What follows belongs to an exercise in optimizing a design on an open flow for small area; a production flow would make more cautious choices. At most, simulation tests tie the RTL to the original design; equivalence was not proved. Not every run is shown, and edits may drop behaviour that the tests do not exercise. Function not checked in runs 2 and 3: the RTL went through the layout flow alone.

<file path="flow/run.sh">
#!/bin/bash
# synth_recipe.tcl (not shown) runs the flow's synth.tcl, then flattens the netlist and writes it again
# the make line also repeats each setting of config.mk as NAME=value (left out here)
make -C /OpenROAD-flow-scripts/flow DESIGN_CONFIG=/design/flow/config.mk WORK_HOME=/design/flow/orfs CLKGATE_MAP_FILE= SYNTH_SCRIPT=/design/flow/synth_recipe.tcl finish
</file>
<file path="flow/config.mk">
export PLATFORM = sky130hd
export DESIGN_NAME = top
export DESIGN_NICKNAME = top
export VERILOG_FILES = /design/flow/design.v
export SDC_FILE = /design/flow/constraint.sdc
export NUM_CORES = 4
export LEC_CHECK = 0
export CAP_MARGIN = 20
export CORE_MARGIN = 2
export CORE_UTILIZATION = 40
export SLEW_MARGIN = 20
</file>
<file path="flow/constraint.sdc">
create_clock -name core_clock -period 10.0 [get_ports {clk}]
set_input_delay 2.0000 -clock core_clock [delete_from_list [all_inputs] [get_ports {clk}]]
set_output_delay 2.0000 -clock core_clock [all_outputs]
set_load 0.01 [all_outputs]
</file>
<file path="flow/design.v">
module adder (
    input wire clk,
    input wire reset,
    input wire plus1,
    input wire plus2,
    input wire plus3,
    input wire minus1,
    input wire minus2,
    input wire minus3,
    output reg [10:0] score
);
    wire reset_n = ~reset;
    localparam DEBOUNCE_TIME = 500;   
    reg [8:0] debounce_counter_plus1;
    reg debounce_plus1;
    reg plus1_stable;
    always @(posedge clk or negedge reset) begin
        if (!reset) begin
            debounce_counter_plus1 <= 0;
            debounce_plus1 <= 0;
            plus1_stable <= 0;
        end else begin
            if (plus1 == 1'b0) begin
                if (debounce_counter_plus1 < DEBOUNCE_TIME) begin
                    debounce_counter_plus1 <= debounce_counter_plus1 + 1;
                end else begin
                    debounce_plus1 <= 1;
                    plus1_stable <= 1;
                end
            end else begin
                debounce_counter_plus1 <= 0;
                debounce_plus1 <= 0;
                plus1_stable <= 0;
            end
        end
    end
    reg [8:0] debounce_counter_plus2;
    reg debounce_plus2;
    reg plus2_stable;
    always @(posedge clk or negedge reset) begin
        if (!reset) begin
            debounce_counter_plus2 <= 0;
            debounce_plus2 <= 0;
            plus2_stable <= 0;
        end else begin
            if (plus2 == 1'b0) begin
                if (debounce_counter_plus2 < DEBOUNCE_TIME) begin
                    debounce_counter_plus2 <= debounce_counter_plus2 + 1;
                end else begin
                    debounce_plus2 <= 1;
                    plus2_stable <= 1;
                end
            end else begin
                debounce_counter_plus2 <= 0;
                debounce_plus2 <= 0;
                plus2_stable <= 0;
            end
        end
    end
    reg [8:0] debounce_counter_plus3;
    reg debounce_plus3;
    reg plus3_stable;
    always @(posedge clk or negedge reset) begin
        if (!reset) begin
            debounce_counter_plus3 <= 0;
            debounce_plus3 <= 0;
            plus3_stable <= 0;
        end else begin
            if (plus3 == 1'b0) begin
                if (debounce_counter_plus3 < DEBOUNCE_TIME) begin
                    debounce_counter_plus3 <= debounce_counter_plus3 + 1;
                end else begin
                    debounce_plus3 <= 1;
                    plus3_stable <= 1;
                end
            end else begin
                debounce_counter_plus3 <= 0;
                debounce_plus3 <= 0;
                plus3_stable <= 0;
            end
        end
    end
    reg [8:0] debounce_counter_minus1;
    reg debounce_minus1;
    reg minus1_stable;
    always @(posedge clk or negedge reset) begin
        if (!reset) begin
            debounce_counter_minus1 <= 0;
            debounce_minus1 <= 0;
            minus1_stable <= 0;
        end else begin
            if (minus1 == 1'b0) begin
                if (debounce_counter_minus1 < DEBOUNCE_TIME) begin
                    debounce_counter_minus1 <= debounce_counter_minus1 + 1;
                end else begin
                    debounce_minus1 <= 1;
                    minus1_stable <= 1;
                end
            end else begin
                debounce_counter_minus1 <= 0;
                debounce_minus1 <= 0;
                minus1_stable <= 0;
            end
        end
    end
    reg [8:0] debounce_counter_minus2;
    reg debounce_minus2;
    reg minus2_stable;
    always @(posedge clk or negedge reset) begin
        if (!reset) begin
            debounce_counter_minus2 <= 0;
            debounce_minus2 <= 0;
            minus2_stable <= 0;
        end else begin
            if (minus2 == 1'b0) begin
                if (debounce_counter_minus2 < DEBOUNCE_TIME) begin
                    debounce_counter_minus2 <= debounce_counter_minus2 + 1;
                end else begin
                    debounce_minus2 <= 1;
                    minus2_stable <= 1;
                end
            end else begin
                debounce_counter_minus2 <= 0;
                debounce_minus2 <= 0;
                minus2_stable <= 0;
            end
        end
    end
    reg [8:0] debounce_counter_minus3;
    reg debounce_minus3;
    reg minus3_stable;
    always @(posedge clk or negedge reset) begin
        if (!reset) begin
            debounce_counter_minus3 <= 0;
            debounce_minus3 <= 0;
            minus3_stable <= 0;
        end else begin
            if (minus3 == 1'b0) begin
                if (debounce_counter_minus3 < DEBOUNCE_TIME) begin
                    debounce_counter_minus3 <= debounce_counter_minus3 + 1;
                end else begin
                    debounce_minus3 <= 1;
                    minus3_stable <= 1;
                end
            end else begin
                debounce_counter_minus3 <= 0;
                debounce_minus3 <= 0;
                minus3_stable <= 0;
            end
        end
    end
    reg plus1_reg, plus2_reg, plus3_reg, minus1_reg, minus2_reg, minus3_reg;
    reg plus1_last, plus2_last, plus3_last, minus1_last, minus2_last, minus3_last;
    always @(posedge clk or negedge reset) begin
        if (!reset) begin
            plus1_reg <= 0;
            plus2_reg <= 0;
            plus3_reg <= 0;
            minus1_reg <= 0;
            minus2_reg <= 0;
            minus3_reg <= 0;
            plus1_last <= 0;
            plus2_last <= 0;
            plus3_last <= 0;
            minus1_last <= 0;
            minus2_last <= 0;
            minus3_last <= 0;
        end else begin
            plus1_last <= plus1_stable;
            plus2_last <= plus2_stable;
            plus3_last <= plus3_stable;
            minus1_last <= minus1_stable;
            minus2_last <= minus2_stable;
            minus3_last <= minus3_stable;
            plus1_reg <= (plus1_stable & ~plus1_last);   
            plus2_reg <= (plus2_stable & ~plus2_last);   
            plus3_reg <= (plus3_stable & ~plus3_last);   
            minus1_reg <= (minus1_stable & ~minus1_last);   
            minus2_reg <= (minus2_stable & ~minus2_last);   
            minus3_reg <= (minus3_stable & ~minus3_last);   
        end
    end
    always @(posedge clk or negedge reset) begin
        if (!reset) begin
            score <= 0;   
        end else begin
            if (plus1_reg) begin
                score <= score + 1;
            end
            if (plus2_reg) begin
                score <= score + 2;
            end
            if (plus3_reg) begin
                score <= score + 3;
            end
            if (minus1_reg) begin
                score <= score - 1;
            end
            if (minus2_reg) begin
                score <= score - 2;
            end
            if (minus3_reg) begin
                score <= score - 3;
            end
        end
    end
endmodule
module DecimalToASCII(
    input [10:0] decimal,
    output reg [7:0] ascii_0, ascii_1, ascii_2
);
always @* begin
		  ascii_0 = decimal % 10 + 48;
		  ascii_1 = (decimal / 10) % 10 + 48;
		  ascii_2 = (decimal / 100) % 10 + 48;
end
endmodule
module timer(clk,pause,min,sec,reset,period);
input clk,pause,reset;
output reg [10:0] min,sec;
output reg [10:0] period;
localparam TICK_MAX = 99;
reg [6:0] tick;
reg clkt,p,stop;
reg pause_last;
wire reset_n=~reset;
wire clkt_rise = (tick == TICK_MAX) && !clkt;
wire pause_rise = pause && !pause_last;
always @(posedge clk or posedge reset_n)
begin
	 if (reset_n) begin
        tick <= 0;
        clkt <= 0;
    end else begin
        tick <= tick + 1;
        if (tick == TICK_MAX) begin	 
            clkt <= ~clkt;
            tick <= 0;
        end
    end
end
always @(posedge clk or posedge reset_n) begin
    if (reset_n) begin
        pause_last <= 1'b1;
        p <= 1'b0;
    end else begin
        pause_last <= pause;
        if (pause_rise) p <= ~p;
    end
end
always @(posedge clk or posedge reset_n) begin
    if (reset_n) begin
        min <= 10;
        sec <= 0;
        period <= 1;
        stop <= 0;
    end else if (clkt_rise) begin
        if (!p^!stop) begin
            stop <= 0;
            if (min > 0 || sec > 0) begin
                if (sec == 0) begin
                    if (min > 0) begin
                        min <= min - 1;
                        sec <= 59;
                    end
                end else begin
                    sec <= sec - 1;
                end
            end else if (period<4) begin period<=period + 1; min<=10; sec<=0; stop<=1;  end
        end
    end
end
endmodule
module datapath(plus1_H,plus2_H,plus3_H,minus1_H,minus2_H,minus3_H,plus1_G,plus2_G,plus3_G,minus1_G,minus2_G,minus3_G,reset,pause,clk,ascii_0_H, ascii_1_H, ascii_2_H,ascii_0_G, ascii_1_G, ascii_2_G,ascii_0_min, ascii_1_min,ascii_0_sec, ascii_1_sec,ascii_0_period);
    input clk,reset,plus1_H,plus2_H,plus3_H,minus1_H,minus2_H,minus3_H,plus1_G,plus2_G,plus3_G,minus1_G,minus2_G,minus3_G;
    input pause;
	 output  [7:0] ascii_0_G, ascii_1_G, ascii_2_G;
    output  [7:0] ascii_0_H, ascii_1_H, ascii_2_H;
	 output  [7:0] ascii_0_min, ascii_1_min;
	 output  [7:0] ascii_0_sec, ascii_1_sec;
	 output  [7:0] ascii_0_period;
    wire [10:0] score_H,score_G;
	 wire [10:0] min,sec,period;
    adder HOME(clk,reset,plus1_H,plus2_H,plus3_H,minus1_H,minus2_H,minus3_H,score_H);
    adder GUEST(clk,reset,plus1_G,plus2_G,plus3_G,minus1_G,minus2_G,minus3_G,score_G);
    timer timer(.clk(clk),.pause(pause),.reset(reset),.min(min),.sec(sec),.period(period));
    DecimalToASCII dectoAsc_H (.decimal(score_H),.ascii_0(ascii_0_H),.ascii_1(ascii_1_H),.ascii_2(ascii_2_H));
    DecimalToASCII dectoAsc_G (.decimal(score_G),.ascii_0(ascii_0_G),.ascii_1(ascii_1_G),.ascii_2(ascii_2_G));
	 DecimalToASCII dectoAsc_min (.decimal(min),.ascii_0(ascii_0_min),.ascii_1(ascii_1_min),.ascii_2());
	 DecimalToASCII dectoAsc_sec (.decimal(sec),.ascii_0(ascii_0_sec),.ascii_1(ascii_1_sec),.ascii_2());
	 DecimalToASCII dectoAsc_period (.decimal(period),.ascii_0(ascii_0_period),.ascii_1(),.ascii_2());
endmodule
module ps2scan(
	input clk,
	input reset,
	input ps2k_clk,
	input ps2k_data,
	output[7:0] ps2_byte,
	output ps2_state
);
reg[7:0] ps2_byte_r;
reg[7:0] temp_data;
reg[3:0] num;
wire parity_check;
reg parity_good;
reg start_good;
reg stop_good;
reg ps2k_clk_s1, ps2k_clk_s2, ps2k_clk_s3;
reg ps2k_data_s1, ps2k_data_s2;
always @ (posedge clk or negedge reset) begin
	if(!reset) begin
			ps2k_clk_s1 <= 1'b1;
			ps2k_clk_s2 <= 1'b1;
			ps2k_clk_s3 <= 1'b1;
			ps2k_data_s1 <= 1'b1;
			ps2k_data_s2 <= 1'b1;
		end
	else begin
			ps2k_clk_s1 <= ps2k_clk;
			ps2k_clk_s2 <= ps2k_clk_s1;
			ps2k_clk_s3 <= ps2k_clk_s2;
			ps2k_data_s1 <= ps2k_data;
			ps2k_data_s2 <= ps2k_data_s1;
		end
end
wire ps2k_fall = ps2k_clk_s3 & ~ps2k_clk_s2;
wire ps2d = ps2k_data_s2;
assign parity_check = ~^temp_data;
wire newcode_rise = ps2k_fall && (num == 4'd10) && ps2d;
always @ (posedge clk or negedge reset) begin
	if(!reset) begin
			num <= 4'd0;
			temp_data <= 8'd0;
			parity_good <= 1'b0;
			start_good <= 1'b0;
			stop_good <= 1'b0;
		end
		else if (ps2k_fall) begin
				case (num)
					4'd0:	begin
								start_good <= ~ps2d;
								if (~ps2d) begin
									num <= num+1'b1;
								end
							end
					4'd1:	begin
								num <= num+1'b1;
								temp_data[0] <= ps2d;	 
							end
					4'd2:	begin
								num <= num+1'b1;
								temp_data[1] <= ps2d;	 
							end
					4'd3:	begin
								num <= num+1'b1;
								temp_data[2] <= ps2d;	 
							end
					4'd4:	begin
								num <= num+1'b1;
								temp_data[3] <= ps2d;	 
							end
					4'd5:	begin
								num <= num+1'b1;
								temp_data[4] <= ps2d;	 
							end
					4'd6:	begin
								num <= num+1'b1;
								temp_data[5] <= ps2d;	 
							end
					4'd7:	begin
								num <= num+1'b1;
								temp_data[6] <= ps2d;	 
							end
					4'd8:	begin
								num <= num+1'b1;
								temp_data[7] <= ps2d;	 
							end
					4'd9:	begin
								num <= num+1'b1;
								parity_good <= parity_check == ps2d;
							end
					4'd10: begin
								stop_good <= ps2d;
								if (ps2d) begin
									num <= 4'd0;
								end
							end
					default: ;
					endcase
				end
end
reg key_f0;
reg key_e0;
reg ps2_state_r;
always @ (posedge clk or negedge reset) begin
	if(!reset) begin
			key_f0 <= 1'b0;
			key_e0 <= 1'b0;
			ps2_state_r <= 1'b0;
			ps2_byte_r <= 8'h00;
		end
	else if (newcode_rise) begin
			if(temp_data == 8'hf0) key_f0 <= 1'b1;
			else if (temp_data == 8'he0) key_e0 <= 1'b1;
			else begin
					if(!key_f0 && !key_e0) begin
							ps2_byte_r <= temp_data;
							ps2_state_r <= 1'b1;
						end
					else begin
							ps2_state_r <= 1'b0;
							key_f0 <= 1'b0;
							key_e0 <= 1'b0;
							ps2_byte_r<=8'hf0;
						end
				end
		end
end
assign ps2_byte=ps2_byte_r;  
assign ps2_state = ps2_state_r;
endmodule
module receive(
	input state,
	input [7:0] code,
	output reg pause,
	output reg plus1_G,
	output reg plus2_G,
	output reg plus3_G,
	output reg plus1_H,
	output reg plus2_H,
	output reg plus3_H,
	output reg minus1_G,
	output reg minus2_G,
	output reg minus3_G,
	output reg minus1_H,
	output reg minus2_H,
	output reg minus3_H
	);
	parameter space=8'h29,
				 A=8'h1c, 
				 S=8'h1b, 
				 D=8'h23, 
				 J=8'h3b, 
				 K=8'h42, 
				 L=8'h4b, 
				 X=8'h22, 
				 C=8'h21, 
				 V=8'h2a,  
				 B=8'h32,  
				 N=8'h31,  
				 M=8'h3a;  
	always@(*) begin
		case(code) 
			A: begin
						pause=0;
						plus1_G=1;
						plus2_G=1;
						plus3_G=1;
						plus1_H=0;
						plus2_H=1;
						plus3_H=1;
						minus1_G=1;
						minus2_G=1;
						minus3_G=1;
						minus1_H=1;
						minus2_H=1;
						minus3_H=1;
					end
			S: begin
						pause=0;
						plus1_G=1;
						plus2_G=1;
						plus3_G=1;
						plus1_H=1;
						plus2_H=0;
						plus3_H=1;
						minus1_G=1;
						minus2_G=1;
						minus3_G=1;
						minus1_H=1;
						minus2_H=1;
						minus3_H=1;
					end
			D: begin
						pause=0;
						plus1_G=1;
						plus2_G=1;
						plus3_G=1;
						plus1_H=1;
						plus2_H=1;
						plus3_H=0;
						minus1_G=1;
						minus2_G=1;
						minus3_G=1;
						minus1_H=1;
						minus2_H=1;
						minus3_H=1;
					end
			J: begin
						pause=1;
						plus1_G=0;
						plus2_G=1;
						plus3_G=1;
						plus1_H=1;
						plus2_H=1;
						plus3_H=1;
						minus1_G=1;
						minus2_G=1;
						minus3_G=1;
						minus1_H=1;
						minus2_H=1;
						minus3_H=1;
					end
			K: begin
						pause=0;
						plus1_G=1;
						plus2_G=0;
						plus3_G=1;
						plus1_H=1;
						plus2_H=1;
						plus3_H=1;
						minus1_G=1;
						minus2_G=1;
						minus3_G=1;
						minus1_H=1;
						minus2_H=1;
						minus3_H=1;
					end
			L: begin
						pause=0;
						plus1_G=1;
						plus2_G=1;
						plus3_G=0;
						plus1_H=1;
						plus2_H=1;
						plus3_H=1;
						minus1_G=1;
						minus2_G=1;
						minus3_G=1;
						minus1_H=1;
						minus2_H=1;
						minus3_H=1;
					end
				X: begin
						pause=0;
						plus1_G=1;
						plus2_G=1;
						plus3_G=1;
						plus1_H=1;
						plus2_H=1;
						plus3_H=1;
						minus1_G=1;
						minus2_G=1;
						minus3_G=1;
						minus1_H=0;
						minus2_H=1;
						minus3_H=1;
					end
			C: begin
						pause=0;
						plus1_G=1;
						plus2_G=1;
						plus3_G=1;
						plus1_H=1;
						plus2_H=1;
						plus3_H=1;
						minus1_G=1;
						minus2_G=1;
						minus3_G=1;
						minus1_H=1;
						minus2_H=0;
						minus3_H=1;
					end
			V: begin
						pause=0;
						plus1_G=1;
						plus2_G=1;
						plus3_G=1;
						plus1_H=1;
						plus2_H=1;
						plus3_H=1;
						minus1_G=1;
						minus2_G=1;
						minus3_G=1;
						minus1_H=1;
						minus2_H=1;
						minus3_H=0;
					end
			B: begin
						pause=0;
						plus1_G=1;
						plus2_G=1;
						plus3_G=1;
						plus1_H=1;
						plus2_H=1;
						plus3_H=1;
						minus1_G=0;
						minus2_G=1;
						minus3_G=1;
						minus1_H=1;
						minus2_H=1;
						minus3_H=1;
					end
			N: begin
						pause=0;
						plus1_G=1;
						plus2_G=1;
						plus3_G=1;
						plus1_H=1;
						plus2_H=1;
						plus3_H=1;
						minus1_G=1;
						minus2_G=0;
						minus3_G=1;
						minus1_H=1;
						minus2_H=1;
						minus3_H=1;
					end
			M :begin
						pause=0;
						plus1_G=1;
						plus2_G=1;
						plus3_G=1;
						plus1_H=1;
						plus2_H=1;
						plus3_H=1;
						minus1_G=1;
						minus2_G=1;
						minus3_G=0;
						minus1_H=1;
						minus2_H=1;
						minus3_H=1;
					end	
			space: begin
						pause=0;
						plus1_G=1;
						plus2_G=1;
						plus3_G=1;
						plus1_H=1;
						plus2_H=1;
						plus3_H=1;
						minus1_G=1;
						minus2_G=1;
						minus3_G=1;
						minus1_H=1;
						minus2_H=1;
						minus3_H=1;
					end
			default:  begin
						pause=1;
						plus1_G=1;
						plus2_G=1;
						plus3_G=1;
						plus1_H=1;
						plus2_H=1;
						plus3_H=1;
						minus1_G=1;
						minus2_G=1;
						minus3_G=1;
						minus1_H=1;
						minus2_H=1;
						minus3_H=1;
					end
			endcase
	end
endmodule
module ps2_key(
	input clk,
	input reset,
	input ps2k_clk,
	input ps2k_data,
	output  pause,
	output plus1_G,
	output  plus2_G,
	output  plus3_G,
	output plus1_H,
	output  plus2_H,
	output  plus3_H,
	output minus1_G,
	output  minus2_G,
	output  minus3_G,
	output minus1_H,
	output  minus2_H,
	output  minus3_H	);
wire[7:0] ps2_byte;	 
wire ps2_state;		 
ps2scan			ps2scan(	.clk(clk),
								.reset(reset),
								.ps2k_clk(ps2k_clk),
								.ps2k_data(ps2k_data),
								.ps2_byte(ps2_byte),
								.ps2_state(ps2_state)
								);
receive			digits(	 
								.state(ps2_state),
								.code(ps2_byte),
								.plus1_G(plus1_G),
								.plus2_G(plus2_G),
								.plus3_G(plus3_G),
								.plus1_H(plus1_H),
								.plus2_H(plus2_H),
								.plus3_H(plus3_H),
								.minus1_G(minus1_G),
								.minus2_G(minus2_G),
								.minus3_G(minus3_G),
								.minus1_H(minus1_H),
								.minus2_H(minus2_H),
								.minus3_H(minus3_H),
								.pause(pause)
								);
endmodule
module lcd(clk, reset, rs, rw, en,dat,ascii_0_G,ascii_1_G,ascii_2_G,ascii_0_H,ascii_1_H,ascii_2_H,ascii_0_min,ascii_1_min,ascii_0_sec,ascii_1_sec,ascii_0_period);
 input clk;
 input reset;
 input  [7:0] ascii_0_G, ascii_1_G, ascii_2_G;
 input  [7:0] ascii_0_H, ascii_1_H, ascii_2_H;
 input  [7:0] ascii_0_min, ascii_1_min;
 input  [7:0] ascii_0_sec, ascii_1_sec;
 input  [7:0] ascii_0_period;
 output [7:0] dat;
 output  rs,rw,en;
 reg [7:0] g0,g1,g2,h0,h1,h2,m0,m1,s0,s1,p;
 reg [7:0] dat;
 reg rs;
 localparam LCD_DIV = 4'd8;
 reg  [3:0] counter;
 reg [4:0] next;
 wire [4:0] current = next;
 reg clkr;
 parameter  set0=4'h0; 
 parameter  set1=4'h1; 
 parameter  set2=4'h2; 
 parameter  set3=4'h3; 
 parameter  dat0=4'h4; 
 parameter  dat1=4'h5; 
 parameter  dat2=4'h6; 
 parameter  dat3=4'h7; 
 parameter  set4=4'h8; 
 parameter  dat4=4'h9; 
 parameter  dat5=4'hA; 
 parameter  dat6=4'hB; 
 parameter  dat7=4'hC; 
 parameter  dat8=4'hD; 
 parameter  set5=4'hE; 
 parameter  dat9=5'hF; 
 parameter  dat10=5'h10; 
 parameter  dat11=5'h11;
 parameter  dat12=5'h12;
 parameter  dat13=5'h13; 
 parameter  dat14=5'h14;  
 parameter  dat15=5'h15;
 parameter  dat16=5'h16;
 parameter  dat17=5'h17; 
 parameter  dat18=5'h18; 
 parameter  dat19=5'h19;
 parameter  dat20=5'h1A; 
 parameter  dat21=5'h1B; 
 parameter  dat22=5'h1C;
 parameter  dat23=5'h1D;
 parameter  dat24=5'h1F;
 parameter  nul=4'hE;   
wire clkr_tog = (counter == LCD_DIV - 4'd1);
wire clkr_rise = clkr_tog && !clkr;
wire clkr_fall = clkr_tog && clkr;
always @(posedge clk or negedge reset)
 begin
  if (!reset) begin
   counter <= 0;
   clkr <= 0;
  end else if (clkr_tog) begin
   clkr <= ~clkr;
   counter <= 0;
  end else begin
   counter <= counter + 4'd1;
  end
end
always @(posedge clk)
begin
 if (clkr_rise) begin
 g0 <= ascii_0_G;
 g1 <= ascii_1_G;
 g2 <= ascii_2_G;
 h0 <= ascii_0_H;
 h1 <= ascii_1_H;
 h2 <= ascii_2_H;
 s0 <= ascii_0_sec;
 s1 <= ascii_1_sec;
 m0 <= ascii_0_min;
 m1 <= ascii_1_min;
 p  <= ascii_0_period;
 end
end
always @(posedge clk or negedge reset)
begin
 if (!reset) begin
  next <= set0;
  rs <= 0;
  dat <= 8'h00;
 end else if (clkr_fall) begin
  case(current) 
    set0:   begin  rs<=0; dat<=8'h38; next<=set1; end 
    set1:   begin  rs<=0; dat<=8'h0c; next<=set2; end 
    set2:   begin  rs<=0; dat<=8'h6; next<=set3; end 
    set3:   begin  rs<=0; dat<=8'h1; next<=dat0; end 
    dat0:   begin  rs<=1; dat<="H"; next<=dat1; end 
    dat1:   begin  rs<=1; dat<="O"; next<=dat2; end 
    dat2:   begin  rs<=1; dat<="M"; next<=dat3; end 
    dat3:   begin  rs<=1; dat<="E"; next<=set4; end
    set4:   begin  rs<=0; dat<=8'h8b; next<=dat4; end 
    dat4:   begin  rs<=1; dat<="G"; next<=dat5; end 
    dat5:   begin  rs<=1; dat<="U"; next<=dat6; end 
    dat6:   begin  rs<=1; dat<="E"; next<=dat7; end 
    dat7:   begin  rs<=1; dat<="S"; next<=dat8; end 
    dat8:   begin  rs<=1; dat<="T"; next<=set5; end 
	 set5:   begin  rs<=0; dat<=8'hc0; next<=dat9; end 
    dat9:   begin  rs<=1; dat<=h2; next<=dat10; end 
	 dat10:   begin  rs<=1; dat<=h1; next<=dat11; end
	 dat11:   begin  rs<=1; dat<=h0; next<=dat12; end
	 dat12:   begin  rs<=1; dat<=" "; next<=dat13; end
	 dat13:   begin  rs<=1; dat<=p; next<=dat14; end 
	 dat14:   begin  rs<=1; dat<="-"; next<=dat15; end
	 dat15:   begin  rs<=1; dat<=m1; next<=dat16; end
	 dat16:   begin  rs<=1; dat<=m0; next<=dat17; end
	 dat17:   begin  rs<=1; dat<=":"; next<=dat18; end
	 dat18:   begin  rs<=1; dat<=s1; next<=dat19; end
	 dat19:   begin  rs<=1; dat<=s0; next<=dat20; end
	 dat20:   begin  rs<=1; dat<=" "; next<=dat21; end
	 dat21:   begin  rs<=1; dat<=" "; next<=dat22; end
	 dat22:   begin  rs<=1; dat<=g2; next<=dat23; end
	 dat23:   begin  rs<=1; dat<=g1; next<=dat24; end
	 dat24:   begin  rs<=1; dat<=g0; next<=nul;  end
   default:   next<=set0;
    endcase
 end
end
assign en=clkr;
assign rw=0;
endmodule
module top(clk, rs, rw, en,dat,ps2k_clk,ps2k_data,reset);
 input clk,reset; 
 input ps2k_clk,ps2k_data; 
 output [7:0] dat; 
 output  rs,rw,en; 
	 wire plus1_H,plus2_H,plus3_H,minus1_H,minus2_H,minus3_H,plus1_G,plus2_G,plus3_G,minus1_G,minus2_G,minus3_G;
    wire pause;
    wire [9:0] decimal;
	 wire  [7:0] ascii_0_G, ascii_1_G, ascii_2_G;
    wire  [7:0] ascii_0_H, ascii_1_H, ascii_2_H;
	 wire  [7:0] ascii_0_min, ascii_1_min;
	 wire  [7:0] ascii_0_sec, ascii_1_sec;
	 wire [7:0] ascii_0_period;
	 datapath d(plus1_H,plus2_H,plus3_H,minus1_H,minus2_H,minus3_H,
	 plus1_G,plus2_G,plus3_G,minus1_G,minus2_G,minus3_G,reset,pause,
	 clk,ascii_0_H, ascii_1_H, ascii_2_H,ascii_0_G, ascii_1_G, 
	 ascii_2_G,ascii_0_min, ascii_1_min,ascii_0_sec, ascii_1_sec,ascii_0_period);
	 ps2_key p(clk,reset,ps2k_clk,ps2k_data,pause,plus1_G,plus2_G,plus3_G,plus1_H,plus2_H,plus3_H,minus1_G,
	minus2_G,minus3_G,minus1_H,minus2_H,minus3_H	);
	lcd l(clk, reset, rs, rw, en,dat,
	ascii_0_G,ascii_1_G,ascii_2_G,ascii_0_H,
	ascii_1_H,ascii_2_H,ascii_0_min,ascii_1_min,
	ascii_0_sec,ascii_1_sec,ascii_0_period);
endmodule
</file>
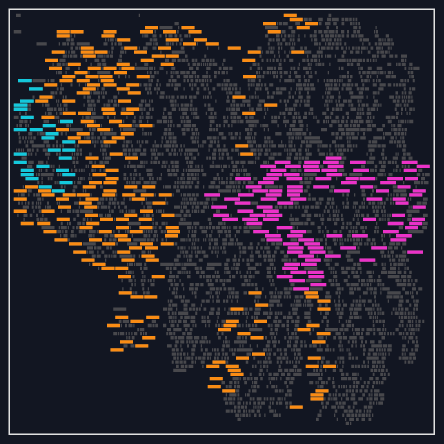
*Sequential cells colored by instance or generate block, run 1*
(1.5 px per um)
[orange] d | flops: 210
[cyan] p | flops: 27
[magenta] l | flops: 107

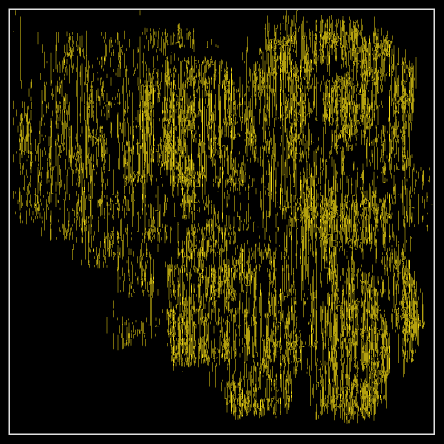
*The metal 2 layer, run 1*
(1.5 px per um)
longest straight run: 89.4 um
nets with wire on the layer: 3122
wire length on this layer: 37.1 mm

==> flow_metrics.py, run 1 <==
metrics = {
    "min_path": {
        "min_path_cells": 0,
        "hold_start": "p.ps2scan.ps2k_data_s1$_DFF_PN1_",
        "hold_class": "reg2reg",
    },
    "setup_path": {
        "worstSetupStartpointType": "register",
        "cpMostUsedCell": "ha_1",
        "arrival_ns": 8.58,
        "critical_path_class": "reg2reg",
        "crit_buf_inv": 2,
        "critPathMaxFanout": 25,
        "crit_family": "compound AO/OA/AOI/OAI gates",
        "end_kind": "register",
    },
    "synth": {
        "synth_area_leaders": "dfrtp_1, edfxtp_1, nor2_1",
        "ys_seq_elements": 344,
        "synth_fa_ha_area_share_pct": 4.96,
        "syn_nets": 3932,
        "synth_area_sq_um": 31000,
        "yosysWarnings": 6,
        "synth_flop_cell": "dfrtp_1",
        "synth_edf_count": 88,
        "ys_types": 145,
        "muxShareOfSynthArea_pct": 3.02,
    },
    "clock_tree": {
        "cts_sinks": 344,
        "cts_tree": "built",
        "post_cts_buffers": 0,
        "clkLatencyLatePin_ns": 0.61,
    },
    "floorplanning": {
        "io_pins": 15,
        "tapCellCount": 1040,
        "row_count": 102,
        "die_w_um": 282,
    },
    "finish": {
        "seq_area_share_pct": 27.4,
        "inv_count": 150,
        "clkbuf_count": 51,
        "num-multi-input-gates": 3130,
        "mostFrequentLayoutCells": "nor2_1, nand2_1, a21oi_1",
        "post-route-util_pct": 42.9,
        "clkCellAreaFrac_pct": 4.38,
        "multi_input_area_share_pct": 61.8,
        "seqCellArea_sq_um": 9060,
    },
    "routing": {
        "routed-wl-met2_mm": 37.1,
        "wl_per_cell_um": 17.0,
        "m1WireLength_mm": 38.2,
        "routed_wirelength_mm": 81.0,
        "post-route-drc-count": 0,
    },
    "timing": {
        "hold_ws_ns": 0.356,
        "finalSetupViolCount": 0,
        "max_freq_mhz": 121,
        "min_period_ns": 8.24,
        "slew_headroom_pct": 29.0,
    },
    "run_status": {
        "outcome": "complete, no violations",
    },
    "run": {
        "cap_violations": 0,
    },
    "grt": {
        "grt_max_degree": 144,
        "grt_first_pass_wirelength_mm": 134,
        "use_met2_pct": 31.8,
        "busiest_layer": "met2",
        "antenna_found_initial": 0,
    },
    "placement": {
        "placed_cell_area_sq_um": 31600,
    },
}
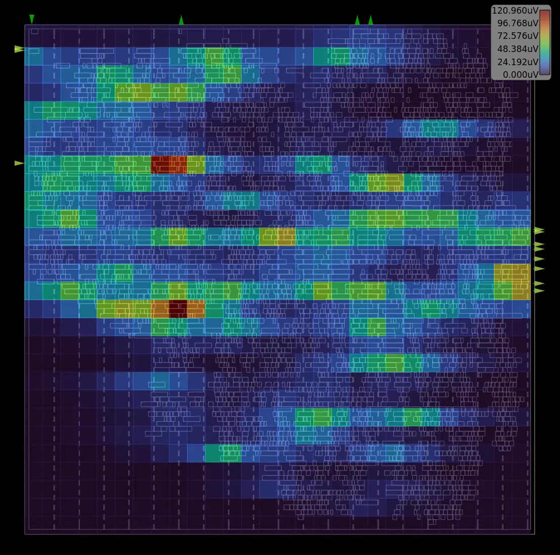
*Supply voltage drop heat map, run 1*

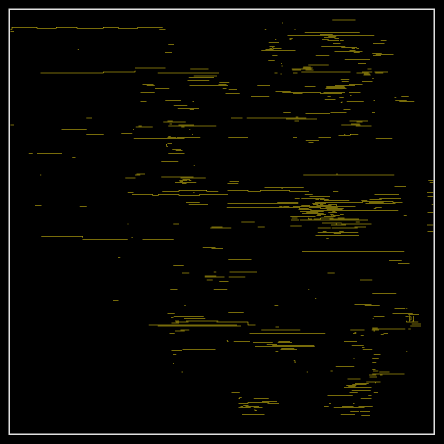
*M3 wires, run 1*
(1.5 px per um)
wire length on this layer: 4140 um
nets with wire on the layer: 300
longest straight run: 67.9 um
share of all routed wire: 5.1%
main direction: horizontal

### Cell area per tile, run 1

(1.5 px per um) 28 x 28 tiles, from dark purple (low) to yellow (high), 0 to 100% covered.
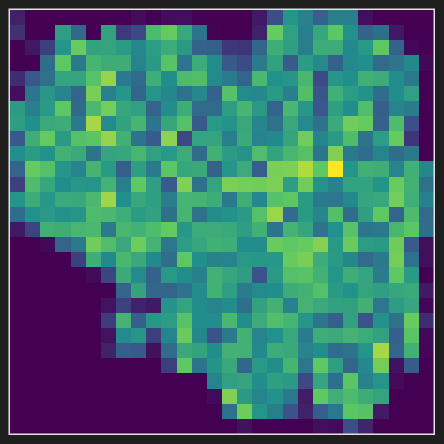

--- run 2 (changed files replaced; the others as in run 1) ---
==> flow/design.v <==
module adder(
	input clk,
	input reset,
	input upd,
	input team,
	input [2:0] delta,
	output reg [3:0] h0, h1, h2,
	output reg [3:0] g0, g1, g2
);
reg [1:0] h3, g3;
wire [3:0] n0, n1, n2;
wire [1:0] n3;
bcd_step step(.d0(team ? g0 : h0), .d1(team ? g1 : h1), .d2(team ? g2 : h2),
	.d3(team ? g3 : h3), .delta(delta),
	.n0(n0), .n1(n1), .n2(n2), .n3(n3));
always @(posedge clk or negedge reset)
	if (!reset) begin
		h0 <= 4'd0; h1 <= 4'd0; h2 <= 4'd0; h3 <= 2'd0;
	end else if (upd && !team) begin
		h0 <= n0; h1 <= n1; h2 <= n2; h3 <= n3;
	end
always @(posedge clk or negedge reset)
	if (!reset) begin
		g0 <= 4'd0; g1 <= 4'd0; g2 <= 4'd0; g3 <= 2'd0;
	end else if (upd && team) begin
		g0 <= n0; g1 <= n1; g2 <= n2; g3 <= n3;
	end
endmodule
module bcd_step(
	input [3:0] d0, d1, d2,
	input [1:0] d3,
	input [2:0] delta,
	output reg [3:0] n0, n1, n2,
	output reg [1:0] n3
);
	reg [4:0] t;
	reg up, dn;
	reg [3:0] r0, r1, r2;
	reg [2:0] r3;
	always @(*) begin
		t = {1'b0, d0} + {{2{delta[2]}}, delta};
		dn = t[4];
		up = !t[4] && t[3] && (t[2] || t[1]);
		if (up) r0 = t[3:0] - 4'd10;
		else if (dn) r0 = t[3:0] + 4'd10;
		else r0 = t[3:0];
		r1 = d1;
		if (up) begin
			if (d1 == 4'd9) r1 = 4'd0; else begin r1 = d1 + 4'd1; up = 1'b0; end
		end else if (dn) begin
			if (d1 == 4'd0) r1 = 4'd9; else begin r1 = d1 - 4'd1; dn = 1'b0; end
		end
		r2 = d2;
		if (up) begin
			if (d2 == 4'd9) r2 = 4'd0; else begin r2 = d2 + 4'd1; up = 1'b0; end
		end else if (dn) begin
			if (d2 == 4'd0) r2 = 4'd9; else begin r2 = d2 - 4'd1; dn = 1'b0; end
		end
		r3 = {1'b0, d3};
		if (up) r3 = r3 + 3'd1;
		else if (dn) r3 = r3 - 3'd1;
		if (dn && d3 == 2'd0) begin
			n3 = 2'd2; n2 = 4'd0; n1 = 4'd4; n0 = r0 - 4'd2;
		end else if (r3 == 3'd2 && r2 == 4'd0 && ((r1 == 4'd4 && r0 >= 4'd8) || r1 == 4'd5)) begin
			n3 = 2'd0; n2 = 4'd0; n1 = 4'd0; n0 = (r0 >= 4'd8) ? r0 - 4'd8 : r0 + 4'd2;
		end else begin
			n3 = r3[1:0]; n2 = r2; n1 = r1; n0 = r0;
		end
	end
endmodule
module timer(
	input clk,
	input reset,
	input tick,
	input p,
	output reg [3:0] s0,
	output reg [2:0] s1,
	output reg [3:0] m0,
	output reg m1,
	output reg [2:0] period
);
reg stop;
wire zero = !m1 && m0 == 4'd0 && s1 == 3'd0 && s0 == 4'd0;
always @(posedge clk or negedge reset)
	if (!reset) begin
		s0 <= 4'd0; s1 <= 3'd0; m0 <= 4'd0; m1 <= 1'b1;
		period <= 3'd1;
		stop <= 1'b0;
	end else if (tick && (p ^ stop)) begin
		stop <= 1'b0;
		if (!zero) begin
			if (s0 != 4'd0) s0 <= s0 - 4'd1;
			else begin
				s0 <= 4'd9;
				if (s1 != 3'd0) s1 <= s1 - 3'd1;
				else begin
					s1 <= 3'd5;
					if (m0 != 4'd0) m0 <= m0 - 4'd1;
					else begin
						m0 <= 4'd9;
						m1 <= 1'b0;
					end
				end
			end
		end else if (period != 3'd4) begin
			period <= period + 3'd1;
			m1 <= 1'b1; m0 <= 4'd0; s1 <= 3'd0; s0 <= 4'd0;
			stop <= 1'b1;
		end
	end
endmodule
module datapath(
	input clk,
	input reset,
	input fire,
	input [3:0] key,
	input p,
	input tick,
	output [3:0] h0, h1, h2, g0, g1, g2,
	output [3:0] s0,
	output [2:0] s1,
	output [3:0] m0,
	output m1,
	output [2:0] period
);
	adder scores(.clk(clk), .reset(reset), .upd(fire), .team(key[3]), .delta(key[2:0]),
		.h0(h0), .h1(h1), .h2(h2), .g0(g0), .g1(g1), .g2(g2));
	timer timer(.clk(clk), .reset(reset), .tick(tick), .p(p),
		.s0(s0), .s1(s1), .m0(m0), .m1(m1), .period(period));
endmodule
module ps2scan(
	input clk,
	input reset,
	input ps2k_clk,
	input ps2k_data,
	output newcode,
	output [7:0] code
);
reg cs1, cs2, cs3;
reg ds1, ds2;
always @(posedge clk or negedge reset)
	if (!reset) {cs1, cs2, cs3} <= 3'b111;
	else        {cs1, cs2, cs3} <= {ps2k_clk, cs1, cs2};
always @(posedge clk) begin
	ds1 <= ps2k_data;
	ds2 <= ds1;
end
wire fall = cs3 & ~cs2;
wire d = ds2;
reg [3:0] num;
reg [7:0] sr;
always @(posedge clk or negedge reset)
	if (!reset) num <= 4'd0;
	else if (fall) begin
		if (num == 4'd0) begin
			if (!d) num <= 4'd1;
		end else if (num == 4'd10) begin
			if (d) num <= 4'd0;
		end else
			num <= num + 4'd1;
	end
always @(posedge clk)
	if (fall && num != 4'd0 && num <= 4'd8) sr <= {d, sr[7:1]};
assign newcode = fall && (num == 4'd10) && d;
assign code = sr;
endmodule
module receive(
	input [7:0] code,
	output reg [3:0] cls
);
	always @(*) begin
		case (code)
			8'h1c: cls = 4'b0001;  
			8'h1b: cls = 4'b0010;  
			8'h23: cls = 4'b0011;  
			8'h22: cls = 4'b0111;  
			8'h21: cls = 4'b0110;  
			8'h2a: cls = 4'b0101;  
			8'h3b: cls = 4'b1001;  
			8'h42: cls = 4'b1010;  
			8'h4b: cls = 4'b1011;  
			8'h32: cls = 4'b1111;  
			8'h31: cls = 4'b1110;  
			8'h3a: cls = 4'b1101;  
			8'h29: cls = 4'b1000;  
			default: cls = 4'b0000;
		endcase
	end
endmodule
module ps2_key(
	input clk,
	input reset,
	input ps2k_clk,
	input ps2k_data,
	output reg p,
	output fire,
	output [3:0] key
);
wire newcode;
wire [7:0] code;
ps2scan ps2scan(.clk(clk), .reset(reset), .ps2k_clk(ps2k_clk),
	.ps2k_data(ps2k_data), .newcode(newcode), .code(code));
wire [3:0] enc;
receive digits(.code(code), .cls(enc));
reg flag;
reg [3:0] cls;
wire prefix = (code == 8'hf0) || (code == 8'he0);
wire [3:0] ncls = flag ? 4'b0000 : enc;
wire wr = newcode && !prefix;
wire chg = wr && (ncls != cls);
always @(posedge clk or negedge reset)
	if (!reset) begin
		flag <= 1'b0;
		cls <= 4'b0000;
	end else if (newcode) begin
		if (prefix) flag <= 1'b1;
		else begin
			flag <= 1'b0;
			cls <= ncls;
		end
	end
wire active = cls[2:0] != 3'b000;
wire pause = active ? (cls == 4'b1001) : !cls[3];
reg pause_last;
always @(posedge clk or negedge reset)
	if (!reset) begin
		pause_last <= 1'b1;
		p <= 1'b0;
	end else begin
		pause_last <= pause;
		if (pause && !pause_last) p <= ~p;
	end
localparam [8:0] CNT0 = 9'h1DC;
reg [8:0] cnt;
wire hit = (cnt == 9'h0FF);
always @(posedge clk)
	if (chg || !active) cnt <= CNT0;
	else cnt <= {cnt[7:0], ~(cnt[8] ^ cnt[4]) | hit};
assign fire = active && hit;
assign key = cls;
endmodule
module lcd(
	input clk,
	input reset,
	input sample,
	input fall,
	input [3:0] h2, h1, h0, g2, g1, g0,
	input [3:0] s0,
	input [2:0] s1,
	input [3:0] m0,
	input m1,
	input [2:0] period,
	output rs,
	output [7:0] dat
);
reg [4:0] state;
reg [3:0] snap, dig;
always @(posedge clk or negedge reset)
	if (!reset) state <= 5'd0;
	else if (fall) state <= (state == 5'd31) ? 5'd15 : state + 5'd1;
reg [3:0] sel;
always @(*) begin
	case (state)
		5'd15: sel = h2;
		5'd16: sel = h1;
		5'd17: sel = h0;
		5'd19: sel = {1'b0, period};
		5'd21: sel = {3'b000, m1};
		5'd22: sel = m0;
		5'd24: sel = {1'b0, s1};
		5'd25: sel = s0;
		5'd28: sel = g2;
		5'd29: sel = g1;
		5'd30: sel = g0;
		default: sel = g0;
	endcase
end
always @(posedge clk) begin
	if (sample) snap <= sel;
	if (fall) dig <= snap;
end
reg [8:0] b;
always @(*) begin
	case (state)
		5'd0:  b = 9'h000;
		5'd1:  b = 9'h038;
		5'd2:  b = 9'h00c;
		5'd3:  b = 9'h006;
		5'd4:  b = 9'h001;
		5'd5:  b = {1'b1, "H"};
		5'd6:  b = {1'b1, "O"};
		5'd7:  b = {1'b1, "M"};
		5'd8:  b = {1'b1, "E"};
		5'd9:  b = 9'h08b;
		5'd10: b = {1'b1, "G"};
		5'd11: b = {1'b1, "U"};
		5'd12: b = {1'b1, "E"};
		5'd13: b = {1'b1, "S"};
		5'd14: b = {1'b1, "T"};
		5'd15: b = 9'h0c0;
		5'd19: b = {1'b1, " "};
		5'd21: b = {1'b1, "-"};
		5'd24: b = {1'b1, ":"};
		5'd27: b = {1'b1, " "};
		5'd28: b = {1'b1, " "};
		default: b = {1'b1, 4'h3, dig};
	endcase
end
assign rs = b[8];
assign dat = b[7:0];
endmodule
module top(clk, rs, rw, en, dat, ps2k_clk, ps2k_data, reset);
 input clk, reset;
 input ps2k_clk, ps2k_data;
 output [7:0] dat;
 output rs, rw, en;
 reg [2:0] ph;
 reg clkr;
 reg [4:0] u;
 always @(posedge clk or negedge reset)
  if (!reset) begin
   ph <= 3'd0; clkr <= 1'b0; u <= 5'd0;
  end else begin
   ph <= ph + 3'd1;
   if (ph == 3'd7) begin
    clkr <= ~clkr;
    u <= (u == 5'd24) ? 5'd0 : u + 5'd1;
   end
  end
 wire tick = (u == 5'd12) && (ph == 3'd3);
 wire sample = (ph == 3'd5) && !clkr;
 wire fall = (ph == 3'd7) && clkr;
 wire p, fire;
 wire [3:0] key;
 ps2_key k(.clk(clk), .reset(reset), .ps2k_clk(ps2k_clk), .ps2k_data(ps2k_data),
  .p(p), .fire(fire), .key(key));
 wire [3:0] h0, h1, h2, g0, g1, g2, s0, m0;
 wire [2:0] s1, period;
 wire m1;
 datapath d(.clk(clk), .reset(reset), .fire(fire), .key(key), .p(p), .tick(tick),
  .h0(h0), .h1(h1), .h2(h2), .g0(g0), .g1(g1), .g2(g2),
  .s0(s0), .s1(s1), .m0(m0), .m1(m1), .period(period));
 lcd l(.clk(clk), .reset(reset), .sample(sample), .fall(fall),
  .h2(h2), .h1(h1), .h0(h0), .g2(g2), .g1(g1), .g0(g0),
  .s0(s0), .s1(s1), .m0(m0), .m1(m1), .period(period),
  .rs(rs), .dat(dat));
 assign en = clkr;
 assign rw = 1'b0;
endmodule
==> flow/config.mk <==
export PLATFORM = sky130hd
export DESIGN_NAME = top
export DESIGN_NICKNAME = top
export VERILOG_FILES = /design/flow/design.v
export SDC_FILE = /design/flow/constraint.sdc
export NUM_CORES = 4
export LEC_CHECK = 0
export ABC_AREA = 1
export CAP_MARGIN = 20
export CORE_MARGIN = 2
export CORE_UTILIZATION = 40
export CTS_BUF_LIST = sky130_fd_sc_hd__clkbuf_8
export SLEW_MARGIN = 20
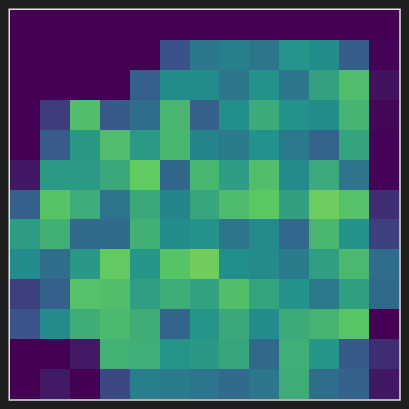
*Cell area per tile, run 2*
(3 px per um) 13 x 13 tiles, from dark purple (low) to yellow (high), 0 to 100% covered.
tiles over 75% full: 2.4%
emptiest ninth of the die: top left
nearly empty tiles: 20%
densest ninth of the die: middle
fullest tile: 78%
mean over tiles: 39%

==> run 2 against run 1 <==
First-iteration DRC count down 88%; still clean; area after synthesis is 80% lower; critical path type is now reg2out.
==> flow_metrics.py, run 2 <==
metrics = {
    "synth": {
        "synth_top_area_cell": "dfrtp_1",
        "syn_inst": 877,
        "synth_edf_count": 16,
        "synth_flop_cell": "dfrtp_1",
        "synth_area_sq_um": 6330,
        "seq_area_frac_synth_pct": 39.7,
        "yosysWarnings": 8,
        "ys_seq_elements": 99,
        "muxShareOfSynthArea_pct": 0,
        "syn_nets": 914,
        "ys_types": 48,
        "synth_fa_ha_area_share_pct": 6.64,
        "synth_area_leaders": "dfrtp_1, nand2_1, inv_1",
    },
    "placement": {
        "placed_cell_area_sq_um": 6650,
        "routabilityCongestion": 0.859,
    },
    "clock_tree": {
        "post_cts_buffers": 0,
        "cts_buffer_depth": 2,
        "cts_tree": "built",
        "cts_sinks": 99,
        "clkLatencyLatePin_ns": 0.39,
    },
    "routing": {
        "m1WireLength_mm": 6.96,
        "wl_per_cell_um": 12.8,
        "routed-wl-met2_mm": 6.48,
        "routed_wirelength_mm": 14.2,
        "post-route-drc-count": 0,
        "drt-pass1-iter-count": 5,
    },
    "grt": {
        "use_met2_pct": 29.8,
        "grtUsageMet1_pct": 24.5,
        "busiest_layer": "met2",
        "grt_max_degree": 73,
        "antenna_found_initial": 0,
    },
    "floorplanning": {
        "die_w_um": 130,
        "row_count": 45,
        "io_pins": 15,
    },
    "setup_path": {
        "end_kind": "output pin",
        "critPathMaxFanout": 5,
        "cpMostUsedCell": "inv_1",
        "crit_buf_inv": 5,
        "worstSetupStartpointType": "register",
        "arrival_ns": 2.90,
        "critical_path_class": "reg2out",
        "cpMaxStageDelayCell": "clkdlybuf4s50_1",
    },
    "finish": {
        "seq_area_share_pct": 36.7,
        "inv_count": 136,
        "seqCellArea_sq_um": 2510,
        "clkCellAreaFrac_pct": 2.64,
        "largest_class": "multi-input combinational cells",
        "mostFrequentLayoutCells": "nand2_1, inv_1, nor2_1",
        "post-route-util_pct": 44.6,
        "multi_input_area_share_pct": 47.1,
        "clkbuf_count": 9,
        "num-multi-input-gates": 627,
        "final_cells": 1105,
    },
    "run": {
        "cap_violations": 0,
    },
    "timing": {
        "max_freq_mhz": 204,
        "slew_headroom_pct": 39.1,
        "hold_ws_ns": 0.335,
        "finalSetupViolCount": 0,
        "min_period_ns": 4.90,
    },
    "run_status": {
        "outcome": "complete, no violations",
    },
    "min_path": {
        "hold_start": "k.ps2scan.ds1$_DFF_P_",
        "hold_class": "reg2reg",
        "min_path_cells": 0,
    },
}
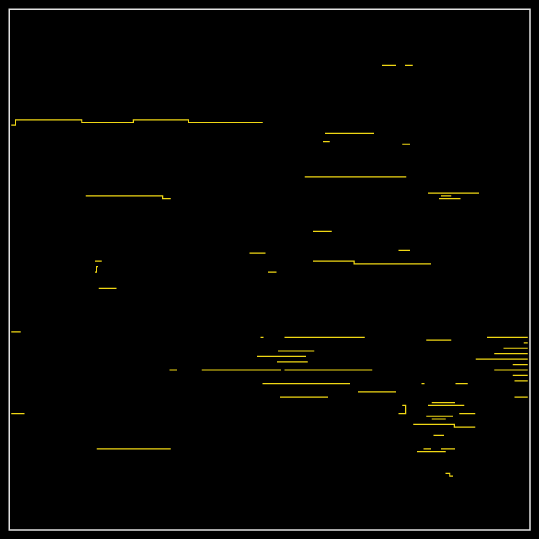
*M3 wires, run 2*
(4 px per um)
main direction: horizontal
share of all routed wire: 3.5%
longest straight run: 25.1 um

### Sequential cells colored by instance or generate block, run 2

(4 px per um)
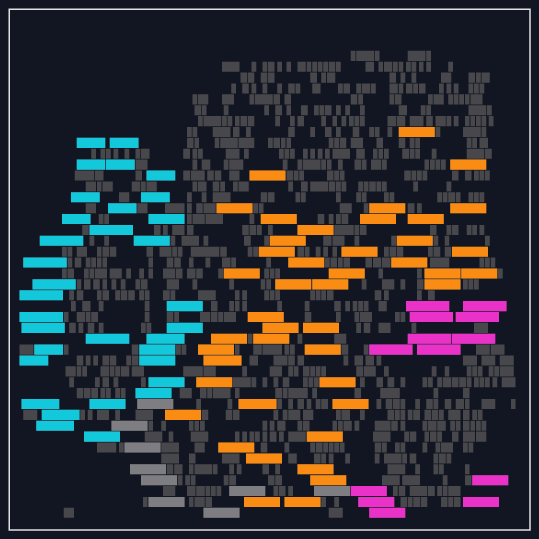

--- run 3 (diff from run 2) ---
==> flow/flow/run.sh (new file) <==
#!/bin/bash
# Layout flow: the standard ORFS flow (standard.sh) with
#  - an area-oriented ABC script for the standard synthesis's logic mapping
#    (registers are mapped before ABC runs, so they are the standard ones),
#  - small port buffers, and a clock tree without dummy loads.
# Each tool's output goes to a log file of its own in this folder.
set -euo pipefail
S=$PWD/scripts
rm -rf "$S"
cp -r "$FLOW_HOME/scripts" "$S"
cp flow/abc_area.script "$S/abc_area.script"
CTS="-sink_clustering_enable -repair_clock_nets -dont_use_dummy_load -buf_list sky130_fd_sc_hd__clkbuf_8"
bash standard.sh SCRIPTS_DIR="$S" ABC_AREA=1 synth > synth.log 2>&1
bash standard.sh SCRIPTS_DIR="$S" ABC_AREA=1 \
  BUFFER_PORTS_ARGS="-buffer_cell sky130_fd_sc_hd__buf_1" \
  CTS_ARGS="$CTS" finish > layout.log 2>&1
==> flow/flow/abc_area.script (new file) <==
strash
&get -n
&deepsyn -T 60
&put
dch -f
amap
topo
==> flow/standard.sh (new file) <==
#!/bin/bash
# synth_recipe.tcl (not shown) runs the flow's synth.tcl, then flattens the netlist and writes it again
# the make line also repeats each setting of config.mk as NAME=value (left out here)
make -C /OpenROAD-flow-scripts/flow DESIGN_CONFIG=/design/flow/config.mk WORK_HOME=/design/flow/orfs CLKGATE_MAP_FILE= SYNTH_SCRIPT=/design/flow/synth_recipe.tcl "${@:-finish}"
==> flow/config.mk (replaced) <==
export PLATFORM = sky130hd
export DESIGN_NAME = top
export DESIGN_NICKNAME = top
export VERILOG_FILES = /design/flow/design.v
export SDC_FILE = /design/flow/constraint.sdc
export NUM_CORES = 4
export LEC_CHECK = 0
export CAP_MARGIN = 20
export CORE_MARGIN = 2
export CORE_UTILIZATION = 40
export SLEW_MARGIN = 20
removed: flow/run.sh
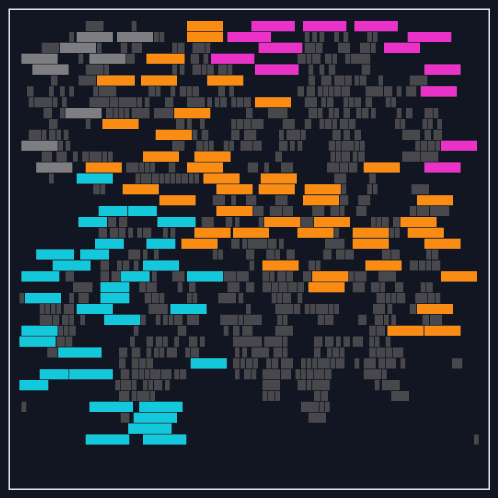
*Sequential cells colored by instance or generate block, run 3*
(4 px per um)
[orange] d | flops: 44
[cyan] k | flops: 33
[magenta] l | flops: 13
not colored: 9

==> run 3 against run 2 <==
Critical endpoint is now d.scores.g0[3]$_DFFE_PN0P_; die area decreased by 15%; routed wire length decreased by 14%; maximum frequency decreased by 17%; highest routed layer unchanged; critical path type is now reg2reg; clock skew increased by 0.015 ns; utilization decreased by 0.89 points; critical path depth increased by 9; hold slack improved by 0.00098 ns; register-to-register slack got worse by 1.6 ns; design area decreased by 16%.
==> flow_metrics.py, run 3 <==
metrics = {
    "finish": {
        "multi_input_area_share_pct": 43.3,
        "seqCellArea_sq_um": 2510,
        "clkCellAreaFrac_pct": 2.16,
        "largest_class": "flip-flops and latches",
        "final_cells": 805,
        "clkbuf_count": 9,
        "inv_count": 91,
        "seq_area_share_pct": 43.7,
        "mostFrequentLayoutCells": "nor2_1, clkinv_1, dfrtp_1",
        "num-multi-input-gates": 416,
    },
    "grt": {
        "grt_usage_pct": 17.9,
        "grtUsageMet1_pct": 23.7,
        "grt_max_degree": 73,
        "use_met2_pct": 27.9,
        "grt_first_pass_wirelength_mm": 20.4,
        "antenna_found_initial": 0,
        "busiest_layer": "met2",
    },
    "run": {
        "cap_violations": 0,
    },
    "timing": {
        "grt_setup_unrepaired": "false",
        "slew_headroom_pct": 37.4,
        "max_freq_mhz": 170,
        "min_period_ns": 5.87,
        "hold_ws_ns": 0.336,
        "finalSetupViolCount": 0,
    },
    "synth": {
        "synth_edf_count": 16,
        "synth_flop_cell": "dfrtp_1",
        "muxShareOfSynthArea_pct": 0,
        "yosysWarnings": 8,
        "synthArstFlopShare_pct": 72.7,
        "synth_top_area_cell": "dfrtp_1",
        "syn_nets": 643,
        "synth_fa_ha_area_share_pct": 7.63,
        "synth_top_family_by_area": "compound AO/OA/AOI/OAI gates",
        "ys_seq_elements": 99,
        "ys_types": 44,
        "syn_inst": 607,
        "synth_area_sq_um": 5350,
    },
    "routing": {
        "routed_wirelength_mm": 12.2,
        "post-route-drc-count": 0,
        "drt-pass1-iter-count": 5,
        "wl_per_cell_um": 15.2,
        "routed-wl-met2_mm": 5.68,
        "m1WireLength_mm": 5.64,
    },
    "setup_path": {
        "critPathMaxFanout": 20,
        "cpMaxStageDelayCell": "dfrtp_1",
        "cpMostUsedCell": "clkinv_1",
        "arrival_ns": 6.14,
        "worstSetupStartpointType": "register",
        "critical_path_class": "reg2reg",
        "end_kind": "register",
        "crit_family": "compound AO/OA/AOI/OAI gates",
        "crit_buf_inv": 5,
    },
    "floorplanning": {
        "io_pins": 15,
        "tapCellCount": 176,
        "row_count": 42,
        "die_area_sq_um": 14300,
        "die_w_um": 120,
    },
    "min_path": {
        "hold_class": "reg2reg",
        "min_path_cells": 0,
    },
    "clock_tree": {
        "clkLatencyLatePin_ns": 0.38,
        "post_cts_buffers": 0,
        "cts_sinks": 99,
        "cts_buffer_depth": 2,
        "cts_tree": "built",
    },
    "run_status": {
        "outcome": "complete, no violations",
    },
    "placement": {
        "placed_cell_area_sq_um": 5620,
        "routabilityCongestion": 0.898,
    },
}
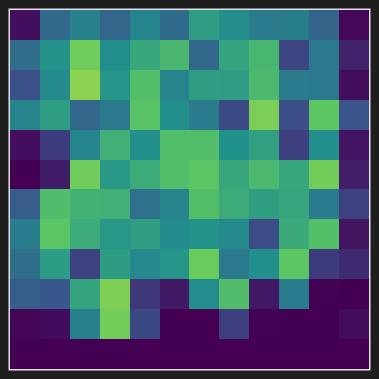
*Cell area per tile, run 3*
(3 px per um) 12 x 12 tiles, from dark purple (low) to yellow (high), 0 to 100% covered.
Starting Density: 40.7%
core box area: 13100 sq um
Final Util: 43.7%

### Sequential cells colored by netlist name, run 3

(4 px per um)
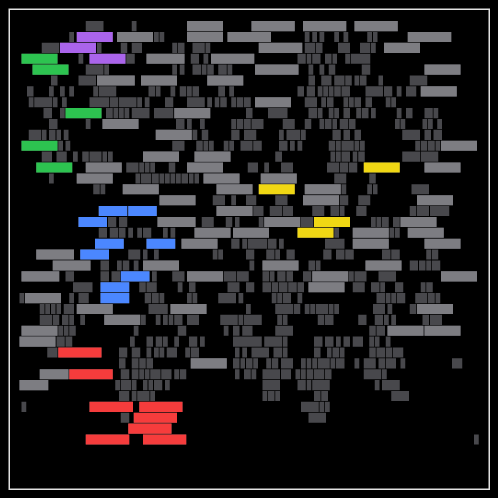

--- run 4 (diff from run 3) ---
--- a/flow/design.v
+++ b/flow/design.v
@@ -2,28 +2,19 @@
 	input clk,
 	input reset,
 	input upd,
-	input team,
 	input [2:0] delta,
-	output reg [3:0] h0, h1, h2,
-	output reg [3:0] g0, g1, g2
+	output reg [3:0] d0, d1, d2,
+	output reg [1:0] d3
 );
-reg [1:0] h3, g3;
 wire [3:0] n0, n1, n2;
 wire [1:0] n3;
-bcd_step step(.d0(team ? g0 : h0), .d1(team ? g1 : h1), .d2(team ? g2 : h2),
-	.d3(team ? g3 : h3), .delta(delta),
+bcd_step step(.d0(d0), .d1(d1), .d2(d2), .d3(d3), .delta(delta),
 	.n0(n0), .n1(n1), .n2(n2), .n3(n3));
 always @(posedge clk or negedge reset)
 	if (!reset) begin
-		h0 <= 4'd0; h1 <= 4'd0; h2 <= 4'd0; h3 <= 2'd0;
-	end else if (upd && !team) begin
-		h0 <= n0; h1 <= n1; h2 <= n2; h3 <= n3;
-	end
-always @(posedge clk or negedge reset)
-	if (!reset) begin
-		g0 <= 4'd0; g1 <= 4'd0; g2 <= 4'd0; g3 <= 2'd0;
-	end else if (upd && team) begin
-		g0 <= n0; g1 <= n1; g2 <= n2; g3 <= n3;
+		d0 <= 4'd0; d1 <= 4'd0; d2 <= 4'd0; d3 <= 2'd0;
+	end else if (upd) begin
+		d0 <= n0; d1 <= n1; d2 <= n2; d3 <= n3;
 	end
 endmodule
 module bcd_step(
@@ -123,8 +114,11 @@
 	output m1,
 	output [2:0] period
 );
-	adder scores(.clk(clk), .reset(reset), .upd(fire), .team(key[3]), .delta(key[2:0]),
-		.h0(h0), .h1(h1), .h2(h2), .g0(g0), .g1(g1), .g2(g2));
+	wire [1:0] h3, g3;
+	adder HOME(.clk(clk), .reset(reset), .upd(fire && !key[3]), .delta(key[2:0]),
+		.d0(h0), .d1(h1), .d2(h2), .d3(h3));
+	adder GUEST(.clk(clk), .reset(reset), .upd(fire && key[3]), .delta(key[2:0]),
+		.d0(g0), .d1(g1), .d2(g2), .d3(g3));
 	timer timer(.clk(clk), .reset(reset), .tick(tick), .p(p),
 		.s0(s0), .s1(s1), .m0(m0), .m1(m1), .period(period));
 endmodule
@@ -193,8 +187,8 @@
 	input ps2k_clk,
 	input ps2k_data,
 	output reg p,
-	output fire,
-	output [3:0] key
+	output reg fire,
+	output reg [3:0] key
 );
 wire newcode;
 wire [7:0] code;
@@ -230,19 +224,27 @@
 		pause_last <= pause;
 		if (pause && !pause_last) p <= ~p;
 	end
-localparam [8:0] CNT0 = 9'h1DC;
 reg [8:0] cnt;
-wire hit = (cnt == 9'h0FF);
+wire hit = (cnt == 9'd500);
+always @(posedge clk)
+	if (chg || !active) cnt <= 9'd0;
+	else if (cnt != 9'd501) cnt <= cnt + 9'd1;
+reg f1;
+always @(posedge clk or negedge reset)
+	if (!reset) begin
+		f1 <= 1'b0;
+		fire <= 1'b0;
+	end else begin
+		f1 <= active && hit;
+		fire <= f1;
+	end
 always @(posedge clk)
-	if (chg || !active) cnt <= CNT0;
-	else cnt <= {cnt[7:0], ~(cnt[8] ^ cnt[4]) | hit};
-assign fire = active && hit;
-assign key = cls;
+	if (active && hit) key <= cls;
 endmodule
 module lcd(
 	input clk,
 	input reset,
-	input sample,
+	input rise,
 	input fall,
 	input [3:0] h2, h1, h0, g2, g1, g0,
 	input [3:0] s0,
@@ -276,7 +278,7 @@
 	endcase
 end
 always @(posedge clk) begin
-	if (sample) snap <= sel;
+	if (rise) snap <= sel;
 	if (fall) dig <= snap;
 end
 reg [8:0] b;
@@ -328,7 +330,7 @@
    end
   end
  wire tick = (u == 5'd12) && (ph == 3'd3);
- wire sample = (ph == 3'd5) && !clkr;
+ wire rise = (ph == 3'd7) && !clkr;
  wire fall = (ph == 3'd7) && clkr;
  wire p, fire;
  wire [3:0] key;
@@ -340,7 +342,7 @@
  datapath d(.clk(clk), .reset(reset), .fire(fire), .key(key), .p(p), .tick(tick),
   .h0(h0), .h1(h1), .h2(h2), .g0(g0), .g1(g1), .g2(g2),
   .s0(s0), .s1(s1), .m0(m0), .m1(m1), .period(period));
- lcd l(.clk(clk), .reset(reset), .sample(sample), .fall(fall),
+ lcd l(.clk(clk), .reset(reset), .rise(rise), .fall(fall),
   .h2(h2), .h1(h1), .h0(h0), .g2(g2), .g1(g1), .g0(g0),
   .s0(s0), .s1(s1), .m0(m0), .m1(m1), .period(period),
   .rs(rs), .dat(dat));
==> flow/run.sh (new file) <==
#!/bin/bash
# synth_recipe.tcl (not shown) runs the flow's synth.tcl, then flattens the netlist and writes it again
# the make line also repeats each setting of config.mk as NAME=value (left out here)
make -C /OpenROAD-flow-scripts/flow DESIGN_CONFIG=/design/flow/config.mk WORK_HOME=/design/flow/orfs CLKGATE_MAP_FILE= SYNTH_SCRIPT=/design/flow/synth_recipe.tcl finish
removed: flow/flow/run.sh
removed: flow/flow/abc_area.script
removed: flow/standard.sh
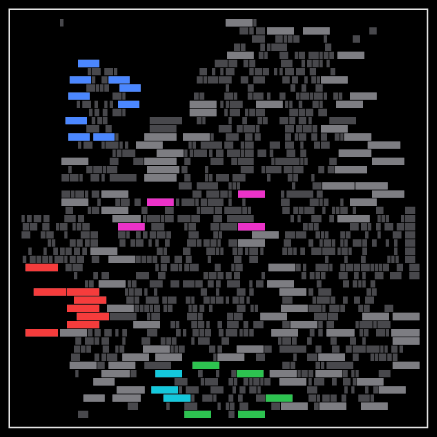
*Sequential cells colored by netlist name, run 4*
(3 px per um)
[magenta] d.HOME.d0 | flops: 4 | where: middle
[cyan] ph | flops: 3
[green] u | flops: 5 | where: bottom middle
[red] k.ps2scan.sr | flops: 8
[blue] k.cnt | flops: 9 | where: top left

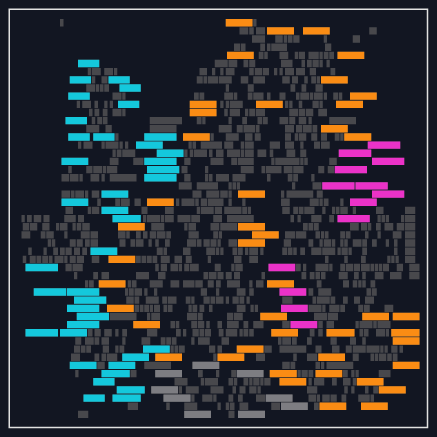
*Sequential cells colored by instance or generate block, run 4*
(3 px per um)
[cyan] k | flops: 39 | where: a vertical strip on the left
[orange] d | flops: 44
[magenta] l | flops: 13
not colored: 9

==> run 4 against run 3 <==
Still clean; critical path depth shrank 17; flip-flop and latch count grew 6; clock-buffer cell count is the same; critical path type is now reg2out; area after synthesis grew 36%.
==> flow_metrics.py, run 4 <==
metrics = {
    "run_status": {
        "outcome": "complete, no violations",
    },
    "grt": {
        "use_met2_pct": 28.4,
        "grt_first_pass_wirelength_mm": 28.5,
        "antenna_found_initial": 0,
        "busiest_layer": "met2",
        "grtUsageMet1_pct": 24.6,
        "grt_usage_pct": 17.9,
        "grt_max_degree": 68,
    },
    "setup_path": {
        "critical_path_class": "reg2out",
        "critPathMaxFanout": 21,
        "cpMaxStageDelayCell": "dfrtp_1",
        "end_kind": "output pin",
        "crit_buf_inv": 2,
        "crit_family": "buffers and inverters",
        "cp.required_ns": 8.00,
        "arrival_ns": 3.44,
    },
    "synth": {
        "synthArstFlopShare_pct": 70.5,
        "synth_fa_ha_area_share_pct": 7.26,
        "synth_top_family_by_area": "simple AND/OR/NAND/NOR gates",
        "syn_inst": 855,
        "synth_top_area_cell": "dfrtp_1",
        "muxShareOfSynthArea_pct": 3.42,
        "synth_area_sq_um": 7280,
        "seq_area_frac_synth_pct": 36.8,
        "synth_edf_count": 20,
        "ys_types": 84,
        "ys_seq_elements": 105,
        "synth_area_leaders": "dfrtp_1, edfxtp_1, ha_1",
    },
    "timing": {
        "finalSetupViolCount": 0,
        "hold_ws_ns": 0.336,
        "max_freq_mhz": 184,
        "slew_headroom_pct": 39.7,
        "min_period_ns": 5.44,
        "grt_setup_unrepaired": "false",
    },
    "finish": {
        "largest_class": "multi-input combinational cells",
        "num-multi-input-gates": 662,
        "largest_register_ff_count": 9,
        "clkCellAreaFrac_pct": 3.87,
        "final_cells": 1075,
        "seqCellArea_sq_um": 2680,
        "multi_input_area_share_pct": 54.2,
        "post-route-util_pct": 43.9,
        "seq_area_share_pct": 34.1,
        "multiInputGateArea_sq_um": 4260,
        "clkbuf_count": 9,
        "inv_count": 48,
    },
    "floorplanning": {
        "die_w_um": 139,
        "core_sq_um": 17900,
        "row_count": 49,
        "io_pins": 15,
        "die_area_sq_um": 19300,
        "tapCellCount": 229,
    },
    "clock_tree": {
        "clkLatencyLatePin_ns": 0.36,
        "cts_sinks": 105,
        "post_cts_buffers": 0,
        "cts_buffer_depth": 2,
    },
    "routing": {
        "wl_per_cell_um": 15.5,
        "routed_wirelength_mm": 16.6,
        "m1WireLength_mm": 8.14,
        "drt-pass1-iter-count": 5,
        "routed-wl-met2_mm": 7.65,
    },
    "min_path": {
        "hold_class": "reg2reg",
        "min_path_cells": 0,
        "hold_start": "k.ps2scan.ds1$_DFF_P_",
    },
    "placement": {
        "routabilityCongestion": 0.884,
        "placed_cell_area_sq_um": 7550,
    },
    "run": {
        "cap_violations": 0,
    },
}
### M3 wires, run 4

(3 px per um)
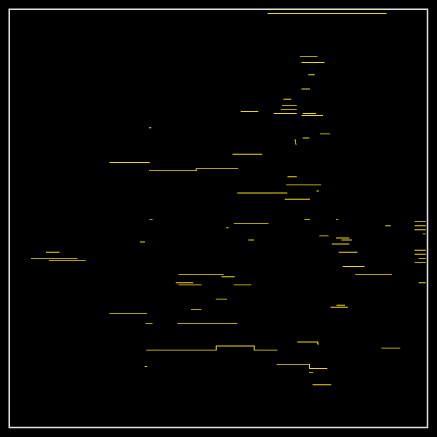

## Run 5: files that changed since run 4, shown whole
removed: flow/run.sh
==> flow/design.v <==
module adder(
	input clk,
	input reset,
	input upd,
	input team,
	input [2:0] delta,
	output reg [3:0] h0, h1, h2,
	output reg [3:0] g0, g1, g2
);
reg ht, gt;
wire [3:0] n0, n1, n2;
wire nt;
bcd_step step(.d0(team ? g0 : h0), .d1(team ? g1 : h1), .h(team ? g2 : h2),
	.t(team ? gt : ht), .delta(delta),
	.n0(n0), .n1(n1), .nh(n2), .nt(nt));
always @(posedge clk or negedge reset)
	if (!reset) begin
		h0 <= 4'd0; h1 <= 4'd0; h2 <= 4'd0; ht <= 1'b0;
	end else if (upd && !team) begin
		h0 <= n0; h1 <= n1; h2 <= n2; ht <= nt;
	end
always @(posedge clk or negedge reset)
	if (!reset) begin
		g0 <= 4'd0; g1 <= 4'd0; g2 <= 4'd0; gt <= 1'b0;
	end else if (upd && team) begin
		g0 <= n0; g1 <= n1; g2 <= n2; gt <= nt;
	end
endmodule
module bcd_step(
	input [3:0] d0, d1, h,
	input t,
	input [2:0] delta,
	output reg [3:0] n0, n1, nh,
	output reg nt
);
	reg [4:0] t5;
	reg up, dn, c1;
	reg [3:0] r0;
	always @(*) begin
		t5 = {1'b0, d0} + {{2{delta[2]}}, delta};
		dn = t5[4];
		up = !t5[4] && t5[3] && (t5[2] || t5[1]);
		if (up) r0 = t5[3:0] - 4'd10;
		else if (dn) r0 = t5[3:0] + 4'd10;
		else r0 = t5[3:0];
		n0 = r0;
		n1 = d1; c1 = 1'b0;
		if (up) begin
			if (d1 == 4'd9) begin n1 = 4'd0; c1 = 1'b1; end else n1 = d1 + 4'd1;
		end else if (dn) begin
			if (d1 == 4'd0) begin n1 = 4'd9; c1 = 1'b1; end else n1 = d1 - 4'd1;
		end
		nh = h; nt = t;
		if (c1 && !delta[2]) begin
			if (h == 4'd9) begin
				if (t) nh = 4'd10; else begin nh = 4'd0; nt = 1'b1; end
			end else nh = h + 4'd1;
		end else if (c1 && delta[2]) begin
			if (h == 4'd0) begin nh = 4'd9; nt = 1'b0; end
			else if (h == 4'd10) nh = 4'd9;
			else nh = h - 4'd1;
		end
		if (dn && c1 && h == 4'd0 && !t) begin
			nt = 1'b1; nh = 4'd10; n1 = 4'd4; n0 = r0 - 4'd2;
		end else if (h == 4'd10 && ((n1 == 4'd4 && r0 >= 4'd8) || n1 == 4'd5)) begin
			nt = 1'b0; nh = 4'd0; n1 = 4'd0; n0 = (r0 >= 4'd8) ? r0 - 4'd8 : r0 + 4'd2;
		end
	end
endmodule
module timer(
	input clk,
	input reset,
	input tick,
	input p,
	output reg [3:0] s0,
	output reg [2:0] s1,
	output reg [3:0] min,
	output reg pa, pb
);
reg stop;
wire zero = min == 4'd0 && s1 == 3'd0 && s0 == 4'd0;
always @(posedge clk or negedge reset)
	if (!reset) begin
		s0 <= 4'd0; s1 <= 3'd0; min <= 4'd10;
		pa <= 1'b1; pb <= 1'b0;
		stop <= 1'b0;
	end else if (tick && (p ^ stop)) begin
		stop <= 1'b0;
		if (!zero) begin
			if (s0 != 4'd0) s0 <= s0 - 4'd1;
			else begin
				s0 <= 4'd9;
				if (s1 != 3'd0) s1 <= s1 - 3'd1;
				else begin
					s1 <= 3'd5;
					min <= min - 4'd1;
				end
			end
		end else if (pa || pb) begin
			pa <= !pa && pb;
			pb <= pa ^ pb;
			min <= 4'd10;
			stop <= 1'b1;
		end
	end
endmodule
module datapath(
	input clk,
	input reset,
	input fire,
	input [3:0] key,
	input p,
	input tick,
	output [3:0] h0, h1, h2, g0, g1, g2,
	output [3:0] s0,
	output [2:0] s1,
	output [3:0] min,
	output pa, pb
);
	adder scores(.clk(clk), .reset(reset), .upd(fire), .team(key[3]), .delta(key[2:0]),
		.h0(h0), .h1(h1), .h2(h2), .g0(g0), .g1(g1), .g2(g2));
	timer timer(.clk(clk), .reset(reset), .tick(tick), .p(p),
		.s0(s0), .s1(s1), .min(min), .pa(pa), .pb(pb));
endmodule
module ps2scan(
	input clk,
	input reset,
	input ps2k_clk,
	input ps2k_data,
	output newcode,
	output [7:0] code
);
reg cs1, cs2, cs3;
reg ds1, ds2;
always @(posedge clk or negedge reset)
	if (!reset) {cs1, cs2, cs3} <= 3'b111;
	else        {cs1, cs2, cs3} <= {ps2k_clk, cs1, cs2};
always @(posedge clk) begin
	ds1 <= ps2k_data;
	ds2 <= ds1;
end
wire fall = cs3 & ~cs2;
wire d = ds2;
reg [3:0] num;
reg [7:0] sr;
always @(posedge clk or negedge reset)
	if (!reset) num <= 4'd0;
	else if (fall) begin
		if (num == 4'd0) begin
			if (!d) num <= 4'd1;
		end else if (num == 4'd10) begin
			if (d) num <= 4'd0;
		end else
			num <= num + 4'd1;
	end
always @(posedge clk)
	if (fall && num != 4'd0 && num <= 4'd8) sr <= {d, sr[7:1]};
assign newcode = fall && (num == 4'd10) && d;
assign code = sr;
endmodule
module receive(
	input [7:0] code,
	output reg [3:0] cls
);
	always @(*) begin
		case (code)
			8'h1c: cls = 4'b0001;  
			8'h1b: cls = 4'b0010;  
			8'h23: cls = 4'b0011;  
			8'h22: cls = 4'b0111;  
			8'h21: cls = 4'b0110;  
			8'h2a: cls = 4'b0101;  
			8'h3b: cls = 4'b1001;  
			8'h42: cls = 4'b1010;  
			8'h4b: cls = 4'b1011;  
			8'h32: cls = 4'b1111;  
			8'h31: cls = 4'b1110;  
			8'h3a: cls = 4'b1101;  
			8'h29: cls = 4'b1000;  
			default: cls = 4'b0000;
		endcase
	end
endmodule
module ps2_key(
	input clk,
	input reset,
	input ps2k_clk,
	input ps2k_data,
	output reg p,
	output fire,
	output [3:0] key
);
wire newcode;
wire [7:0] code;
ps2scan ps2scan(.clk(clk), .reset(reset), .ps2k_clk(ps2k_clk),
	.ps2k_data(ps2k_data), .newcode(newcode), .code(code));
wire [3:0] enc;
receive digits(.code(code), .cls(enc));
reg flag;
reg [3:0] cls;
wire prefix = (code == 8'hf0) || (code == 8'he0);
wire [3:0] ncls = flag ? 4'b0000 : enc;
wire wr = newcode && !prefix;
wire chg = wr && (ncls != cls);
always @(posedge clk or negedge reset)
	if (!reset) begin
		flag <= 1'b0;
		cls <= 4'b0000;
	end else if (newcode) begin
		if (prefix) flag <= 1'b1;
		else begin
			flag <= 1'b0;
			cls <= ncls;
		end
	end
wire active = cls[2:0] != 3'b000;
wire pause = active ? (cls == 4'b1001) : !cls[3];
reg pause_last;
always @(posedge clk or negedge reset)
	if (!reset) begin
		pause_last <= 1'b1;
		p <= 1'b0;
	end else begin
		pause_last <= pause;
		if (pause && !pause_last) p <= ~p;
	end
localparam [8:0] CNT0 = 9'h1DC;
reg [8:0] cnt;
wire hit = (cnt == 9'h0FF);
always @(posedge clk)
	if (chg || !active) cnt <= CNT0;
	else cnt <= {cnt[7:0], ~(cnt[8] ^ cnt[4]) | hit};
assign fire = active && hit;
assign key = cls;
endmodule
module lcd(
	input clk,
	input reset,
	input sample,
	input fall,
	input [3:0] h2, h1, h0, g2, g1, g0,
	input [3:0] s0,
	input [2:0] s1,
	input [3:0] min,
	input pa, pb,
	output rs,
	output [7:0] dat
);
reg [4:0] state;
reg [3:0] snap, dig;
always @(posedge clk or negedge reset)
	if (!reset) state <= 5'd0;
	else if (fall) state <= (state == 5'd31) ? 5'd15 : state + 5'd1;
reg [3:0] sel;
always @(*) begin
	case (state)
		5'd15: sel = h2;
		5'd16: sel = h1;
		5'd17: sel = h0;
		5'd19: sel = {1'b0, !(pa || pb), pb, pa};
		5'd21: sel = {3'b000, min[3] && min[1]};
		5'd22: sel = min;
		5'd24: sel = {1'b0, s1};
		5'd25: sel = s0;
		5'd28: sel = g2;
		5'd29: sel = g1;
		5'd30: sel = g0;
		default: sel = g0;
	endcase
end
always @(posedge clk) begin
	if (sample) snap <= sel;
	if (fall) dig <= snap;
end
reg [8:0] b;
always @(*) begin
	case (state)
		5'd0:  b = 9'h000;
		5'd1:  b = 9'h038;
		5'd2:  b = 9'h00c;
		5'd3:  b = 9'h006;
		5'd4:  b = 9'h001;
		5'd5:  b = {1'b1, "H"};
		5'd6:  b = {1'b1, "O"};
		5'd7:  b = {1'b1, "M"};
		5'd8:  b = {1'b1, "E"};
		5'd9:  b = 9'h08b;
		5'd10: b = {1'b1, "G"};
		5'd11: b = {1'b1, "U"};
		5'd12: b = {1'b1, "E"};
		5'd13: b = {1'b1, "S"};
		5'd14: b = {1'b1, "T"};
		5'd15: b = 9'h0c0;
		5'd19: b = {1'b1, " "};
		5'd21: b = {1'b1, "-"};
		5'd24: b = {1'b1, ":"};
		5'd27: b = {1'b1, " "};
		5'd28: b = {1'b1, " "};
		default: b = {1'b1, 4'h3, dig[3] && !dig[1], dig[2], dig[1] && !dig[3], dig[0]};
	endcase
end
assign rs = b[8];
assign dat = b[7:0];
endmodule
module top(clk, rs, rw, en, dat, ps2k_clk, ps2k_data, reset);
 input clk, reset;
 input ps2k_clk, ps2k_data;
 output [7:0] dat;
 output rs, rw, en;
 reg [2:0] ph;
 reg clkr;
 reg [4:0] u;
 always @(posedge clk or negedge reset)
  if (!reset) begin
   ph <= 3'd0; clkr <= 1'b0; u <= 5'd0;
  end else begin
   ph <= ph + 3'd1;
   if (ph == 3'd7) begin
    clkr <= ~clkr;
    u <= (u == 5'd24) ? 5'd0 : u + 5'd1;
   end
  end
 wire tick = (u == 5'd12) && (ph == 3'd3);
 wire sample = (ph == 3'd5) && !clkr;
 wire fall = (ph == 3'd7) && clkr;
 wire p, fire;
 wire [3:0] key;
 ps2_key k(.clk(clk), .reset(reset), .ps2k_clk(ps2k_clk), .ps2k_data(ps2k_data),
  .p(p), .fire(fire), .key(key));
 wire [3:0] h0, h1, h2, g0, g1, g2, s0, min;
 wire [2:0] s1;
 wire pa, pb;
 datapath d(.clk(clk), .reset(reset), .fire(fire), .key(key), .p(p), .tick(tick),
  .h0(h0), .h1(h1), .h2(h2), .g0(g0), .g1(g1), .g2(g2),
  .s0(s0), .s1(s1), .min(min), .pa(pa), .pb(pb));
 lcd l(.clk(clk), .reset(reset), .sample(sample), .fall(fall),
  .h2(h2), .h1(h1), .h0(h0), .g2(g2), .g1(g1), .g0(g0),
  .s0(s0), .s1(s1), .min(min), .pa(pa), .pb(pb),
  .rs(rs), .dat(dat));
 assign en = clkr;
 assign rw = 1'b0;
endmodule
==> flow/flow/run.sh <==
#!/bin/bash
# Layout flow: the standard ORFS flow (standard.sh) with
#  - an area-oriented ABC script for the standard synthesis's logic mapping
#    (registers are mapped before ABC runs, so they are the standard ones),
#  - small port buffers, and a clock tree without dummy loads.
# Each tool's output goes to a log file of its own in this folder.
set -euo pipefail
S=$PWD/scripts
rm -rf "$S"
cp -r "$FLOW_HOME/scripts" "$S"
cp flow/abc_area.script "$S/abc_area.script"
CTS="-sink_clustering_enable -repair_clock_nets -dont_use_dummy_load -buf_list sky130_fd_sc_hd__clkbuf_4 -root_buf sky130_fd_sc_hd__clkbuf_8"
bash standard.sh SCRIPTS_DIR="$S" ABC_AREA=1 synth > synth.log 2>&1
bash standard.sh SCRIPTS_DIR="$S" ABC_AREA=1 \
  BUFFER_PORTS_ARGS="-buffer_cell sky130_fd_sc_hd__buf_1" \
  CTS_ARGS="$CTS" finish > layout.log 2>&1
==> flow/flow/abc_area.script <==
strash
&get -n
&deepsyn -T 20
&put
dch -f
amap
topo
==> flow/standard.sh <==
#!/bin/bash
# synth_recipe.tcl (not shown) runs the flow's synth.tcl, then flattens the netlist and writes it again
# the make line also repeats each setting of config.mk as NAME=value (left out here)
make -C /OpenROAD-flow-scripts/flow DESIGN_CONFIG=/design/flow/config.mk WORK_HOME=/design/flow/orfs CLKGATE_MAP_FILE= SYNTH_SCRIPT=/design/flow/synth_recipe.tcl "${@:-finish}"
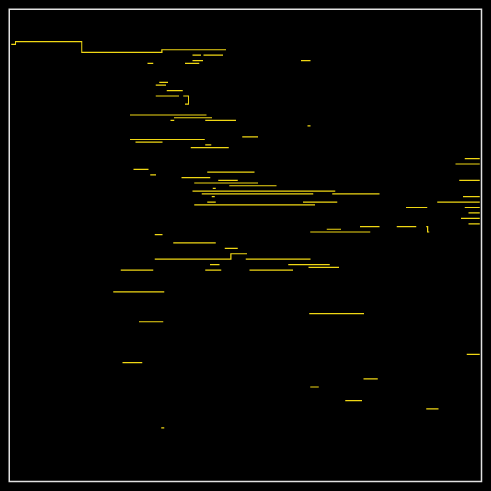
*M3 wires, run 5*
(4 px per um)
longest straight run: 35.4 um
nets with wire on the layer: 54
wire length on this layer: 557 um
share of all routed wire: 4.7%

==> run 5 against run 4 <==
Utilization is 0.32 points higher; clock-buffer cell count stayed put; sequential share of layout area is 9.1 points higher; clock skew is 0.010 ns higher; design area is 29% lower; still clean; worst setup slack worse by 0.48 ns; non-clock buffer count is 1 higher.
==> flow_metrics.py, run 5 <==
metrics = {
    "synth": {
        "synth_flop_cell": "dfrtp_1",
        "ys_types": 47,
        "muxShareOfSynthArea_pct": 0,
        "synth_top_area_cell": "dfrtp_1",
        "syn_inst": 598,
        "ys_seq_elements": 95,
        "seq_area_frac_synth_pct": 46.6,
        "synthArstFlopShare_pct": 71.6,
        "synth_edf_count": 16,
        "yosysWarnings": 8,
        "synth_area_sq_um": 5170,
        "synth_fa_ha_area_share_pct": 7.64,
        "synth_area_leaders": "dfrtp_1, edfxtp_1, clkinv_1",
    },
    "floorplanning": {
        "core_sq_um": 12600,
        "tapCellCount": 172,
        "die_area_sq_um": 13900,
        "initial_core_util_pct": 41.0,
        "io_pins": 15,
        "die_w_um": 118,
    },
    "setup_path": {
        "arrival_ns": 6.15,
        "cp.required_ns": 10.23,
        "crit_buf_inv": 2,
        "critPathMaxFanout": 18,
        "end_kind": "register",
    },
    "grt": {
        "grt_usage_pct": 18.1,
        "antenna_found_initial": 0,
        "grtUsageMet1_pct": 24.3,
        "busiest_layer": "met2",
        "use_met2_pct": 28.5,
    },
    "finish": {
        "multi_input_area_share_pct": 42.2,
        "clkCellAreaFrac_pct": 2.22,
        "seqCellArea_sq_um": 2410,
        "seq_area_share_pct": 43.2,
        "multiInputGateArea_sq_um": 2350,
        "final_cells": 794,
        "num-multi-input-gates": 395,
        "post-route-util_pct": 44.2,
        "mostFrequentLayoutCells": "clkinv_1, nor2_1, dfrtp_1",
        "inv_count": 107,
    },
    "run": {
        "cap_violations": 0,
    },
    "routing": {
        "routed-wl-met2_mm": 5.66,
        "m1WireLength_mm": 5.41,
    },
    "min_path": {
        "min_path_cells": 0,
        "hold_start": "k.ps2scan.ds1$_DFF_P_",
        "hold_class": "reg2reg",
    },
    "placement": {
        "routabilityCongestion": 0.931,
    },
    "run_status": {
        "outcome": "complete, no violations",
    },
    "clock_tree": {
        "cts_buffer_depth": 2,
        "post_cts_buffers": 0,
    },
    "timing": {
        "grt_setup_unrepaired": "false",
        "finalSetupViolCount": 0,
    },
}
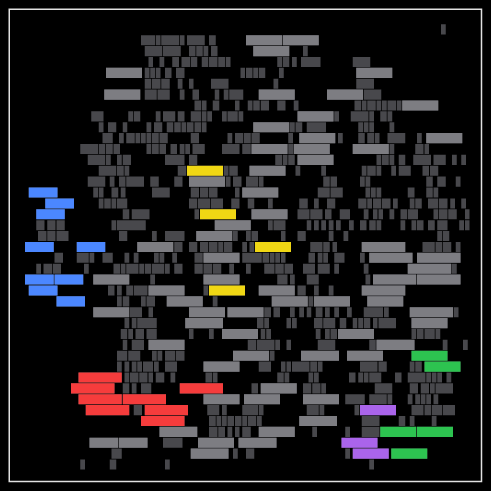
*Sequential cells colored by netlist name, run 5*
(4 px per um)
[red] k.ps2scan.sr | flops: 8 | where: bottom left
[green] u | flops: 5 | where: bottom right
[yellow] d.scores.g1 | flops: 4 | where: middle
[purple] ph | flops: 3
[blue] k.cnt | flops: 9 | where: left middle
not colored: 66

### Sequential cells colored by instance or generate block, run 5

(4 px per um)
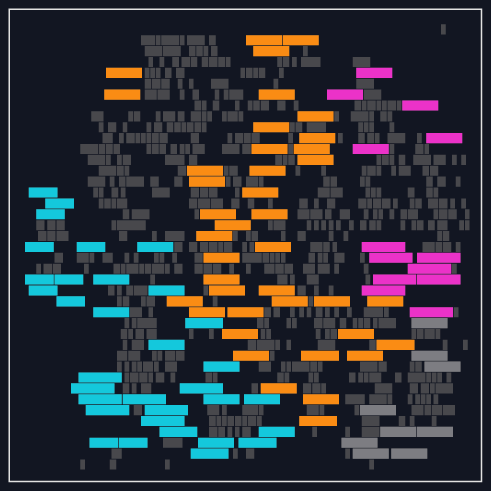

--- run 6 (diff from run 5) ---
--- a/flow/flow/run.sh
+++ b/flow/flow/run.sh
@@ -9,7 +9,7 @@
 rm -rf "$S"
 cp -r "$FLOW_HOME/scripts" "$S"
 cp flow/abc_area.script "$S/abc_area.script"
-CTS="-sink_clustering_enable -repair_clock_nets -dont_use_dummy_load -buf_list sky130_fd_sc_hd__clkbuf_4 -root_buf sky130_fd_sc_hd__clkbuf_8"
+CTS="-sink_clustering_enable -repair_clock_nets -dont_use_dummy_load -buf_list sky130_fd_sc_hd__clkbuf_8"
 bash standard.sh SCRIPTS_DIR="$S" ABC_AREA=1 synth > synth.log 2>&1
 bash standard.sh SCRIPTS_DIR="$S" ABC_AREA=1 \
   BUFFER_PORTS_ARGS="-buffer_cell sky130_fd_sc_hd__buf_1" \
==> flow/flow/abc_area.script (replaced) <==
strash
&get -n
&deepsyn -T 60
&put
dch -f
amap
topo
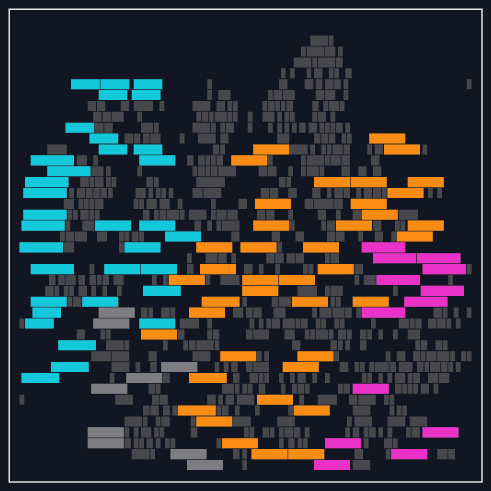
*Sequential cells colored by instance or generate block, run 6*
(4 px per um)
[magenta] l | flops: 13
[orange] d | flops: 40
[cyan] k | flops: 33
not colored: 9

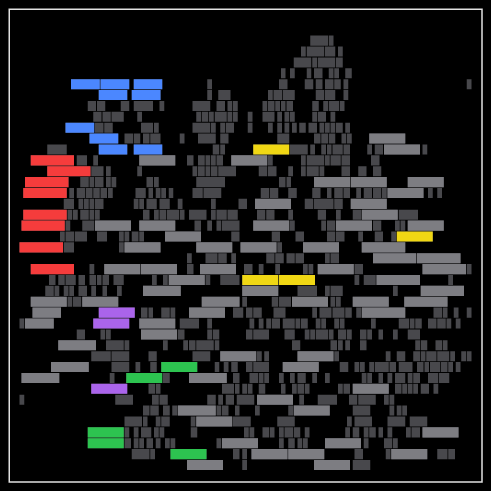
*Sequential cells colored by netlist name, run 6*
(4 px per um)
[purple] ph | flops: 3
[red] k.ps2scan.sr | flops: 8 | where: left middle
[green] u | flops: 5
[blue] k.cnt | flops: 9 | where: top left
[yellow] d.scores.g1 | flops: 4 | where: middle
not colored: 66

==> run 6 against run 5 <==
Still clean on timing, DRC and antenna; register-to-register slack got worse by 0.09 ns; first-iteration DRC count shrank 22%; clock-buffer cell count did not move; utilization increased by 0.14 points; cell count grew 1.3%; die area is 0.19% higher; via count is 0.53% lower; worst setup slack lost 0.093 ns; area after synthesis grew 0.19%; flip-flop and latch count did not move; critical endpoint unchanged.
==> flow_metrics.py, run 6 <==
metrics = {
    "run_status": {
        "outcome": "complete, no violations",
    },
    "finish": {
        "area_share_nonclk_buffers_pct": 1.43,
        "largest_class": "flip-flops and latches",
        "multi_input_area_share_pct": 41.8,
        "inv_count": 114,
        "multiInputGateArea_sq_um": 2340,
        "clkCellAreaFrac_pct": 2.21,
        "n_antenna_cell": 0,
        "nets": 669,
        "seqCellArea_sq_um": 2410,
        "largest-register": "k.cnt",
        "final_cells": 804,
        "mostFrequentLayoutCells": "clkinv_1, nor2_1, dfrtp_1",
        "layout_commonest_cell": "clkinv_1",
        "drive_above_1_share_pct": 3.32,
        "largest_register_ff_count": 9,
        "syn_to_final_growth_pct": 7.94,
        "num-multi-input-gates": 397,
        "postLayoutCellArea_sq_um": 5590,
        "seq_area_share_pct": 43.1,
        "post-route-util_pct": 44.3,
        "non_clock_buffer_count": 17,
        "nFlopsAndLatches": 95,
        "reg_top3": "k.cnt (9), k.ps2scan.sr (8)",
        "clkbuf_count": 9,
    },
    "synth": {
        "synth_common_cells": "clkinv_1, nor2_1, dfrtp_1, o22ai_1, nand2_1",
        "ys_seq_elements": 95,
        "synth_compound_area_share_pct": 20.0,
        "synth_simple_gate_area_share_pct": 17.4,
        "syn_inst": 607,
        "syn_area_per_cell_sq_um": 8.54,
        "synth_xor_area_share_pct": 0,
        "synthArstFlopShare_pct": 71.6,
        "synth_fa_ha_area_share_pct": 7.63,
        "muxShareOfSynthArea_pct": 0,
        "synth_area_sq_um": 5180,
        "synth_area_leaders": "dfrtp_1, edfxtp_1, clkinv_1",
        "ys_types": 47,
        "syn_nets": 642,
        "yosysWarnings": 8,
        "synth_flop_cell": "dfrtp_1",
        "synth_edf_count": 16,
        "seq_area_frac_synth_pct": 46.5,
        "synth_top_area_cell": "dfrtp_1",
        "synth_top_family_by_area": "compound AO/OA/AOI/OAI gates",
        "yosysMostFrequentCell": "clkinv_1",
    },
    "timing": {
        "min_period_ns": 6.01,
        "finalSetupViolCount": 0,
        "slew_headroom_pct": 39.9,
        "max_freq_mhz": 166,
        "tns_ns": 0,
        "worstMarginPinSlew_ns": 0.895,
        "hold_ws_ns": 0.336,
        "grt_setup_unrepaired": "false",
        "skew_ns": 0.0290,
        "slew_violations": 0,
        "fin_ws_ns": 3.99,
    },
    "grt": {
        "grt_usage_pct": 17.8,
        "antenna_found_initial": 0,
        "grt_first_pass_wirelength_mm": 19.9,
        "overflow": 0,
        "busiest_layer": "met2",
        "grt_pass1_vias": 4086,
        "grtUsageMet1_pct": 23.7,
        "gr-usage-met3_pct": 3.92,
        "grt_max_degree": 69,
        "use_met2_pct": 28.9,
    },
    "routing": {
        "m1WireLength_mm": 5.44,
        "post-route-drc-count": 0,
        "routed_wirelength_mm": 11.7,
        "route.met3.wl_um": 578,
        "routed_via_density": 5.35,
        "wl_per_cell_um": 14.5,
        "vias": 4304,
        "routed-wl-met2_mm": 5.46,
        "drt-pass1-iter-count": 7,
        "ant_nets": 0,
    },
    "setup_path": {
        "cpMaxStageDelayCell": "dfrtp_1",
        "end_kind": "register",
        "critical_path_class": "reg2reg",
        "r2r_start": "k.cls[3]$_DFFE_PN0P_",
        "worstSetupStartpointType": "register",
        "critPathMaxFanout": 19,
        "r2r_setup_slack_ns": 3.99,
        "cpMostUsedCell": "nand2_1",
        "crit_path_start": "k.cls[3]$_DFFE_PN0P_",
        "worst-r2r-cell-count": 26,
        "crit_buf_inv": 4,
        "arrival_ns": 6.24,
        "max_stage_delay_ns": 0.65,
        "crit_family": "simple AND/OR/NAND/NOR gates",
        "cp.required_ns": 10.23,
    },
    "floorplanning": {
        "tapCellCount": 172,
        "io_pins": 15,
        "die_area_sq_um": 13900,
        "row_count": 41,
        "core_sq_um": 12600,
        "die_h_um": 118,
        "initial_core_util_pct": 41.1,
        "die_w_um": 118,
    },
    "min_path": {
        "min_to": "k.ps2scan.ds2$_DFF_P_",
        "hold_class": "reg2reg",
        "hold_start": "k.ps2scan.ds1$_DFF_P_",
        "min_path_cells": 0,
    },
    "clock_tree": {
        "cts_buffer_depth": 2,
        "cts_made_buffers": 9,
        "clkLatencyLatePin_ns": 0.38,
        "htreeDepth": 3,
        "cts_tree": "built",
        "cts_resized": 0,
        "cts_sinks": 95,
        "cts_hold_buffers": 0,
        "post_cts_buffers": 0,
    },
    "placement": {
        "pre_cts_ws_ns": 4.13,
        "placed_cells": 795,
        "dp_hpwl_mm": 8.91,
        "placed_cell_area_sq_um": 5470,
        "port_buffers": 13,
        "routabilityCongestion": 0.900,
    },
    "run": {
        "cap_violations": 0,
    },
}
### M3 wires, run 6

(4 px per um)
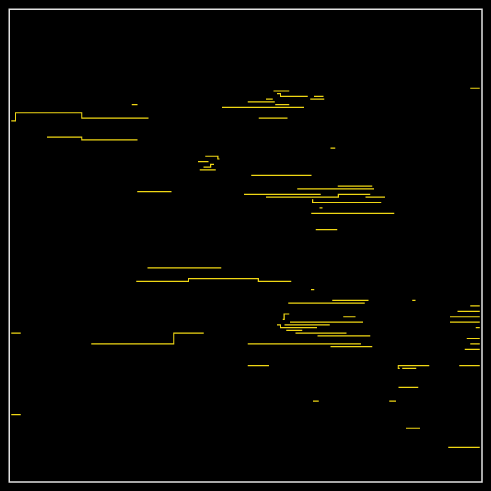

--- run 7 (diff from run 6) ---
--- a/flow/design.v
+++ b/flow/design.v
@@ -213,17 +213,14 @@
 			cls <= ncls;
 		end
 	end
+function pause_of;
+	input [3:0] c;
+	pause_of = (c[2:0] != 3'b000) ? (c == 4'b1001) : !c[3];
+endfunction
 wire active = cls[2:0] != 3'b000;
-wire pause = active ? (cls == 4'b1001) : !cls[3];
-reg pause_last;
 always @(posedge clk or negedge reset)
-	if (!reset) begin
-		pause_last <= 1'b1;
-		p <= 1'b0;
-	end else begin
-		pause_last <= pause;
-		if (pause && !pause_last) p <= ~p;
-	end
+	if (!reset) p <= 1'b0;
+	else if (wr && pause_of(ncls) && !pause_of(cls)) p <= ~p;
 localparam [8:0] CNT0 = 9'h1DC;
 reg [8:0] cnt;
 wire hit = (cnt == 9'h0FF);
@@ -320,7 +317,7 @@
     u <= (u == 5'd24) ? 5'd0 : u + 5'd1;
    end
   end
- wire tick = (u == 5'd12) && (ph == 3'd3);
+ wire tick = (u == 5'd12) && (ph == 3'd2);
  wire sample = (ph == 3'd5) && !clkr;
  wire fall = (ph == 3'd7) && clkr;
  wire p, fire;
==> flow/flow/run.sh (replaced) <==
#!/bin/bash
# Layout flow: the standard ORFS flow (standard.sh) with
#  - an area-oriented ABC script for the standard synthesis's logic mapping,
#    and no separate half/full-adder mapping (registers are mapped before
#    ABC runs, so they are the standard ones),
#  - small port buffers, and a clock tree without dummy loads.
# Each tool's output goes to a log file of its own in this folder.
set -euo pipefail
S=$PWD/scripts
rm -rf "$S"
cp -r "$FLOW_HOME/scripts" "$S"
cp flow/abc_area.script "$S/abc_area.script"
CTS="-sink_clustering_enable -repair_clock_nets -dont_use_dummy_load -buf_list sky130_fd_sc_hd__clkbuf_8"
bash standard.sh SCRIPTS_DIR="$S" ABC_AREA=1 ADDER_MAP_FILE= synth > synth.log 2>&1
bash standard.sh SCRIPTS_DIR="$S" ABC_AREA=1 ADDER_MAP_FILE= \
  BUFFER_PORTS_ARGS="-buffer_cell sky130_fd_sc_hd__buf_1" \
  CTS_ARGS="$CTS" finish > layout.log 2>&1
==> flow/flow/abc_area.script (replaced) <==
strash
&get -n
&deepsyn -T 90
&put
dch -f
amap
topo
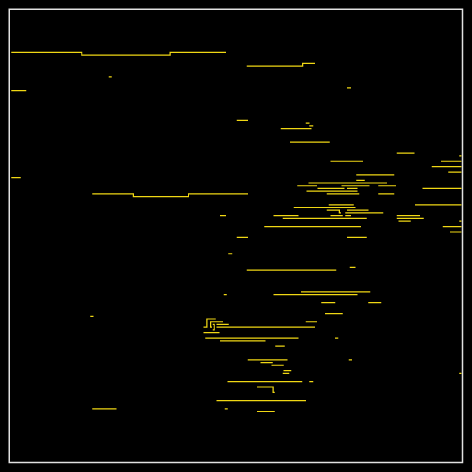
*M3 wires, run 7*
(4 px per um)
wire length on this layer: 619 um
share of all routed wire: 5.5%
main direction: horizontal
nets with wire on the layer: 60

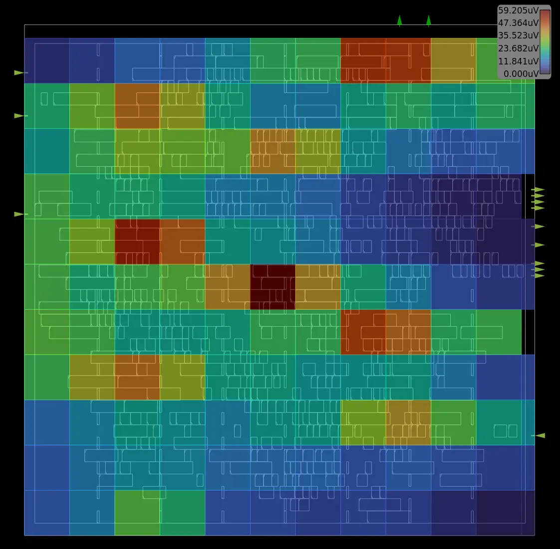
*Supply voltage drop heat map, run 7*

==> run 7 against run 6 <==
Largest cell class unchanged; still clean on timing, DRC and antenna; maximum frequency rose by 7.9%; highest routed layer unchanged; die area fell by 8.1%; critical path type is now reg2out; first-iteration DRC count fell by 1.1%.
==> flow_metrics.py, run 7 <==
metrics = {
    "routing": {
        "routed_wirelength_mm": 11.3,
        "wl_per_cell_um": 15.5,
        "drtIter0Drc": 347,
        "ant_nets": 0,
        "drt-pass1-iter-count": 16,
        "route.met3.wl_um": 618,
        "routed_via_density": 5.67,
        "m1WireLength_mm": 5.32,
        "routed-wl-met2_mm": 4.97,
        "top_layer_used": "met4",
        "vias": 4154,
        "post-route-drc-count": 0,
    },
    "finish": {
        "drive_above_1_share_pct": 3.05,
        "seq_area_share_pct": 46.7,
        "nets": 596,
        "final_cells": 733,
        "largest_class": "flip-flops and latches",
        "multiInputGateArea_sq_um": 2060,
        "multi_input_area_share_pct": 40.4,
        "layout_commonest_cell": "nor2_1",
        "fillCellCount": 1153,
        "non_clock_buffer_count": 15,
        "mostFrequentLayoutCells": "nor2_1, clkinv_1, dfrtp_1",
        "largest_register_ff_count": 9,
        "clkCellAreaFrac_pct": 2.42,
        "largest-register": "k.cnt",
        "area_share_nonclk_buffers_pct": 1.27,
        "inv_count": 78,
        "num-multi-input-gates": 394,
        "n_antenna_cell": 0,
        "postLayoutCellArea_sq_um": 5110,
        "clkbuf_count": 9,
        "post-route-util_pct": 44.4,
        "seqCellArea_sq_um": 2380,
        "reg_top3": "k.cnt (9), k.ps2scan.sr (8)",
        "syn_to_final_growth_pct": 7.59,
        "nFlopsAndLatches": 94,
    },
    "synth": {
        "synth_area_sq_um": 4750,
        "synth_area_leaders": "dfrtp_1, edfxtp_1, nor2_1",
        "synth_edf_count": 16,
        "synth_top_cell_area_share_pct": 32.1,
        "ys_seq_elements": 94,
        "synth_fa_ha_area_share_pct": 0,
        "synthArstFlopShare_pct": 71.3,
        "seq_area_frac_synth_pct": 50.2,
        "synth_flop_cell": "dfrtp_1",
        "synth_common_cells": "nor2_1, clkinv_1, dfrtp_1, nand2_1, o21ai_0",
        "syn_area_per_cell_sq_um": 8.37,
        "syn_nets": 571,
        "synth_xor_area_share_pct": 0,
        "synth_top_family_by_area": "compound AO/OA/AOI/OAI gates",
        "synth_simple_gate_area_share_pct": 20.9,
        "syn_inst": 567,
        "muxShareOfSynthArea_pct": 0,
        "synth_top_area_cell": "dfrtp_1",
        "synth_compound_area_share_pct": 22.5,
        "yosysMostFrequentCell": "nor2_1",
        "ys_types": 43,
        "yosysWarnings": 8,
    },
    "placement": {
        "port_buffers": 13,
        "placed_cell_area_sq_um": 4980,
        "placed_cells": 724,
        "pre_cts_ws_ns": 4.49,
        "dp_hpwl_mm": 8.50,
        "routabilityCongestion": 0.898,
    },
    "setup_path": {
        "worstSetupStartpointType": "register",
        "cp.required_ns": 8.00,
        "max_stage_delay_ns": 0.69,
        "arrival_ns": 3.58,
        "r2r_start": "k.cls[3]$_DFFE_PN0P_",
        "crit_buf_inv": 3,
        "crit_path_end": "dat[1]",
        "cpMaxStageDelayCell": "a2111oi_0",
        "worst-r2r-cell-count": 24,
        "cp.depth": 10,
        "end_kind": "output pin",
        "critical_path.cell_chain": "clkinv_1 > nor2_1 > clkinv_1 > nand2_1 > a21oi_1 > a2111oi_0 > nor2_1 > nor3_1 > o32ai_1 > buf_1",
        "r2r_setup_slack_ns": 4.43,
        "crit_family": "simple AND/OR/NAND/NOR gates",
        "critPathMaxFanout": 12,
        "critical_path_class": "reg2out",
        "crit_path_start": "l.state[2]$_DFFE_PN0P_",
    },
    "floorplanning": {
        "initial_core_util_pct": 41.2,
        "row_count": 39,
        "die_area_sq_um": 12800,
        "io_pins": 15,
        "die_h_um": 113,
        "tapCellCount": 143,
        "die_w_um": 113,
        "core_sq_um": 11500,
    },
    "timing": {
        "max_freq_mhz": 179,
        "hold_ws_ns": 0.334,
        "tns_ns": 0,
        "slew_violations": 0,
        "worstMarginPinSlew_ns": 0.928,
        "slew_headroom_pct": 37.3,
        "fin_ws_ns": 4.42,
        "grt_setup_unrepaired": "false",
        "skew_ns": 0.0244,
        "finalSetupViolCount": 0,
        "hold_violations": 0,
        "min_period_ns": 5.58,
    },
    "grt": {
        "grt_first_pass_wirelength_mm": 19.4,
        "overflow": 0,
        "antenna_found_initial": 0,
        "grtUsageMet1_pct": 26.5,
        "grt_usage_pct": 19.2,
        "busiest_layer": "met2",
        "grt_max_degree": 68,
        "use_met2_pct": 28.7,
        "grt_pass1_vias": 3864,
        "gr-usage-met3_pct": 3.48,
    },
    "run_status": {
        "outcome": "complete, no violations",
    },
    "clock_tree": {
        "clkLatencyLatePin_ns": 0.38,
        "cts_resized": 0,
        "cts_tree": "built",
        "cts_made_buffers": 9,
        "cts_buffer_depth": 2,
        "cts_hold_buffers": 0,
        "post_cts_buffers": 0,
        "cts_sinks": 94,
        "htreeDepth": 3,
        "path_clk_slew_ns": 0.09,
    },
    "run": {
        "cap_violations": 0,
    },
    "min_path": {
        "min_path_cells": 0,
        "min_to": "k.ps2scan.ds2$_DFF_P_",
        "hold_class": "reg2reg",
        "hold_start": "k.ps2scan.ds1$_DFF_P_",
    },
}
--- run 8 (diff from run 7) ---
--- a/flow/flow/run.sh
+++ b/flow/flow/run.sh
@@ -10,7 +10,7 @@
 rm -rf "$S"
 cp -r "$FLOW_HOME/scripts" "$S"
 cp flow/abc_area.script "$S/abc_area.script"
-CTS="-sink_clustering_enable -repair_clock_nets -dont_use_dummy_load -buf_list sky130_fd_sc_hd__clkbuf_8"
+CTS="-sink_clustering_enable -repair_clock_nets -dont_use_dummy_load -buf_list sky130_fd_sc_hd__clkbuf_8 -sink_clustering_size 30 -sink_clustering_max_diameter 300 -sink_clustering_levels 1"
 bash standard.sh SCRIPTS_DIR="$S" ABC_AREA=1 ADDER_MAP_FILE= synth > synth.log 2>&1
 bash standard.sh SCRIPTS_DIR="$S" ABC_AREA=1 ADDER_MAP_FILE= \
   BUFFER_PORTS_ARGS="-buffer_cell sky130_fd_sc_hd__buf_1" \
==> flow/flow/abc_area.script (replaced) <==
strash
&get -n
&deepsyn -T 30
&put
dch -f
amap
topo
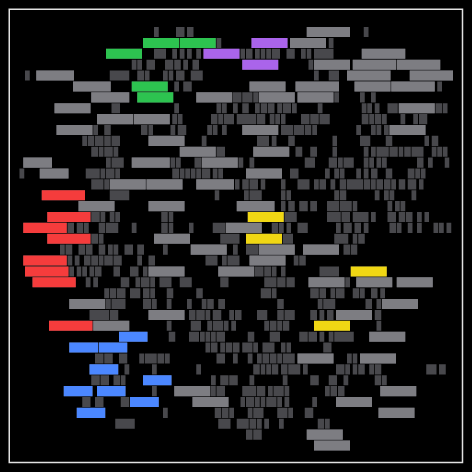
*Sequential cells colored by netlist name, run 8*
(4 px per um)
[purple] ph | flops: 3
[yellow] d.scores.g1 | flops: 4
[blue] k.cnt | flops: 9 | where: bottom left
[green] u | flops: 5
[red] k.ps2scan.sr | flops: 8 | where: left middle

==> run 8 against run 7 <==
Still clean; clock skew is the same; non-clock buffer count is the same; design area is the same; synthesized cell count is the same; sequential share of layout area is the same; register-to-register slack is essentially flat; global-route usage is the same; utilization is the same.
==> flow_metrics.py, run 8 <==
metrics = {
    "finish": {
        "seqCellArea_sq_um": 2380,
        "postLayoutCellArea_sq_um": 5110,
        "seq_area_share_pct": 46.7,
        "fillCellCount": 1153,
        "syn_to_final_growth_pct": 7.59,
        "nFlopsAndLatches": 94,
        "reg_top3": "k.cnt (9), k.ps2scan.sr (8)",
        "largest-register": "k.cnt",
        "final_cells": 733,
        "inv_count": 78,
        "layout_commonest_cell": "nor2_1",
        "clkbuf_count": 9,
        "clkCellAreaFrac_pct": 2.42,
        "multi_input_area_share_pct": 40.4,
        "multiInputGateArea_sq_um": 2060,
        "mostFrequentLayoutCells": "nor2_1, clkinv_1, dfrtp_1",
        "post-route-util_pct": 44.4,
    },
    "setup_path": {
        "cp.depth": 10,
        "cpMaxStageDelayCell": "a2111oi_0",
        "critical_path_class": "reg2out",
        "crit_path_end": "dat[1]",
        "critical_path.cell_chain": "clkinv_1 > nor2_1 > clkinv_1 > nand2_1 > a21oi_1 > a2111oi_0 > nor2_1 > nor3_1 > o32ai_1 > buf_1",
        "worstSetupStartpointType": "register",
        "max_stage_delay_ns": 0.69,
        "end_kind": "output pin",
        "crit_buf_inv": 3,
        "cp.required_ns": 8.00,
        "arrival_ns": 3.58,
        "crit_family": "simple AND/OR/NAND/NOR gates",
    },
    "synth": {
        "synth_area_sq_um": 4750,
        "synth_compound_area_share_pct": 22.5,
        "synth_xor_area_share_pct": 0,
        "synth_common_cells": "nor2_1, clkinv_1, dfrtp_1, nand2_1, o21ai_0",
        "synth_fa_ha_area_share_pct": 0,
        "yosysWarnings": 8,
        "synth_simple_gate_area_share_pct": 20.9,
        "synth_top_family_by_area": "compound AO/OA/AOI/OAI gates",
        "ys_seq_elements": 94,
        "muxShareOfSynthArea_pct": 0,
        "ys_types": 43,
        "synth_top_area_cell": "dfrtp_1",
    },
    "clock_tree": {
        "cts_hold_buffers": 0,
        "cts_resized": 0,
        "cts_tree": "built",
        "cts_buffer_depth": 2,
        "post_cts_buffers": 0,
        "path_clk_slew_ns": 0.09,
        "htreeDepth": 3,
        "cts_sinks": 94,
        "cts_made_buffers": 9,
    },
    "timing": {
        "skew_ns": 0.0244,
        "max_freq_mhz": 179,
        "min_period_ns": 5.58,
        "finalSetupViolCount": 0,
        "fin_ws_ns": 4.42,
        "slew_headroom_pct": 37.3,
    },
    "placement": {
        "dp_hpwl_mm": 8.50,
        "port_buffers": 13,
        "pre_cts_ws_ns": 4.49,
        "routabilityCongestion": 0.898,
        "placed_cell_area_sq_um": 4980,
    },
    "floorplanning": {
        "die_w_um": 113,
        "row_count": 39,
        "die_h_um": 113,
    },
    "min_path": {
        "hold_start": "k.ps2scan.ds1$_DFF_P_",
        "min_to": "k.ps2scan.ds2$_DFF_P_",
    },
    "routing": {
        "ant_nets": 0,
        "drt-pass1-iter-count": 16,
        "wl_per_cell_um": 15.5,
        "m1WireLength_mm": 5.32,
        "route.met3.wl_um": 618,
    },
    "grt": {
        "gr-usage-met3_pct": 3.48,
        "use_met2_pct": 28.7,
        "grtUsageMet1_pct": 26.5,
        "antenna_found_initial": 0,
        "grt_max_degree": 68,
        "grt_pass1_vias": 3864,
    },
    "run_status": {
        "outcome": "complete, no violations",
    },
}
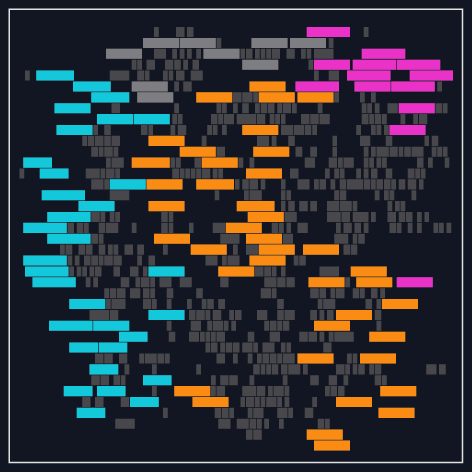
*Sequential cells colored by instance or generate block, run 8*
(4 px per um)
[cyan] k | flops: 32 | where: a vertical strip on the left
[orange] d | flops: 40
[magenta] l | flops: 13 | where: top right
not colored: 9

### Cell area per tile, run 8

(3 px per um) 11 x 11 tiles, from dark purple (low) to yellow (high), 0 to 100% covered.
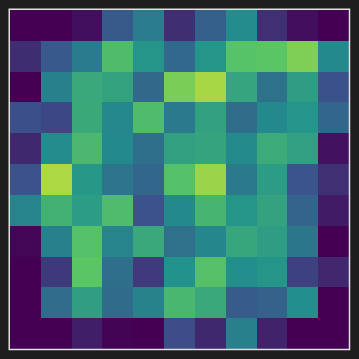

--- run 9 (diff from run 8) ---
--- a/flow/design.v
+++ b/flow/design.v
@@ -141,22 +141,19 @@
 end
 wire fall = cs3 & ~cs2;
 wire d = ds2;
-reg [3:0] num;
-reg [7:0] sr;
+reg busy;
+reg [9:0] sr;
 always @(posedge clk or negedge reset)
-	if (!reset) num <= 4'd0;
+	if (!reset) busy <= 1'b0;
 	else if (fall) begin
-		if (num == 4'd0) begin
-			if (!d) num <= 4'd1;
-		end else if (num == 4'd10) begin
-			if (d) num <= 4'd0;
-		end else
-			num <= num + 4'd1;
+		if (!busy) busy <= !d;
+		else if (sr[0] && d) busy <= 1'b0;
 	end
 always @(posedge clk)
-	if (fall && num != 4'd0 && num <= 4'd8) sr <= {d, sr[7:1]};
-assign newcode = fall && (num == 4'd10) && d;
-assign code = sr;
+	if (!busy) sr <= 10'b10_0000_0000;
+	else if (fall && !sr[0]) sr <= {d, sr[9:1]};
+assign newcode = fall && busy && sr[0] && d;
+assign code = sr[8:1];
 endmodule
 module receive(
 	input [7:0] code,
@@ -314,10 +311,10 @@
    ph <= ph + 3'd1;
    if (ph == 3'd7) begin
     clkr <= ~clkr;
-    u <= (u == 5'd24) ? 5'd0 : u + 5'd1;
+    u <= (u == 5'd20) ? 5'd0 : {u[3:0], ~(u[4] ^ u[2])};
    end
   end
- wire tick = (u == 5'd12) && (ph == 3'd2);
+ wire tick = (u == 5'd5) && (ph == 3'd2);
  wire sample = (ph == 3'd5) && !clkr;
  wire fall = (ph == 3'd7) && clkr;
  wire p, fire;
--- a/flow/flow/run.sh
+++ b/flow/flow/run.sh
@@ -10,7 +10,7 @@
 rm -rf "$S"
 cp -r "$FLOW_HOME/scripts" "$S"
 cp flow/abc_area.script "$S/abc_area.script"
-CTS="-sink_clustering_enable -repair_clock_nets -dont_use_dummy_load -buf_list sky130_fd_sc_hd__clkbuf_8 -sink_clustering_size 30 -sink_clustering_max_diameter 300 -sink_clustering_levels 1"
+CTS="-sink_clustering_enable -repair_clock_nets -dont_use_dummy_load -buf_list sky130_fd_sc_hd__clkbuf_8"
 bash standard.sh SCRIPTS_DIR="$S" ABC_AREA=1 ADDER_MAP_FILE= synth > synth.log 2>&1
 bash standard.sh SCRIPTS_DIR="$S" ABC_AREA=1 ADDER_MAP_FILE= \
   BUFFER_PORTS_ARGS="-buffer_cell sky130_fd_sc_hd__buf_1" \
==> flow/flow/abc_area.script (replaced) <==
strash
&get -n
&deepsyn -T 90
&put
dch -f
amap
topo
--- a/flow/config.mk
+++ b/flow/config.mk
@@ -7,5 +7,5 @@
 export LEC_CHECK = 0
 export CAP_MARGIN = 20
 export CORE_MARGIN = 2
-export CORE_UTILIZATION = 40
+export CORE_UTILIZATION = 60
 export SLEW_MARGIN = 20
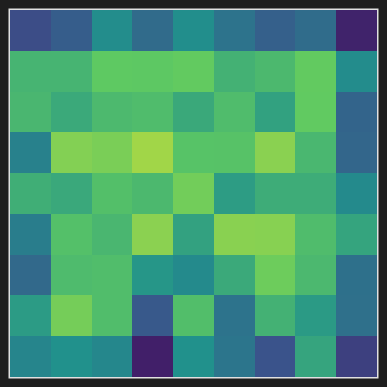
*Cell area per tile, run 9*
(4 px per um) 9 x 9 tiles, from dark purple (low) to yellow (high), 0 to 100% covered.
mean over tiles: 57%
densest ninth of the die: middle
fullest tile: 86%
tiles over 75% full: 17%

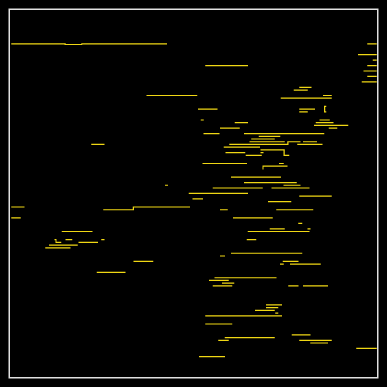
*M3 wires, run 9*
(4 px per um)
main direction: horizontal
nets with wire on the layer: 71
longest straight run: 21.2 um
wire length on this layer: 586 um
share of all routed wire: 5.5%

==> run 9 against run 8 <==
Still clean; sequential share of layout area decreased by 0.54 points; routed wire length decreased by 6.8%; register-to-register slack got worse by 0.42 ns; global-route usage increased by 7.6 points; clock-buffer cell count unchanged; non-clock buffer count decreased by 1; die area decreased by 34%; maximum frequency decreased by 7.0%; critical endpoint is now d.scores.g0[3]$_DFFE_PN0P_; highest routed layer unchanged.
==> flow_metrics.py, run 9 <==
metrics = {
    "min_path": {
        "min_path_cells": 0,
        "hold_start": "k.ps2scan.ds1$_DFF_P_",
        "min_to": "k.ps2scan.ds2$_DFF_P_",
        "hold_class": "reg2reg",
    },
    "clock_tree": {
        "clkLatencyLatePin_ns": 0.36,
        "cts_resized": 0,
        "cts_sinks": 93,
        "cts_tree": "built",
        "post_cts_buffers": 0,
        "path_clk_slew_ns": 0.07,
        "cts_hold_buffers": 0,
        "cts_buffer_depth": 2,
        "cts_made_buffers": 9,
    },
    "synth": {
        "synth_area_leaders": "dfrtp_1, nor2_1, dfxtp_1",
        "syn_nets": 564,
        "synth_top_family_by_area": "compound AO/OA/AOI/OAI gates",
        "ys_types": 45,
        "syn_area_per_cell_sq_um": 8.25,
        "yosysWarnings": 8,
        "muxShareOfSynthArea_pct": 0,
        "ys_seq_elements": 93,
        "synth_top_cell_area_share_pct": 31.4,
        "synth_area_sq_um": 4620,
        "synthArstFlopShare_pct": 68.8,
        "synth_fa_ha_area_share_pct": 0,
        "seq_area_frac_synth_pct": 49.1,
        "synth_edf_count": 8,
        "synth_xor_area_share_pct": 0,
        "synth_compound_area_share_pct": 24.8,
        "syn_inst": 560,
        "synth_flop_cell": "dfrtp_1",
        "synth_simple_gate_area_share_pct": 18.9,
        "yosysMostFrequentCell": "nor2_1",
        "synth_common_cells": "nor2_1, clkinv_1, dfrtp_1, o22ai_1, nand2_1",
    },
    "floorplanning": {
        "initial_core_util_pct": 62.7,
        "die_h_um": 91.8,
        "row_count": 31,
        "tapCellCount": 99,
        "core_sq_um": 7370,
        "die_area_sq_um": 8420,
    },
    "run_status": {
        "outcome": "complete, no violations",
    },
    "placement": {
        "routabilityCongestion": 0.892,
        "dp_hpwl_mm": 8.03,
        "port_buffers": 13,
        "pre_cts_ws_ns": 4.08,
        "placed_cells": 672,
        "placed_cell_area_sq_um": 4790,
    },
    "grt": {
        "grt_max_degree": 65,
        "grt_first_pass_wirelength_mm": 18.1,
        "overflow": 0,
        "grt_pass1_vias": 3874,
        "use_met2_pct": 41.7,
        "antenna_found_initial": 0,
        "busiest_layer": "met2",
        "grt_usage_pct": 26.8,
    },
    "setup_path": {
        "worstSetupStartpointType": "register",
        "critPathMaxFanout": 18,
        "crit_path_start": "k.cls[3]$_DFFE_PN0P_",
        "worst-r2r-cell-count": 29,
        "r2r_start": "k.cls[3]$_DFFE_PN0P_",
        "cpMostUsedCell": "o21ai_0",
        "crit_family": "compound AO/OA/AOI/OAI gates",
        "max_stage_delay_ns": 0.66,
        "cp.required_ns": 10.19,
        "cp.depth": 29,
        "crit_buf_inv": 4,
        "crit_path_end": "d.scores.g0[3]$_DFFE_PN0P_",
        "end_kind": "register",
        "arrival_ns": 6.18,
    },
    "finish": {
        "multiInputGateArea_sq_um": 2020,
        "reg_top3": "k.ps2scan.sr (10), k.cnt (9)",
        "final_cells": 681,
        "n_antenna_cell": 0,
        "layout_commonest_cell": "nor2_1",
        "seqCellArea_sq_um": 2270,
        "largest_register_ff_count": 10,
        "multi_input_area_share_pct": 41.2,
        "syn_to_final_growth_pct": 6.44,
        "non_clock_buffer_count": 14,
        "largest-register": "k.ps2scan.sr",
        "post-route-util_pct": 66.7,
        "postLayoutCellArea_sq_um": 4920,
        "nets": 588,
        "mostFrequentLayoutCells": "nor2_1, clkinv_1, dfrtp_1",
        "drive_above_1_share_pct": 2.92,
        "seq_area_share_pct": 46.1,
        "clkCellAreaFrac_pct": 2.52,
        "area_share_nonclk_buffers_pct": 1.17,
        "nFlopsAndLatches": 93,
        "num-multi-input-gates": 381,
        "fillCellCount": 605,
        "clkbuf_count": 9,
        "inv_count": 85,
    },
    "timing": {
        "max_freq_mhz": 167,
        "tns_ns": 0,
        "hold_violations": 0,
        "skew_ns": 0.0279,
        "grt_setup_unrepaired": "false",
        "slew_violations": 0,
        "hold_ws_ns": 0.341,
        "worstMarginPinSlew_ns": 0.775,
        "slew_headroom_pct": 47.0,
        "min_period_ns": 5.99,
    },
    "routing": {
        "top_layer_used": "met4",
        "routed_wirelength_mm": 10.6,
        "routed_via_density": 6.09,
        "ant_nets": 0,
        "routed-wl-met2_mm": 4.91,
        "drt-pass1-iter-count": 5,
        "drtIter0Drc": 328,
        "vias": 4148,
        "route.met3.wl_um": 586,
        "wl_per_cell_um": 15.5,
        "m1WireLength_mm": 4.78,
    },
    "run": {
        "cap_violations": 0,
    },
}

## Gallery

Supply voltage drop heat map.
picture 1
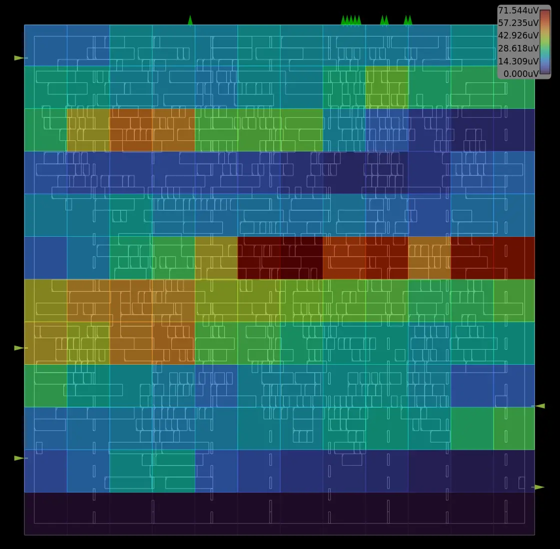
picture 2
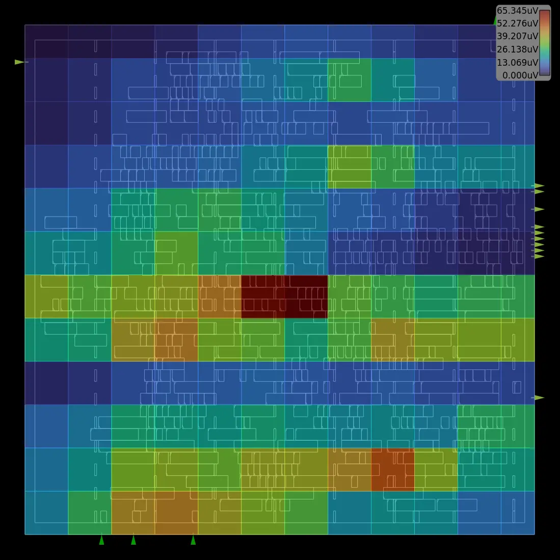
picture 3
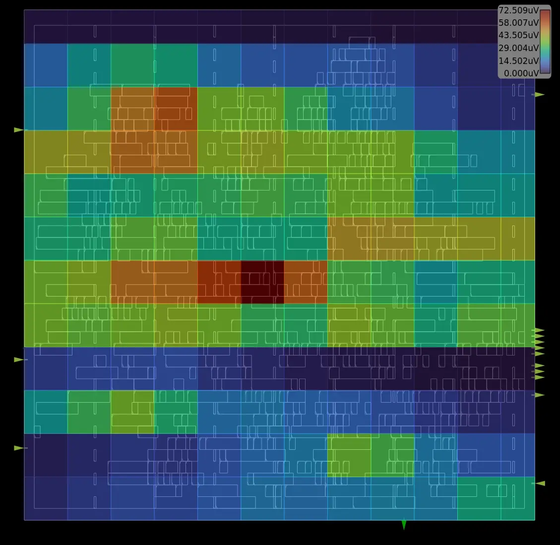
picture 4
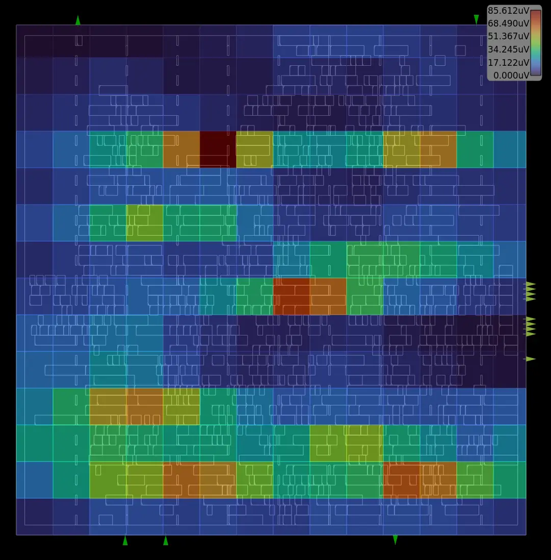
picture 5
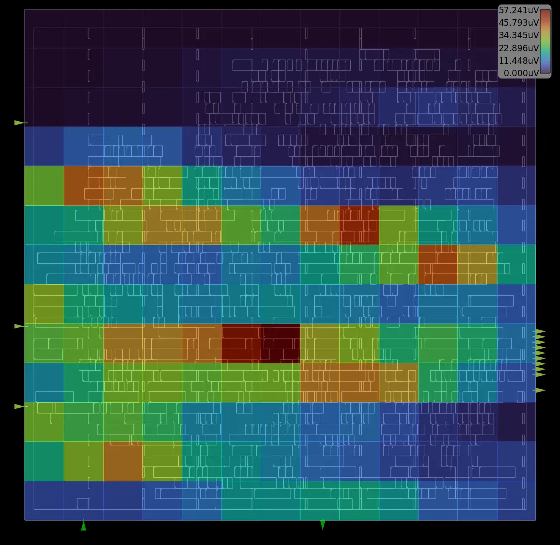
picture 6
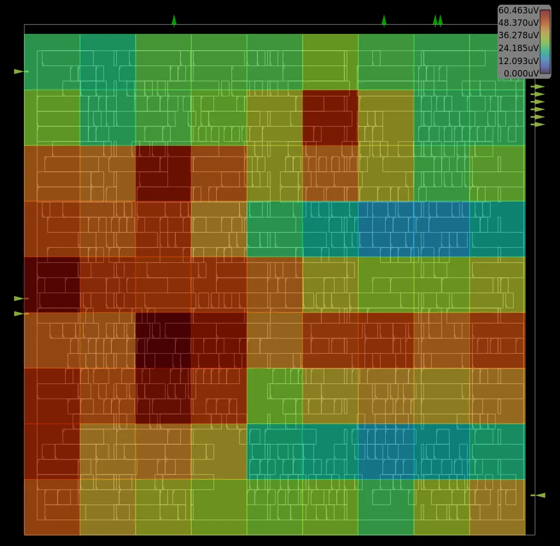
Picture 5 is run 2.
Picture 3 is run 6.
Picture 4 is run 4.
Picture 1 is run 3.
Picture 2 is run 5.
Picture 6 is run 9.


==> screenshots <==
Cell area per tile.
(a)
(3 px per um) 12 x 12 tiles, from dark purple (low) to yellow (high), 0 to 100% covered.
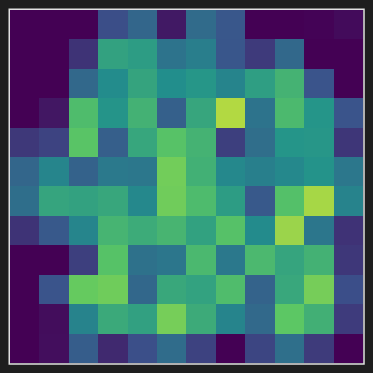
(b)
(3 px per um) 12 x 12 tiles, from dark purple (low) to yellow (high), 0 to 100% covered.
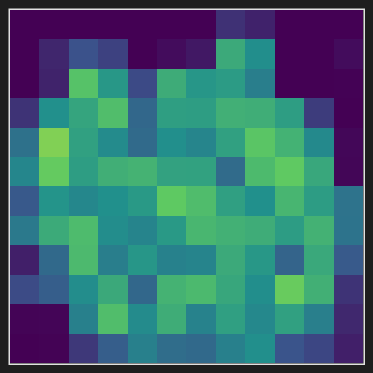
(c)
(3 px per um) 14 x 14 tiles, from dark purple (low) to yellow (high), 0 to 100% covered.
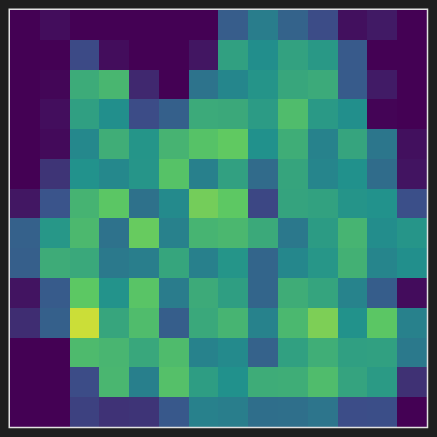
- run 5 = (a)
- run 4 = (c)
- run 6 = (b)

-- afterwards: timing with drivers on the ports --
In the flow no input, the clock included, has a driving cell. The finished layouts below were timed again as built, in two steps.
Step 1 (the two cells are an assumption about what drives the block):
set clk [get_ports {clk}]
set_driving_cell -lib_cell sky130_fd_sc_hd__clkbuf_16 $clk
set_driving_cell -lib_cell sky130_fd_sc_hd__buf_2 [delete_from_list [all_inputs] $clk]
Step 2 also shifts input and output timing later by t, the mid clock arrival at the registers, as if the neighbouring blocks saw the same clock.
a / b / c = no drivers / after step 1 / after step 2; a / b = the first two.
run | t, ns | setup slack, ns | latest minus earliest clock arrival (ns)
run 1 | 0.652 | 1.757 / 1.757 / 1.757 | 0.031 / 0.032
run 2 | 0.419 | 5.102 / 5.065 / 5.484 | 0.015 / 0.016
run 3 | 0.404 | 4.131 / 4.131 / 4.131 | 0.030 / 0.030
run 4 | 0.398 | 4.557 / 4.515 / 4.913 | 0.010 / 0.010
run 5 | 0.403 | 4.078 / 4.078 / 4.078 | 0.022 / 0.022
run 6 | 0.398 | 3.985 / 3.985 / 3.985 | 0.030 / 0.031
run 7 | 0.398 | 4.425 / 4.392 / 4.428 | 0.024 / 0.025
run 8 | 0.398 | 4.425 / 4.392 / 4.428 | 0.024 / 0.025
run 9 | 0.375 | 4.005 / 4.005 / 4.005 | 0.028 / 0.028
After both steps every run listed still meets setup and hold.
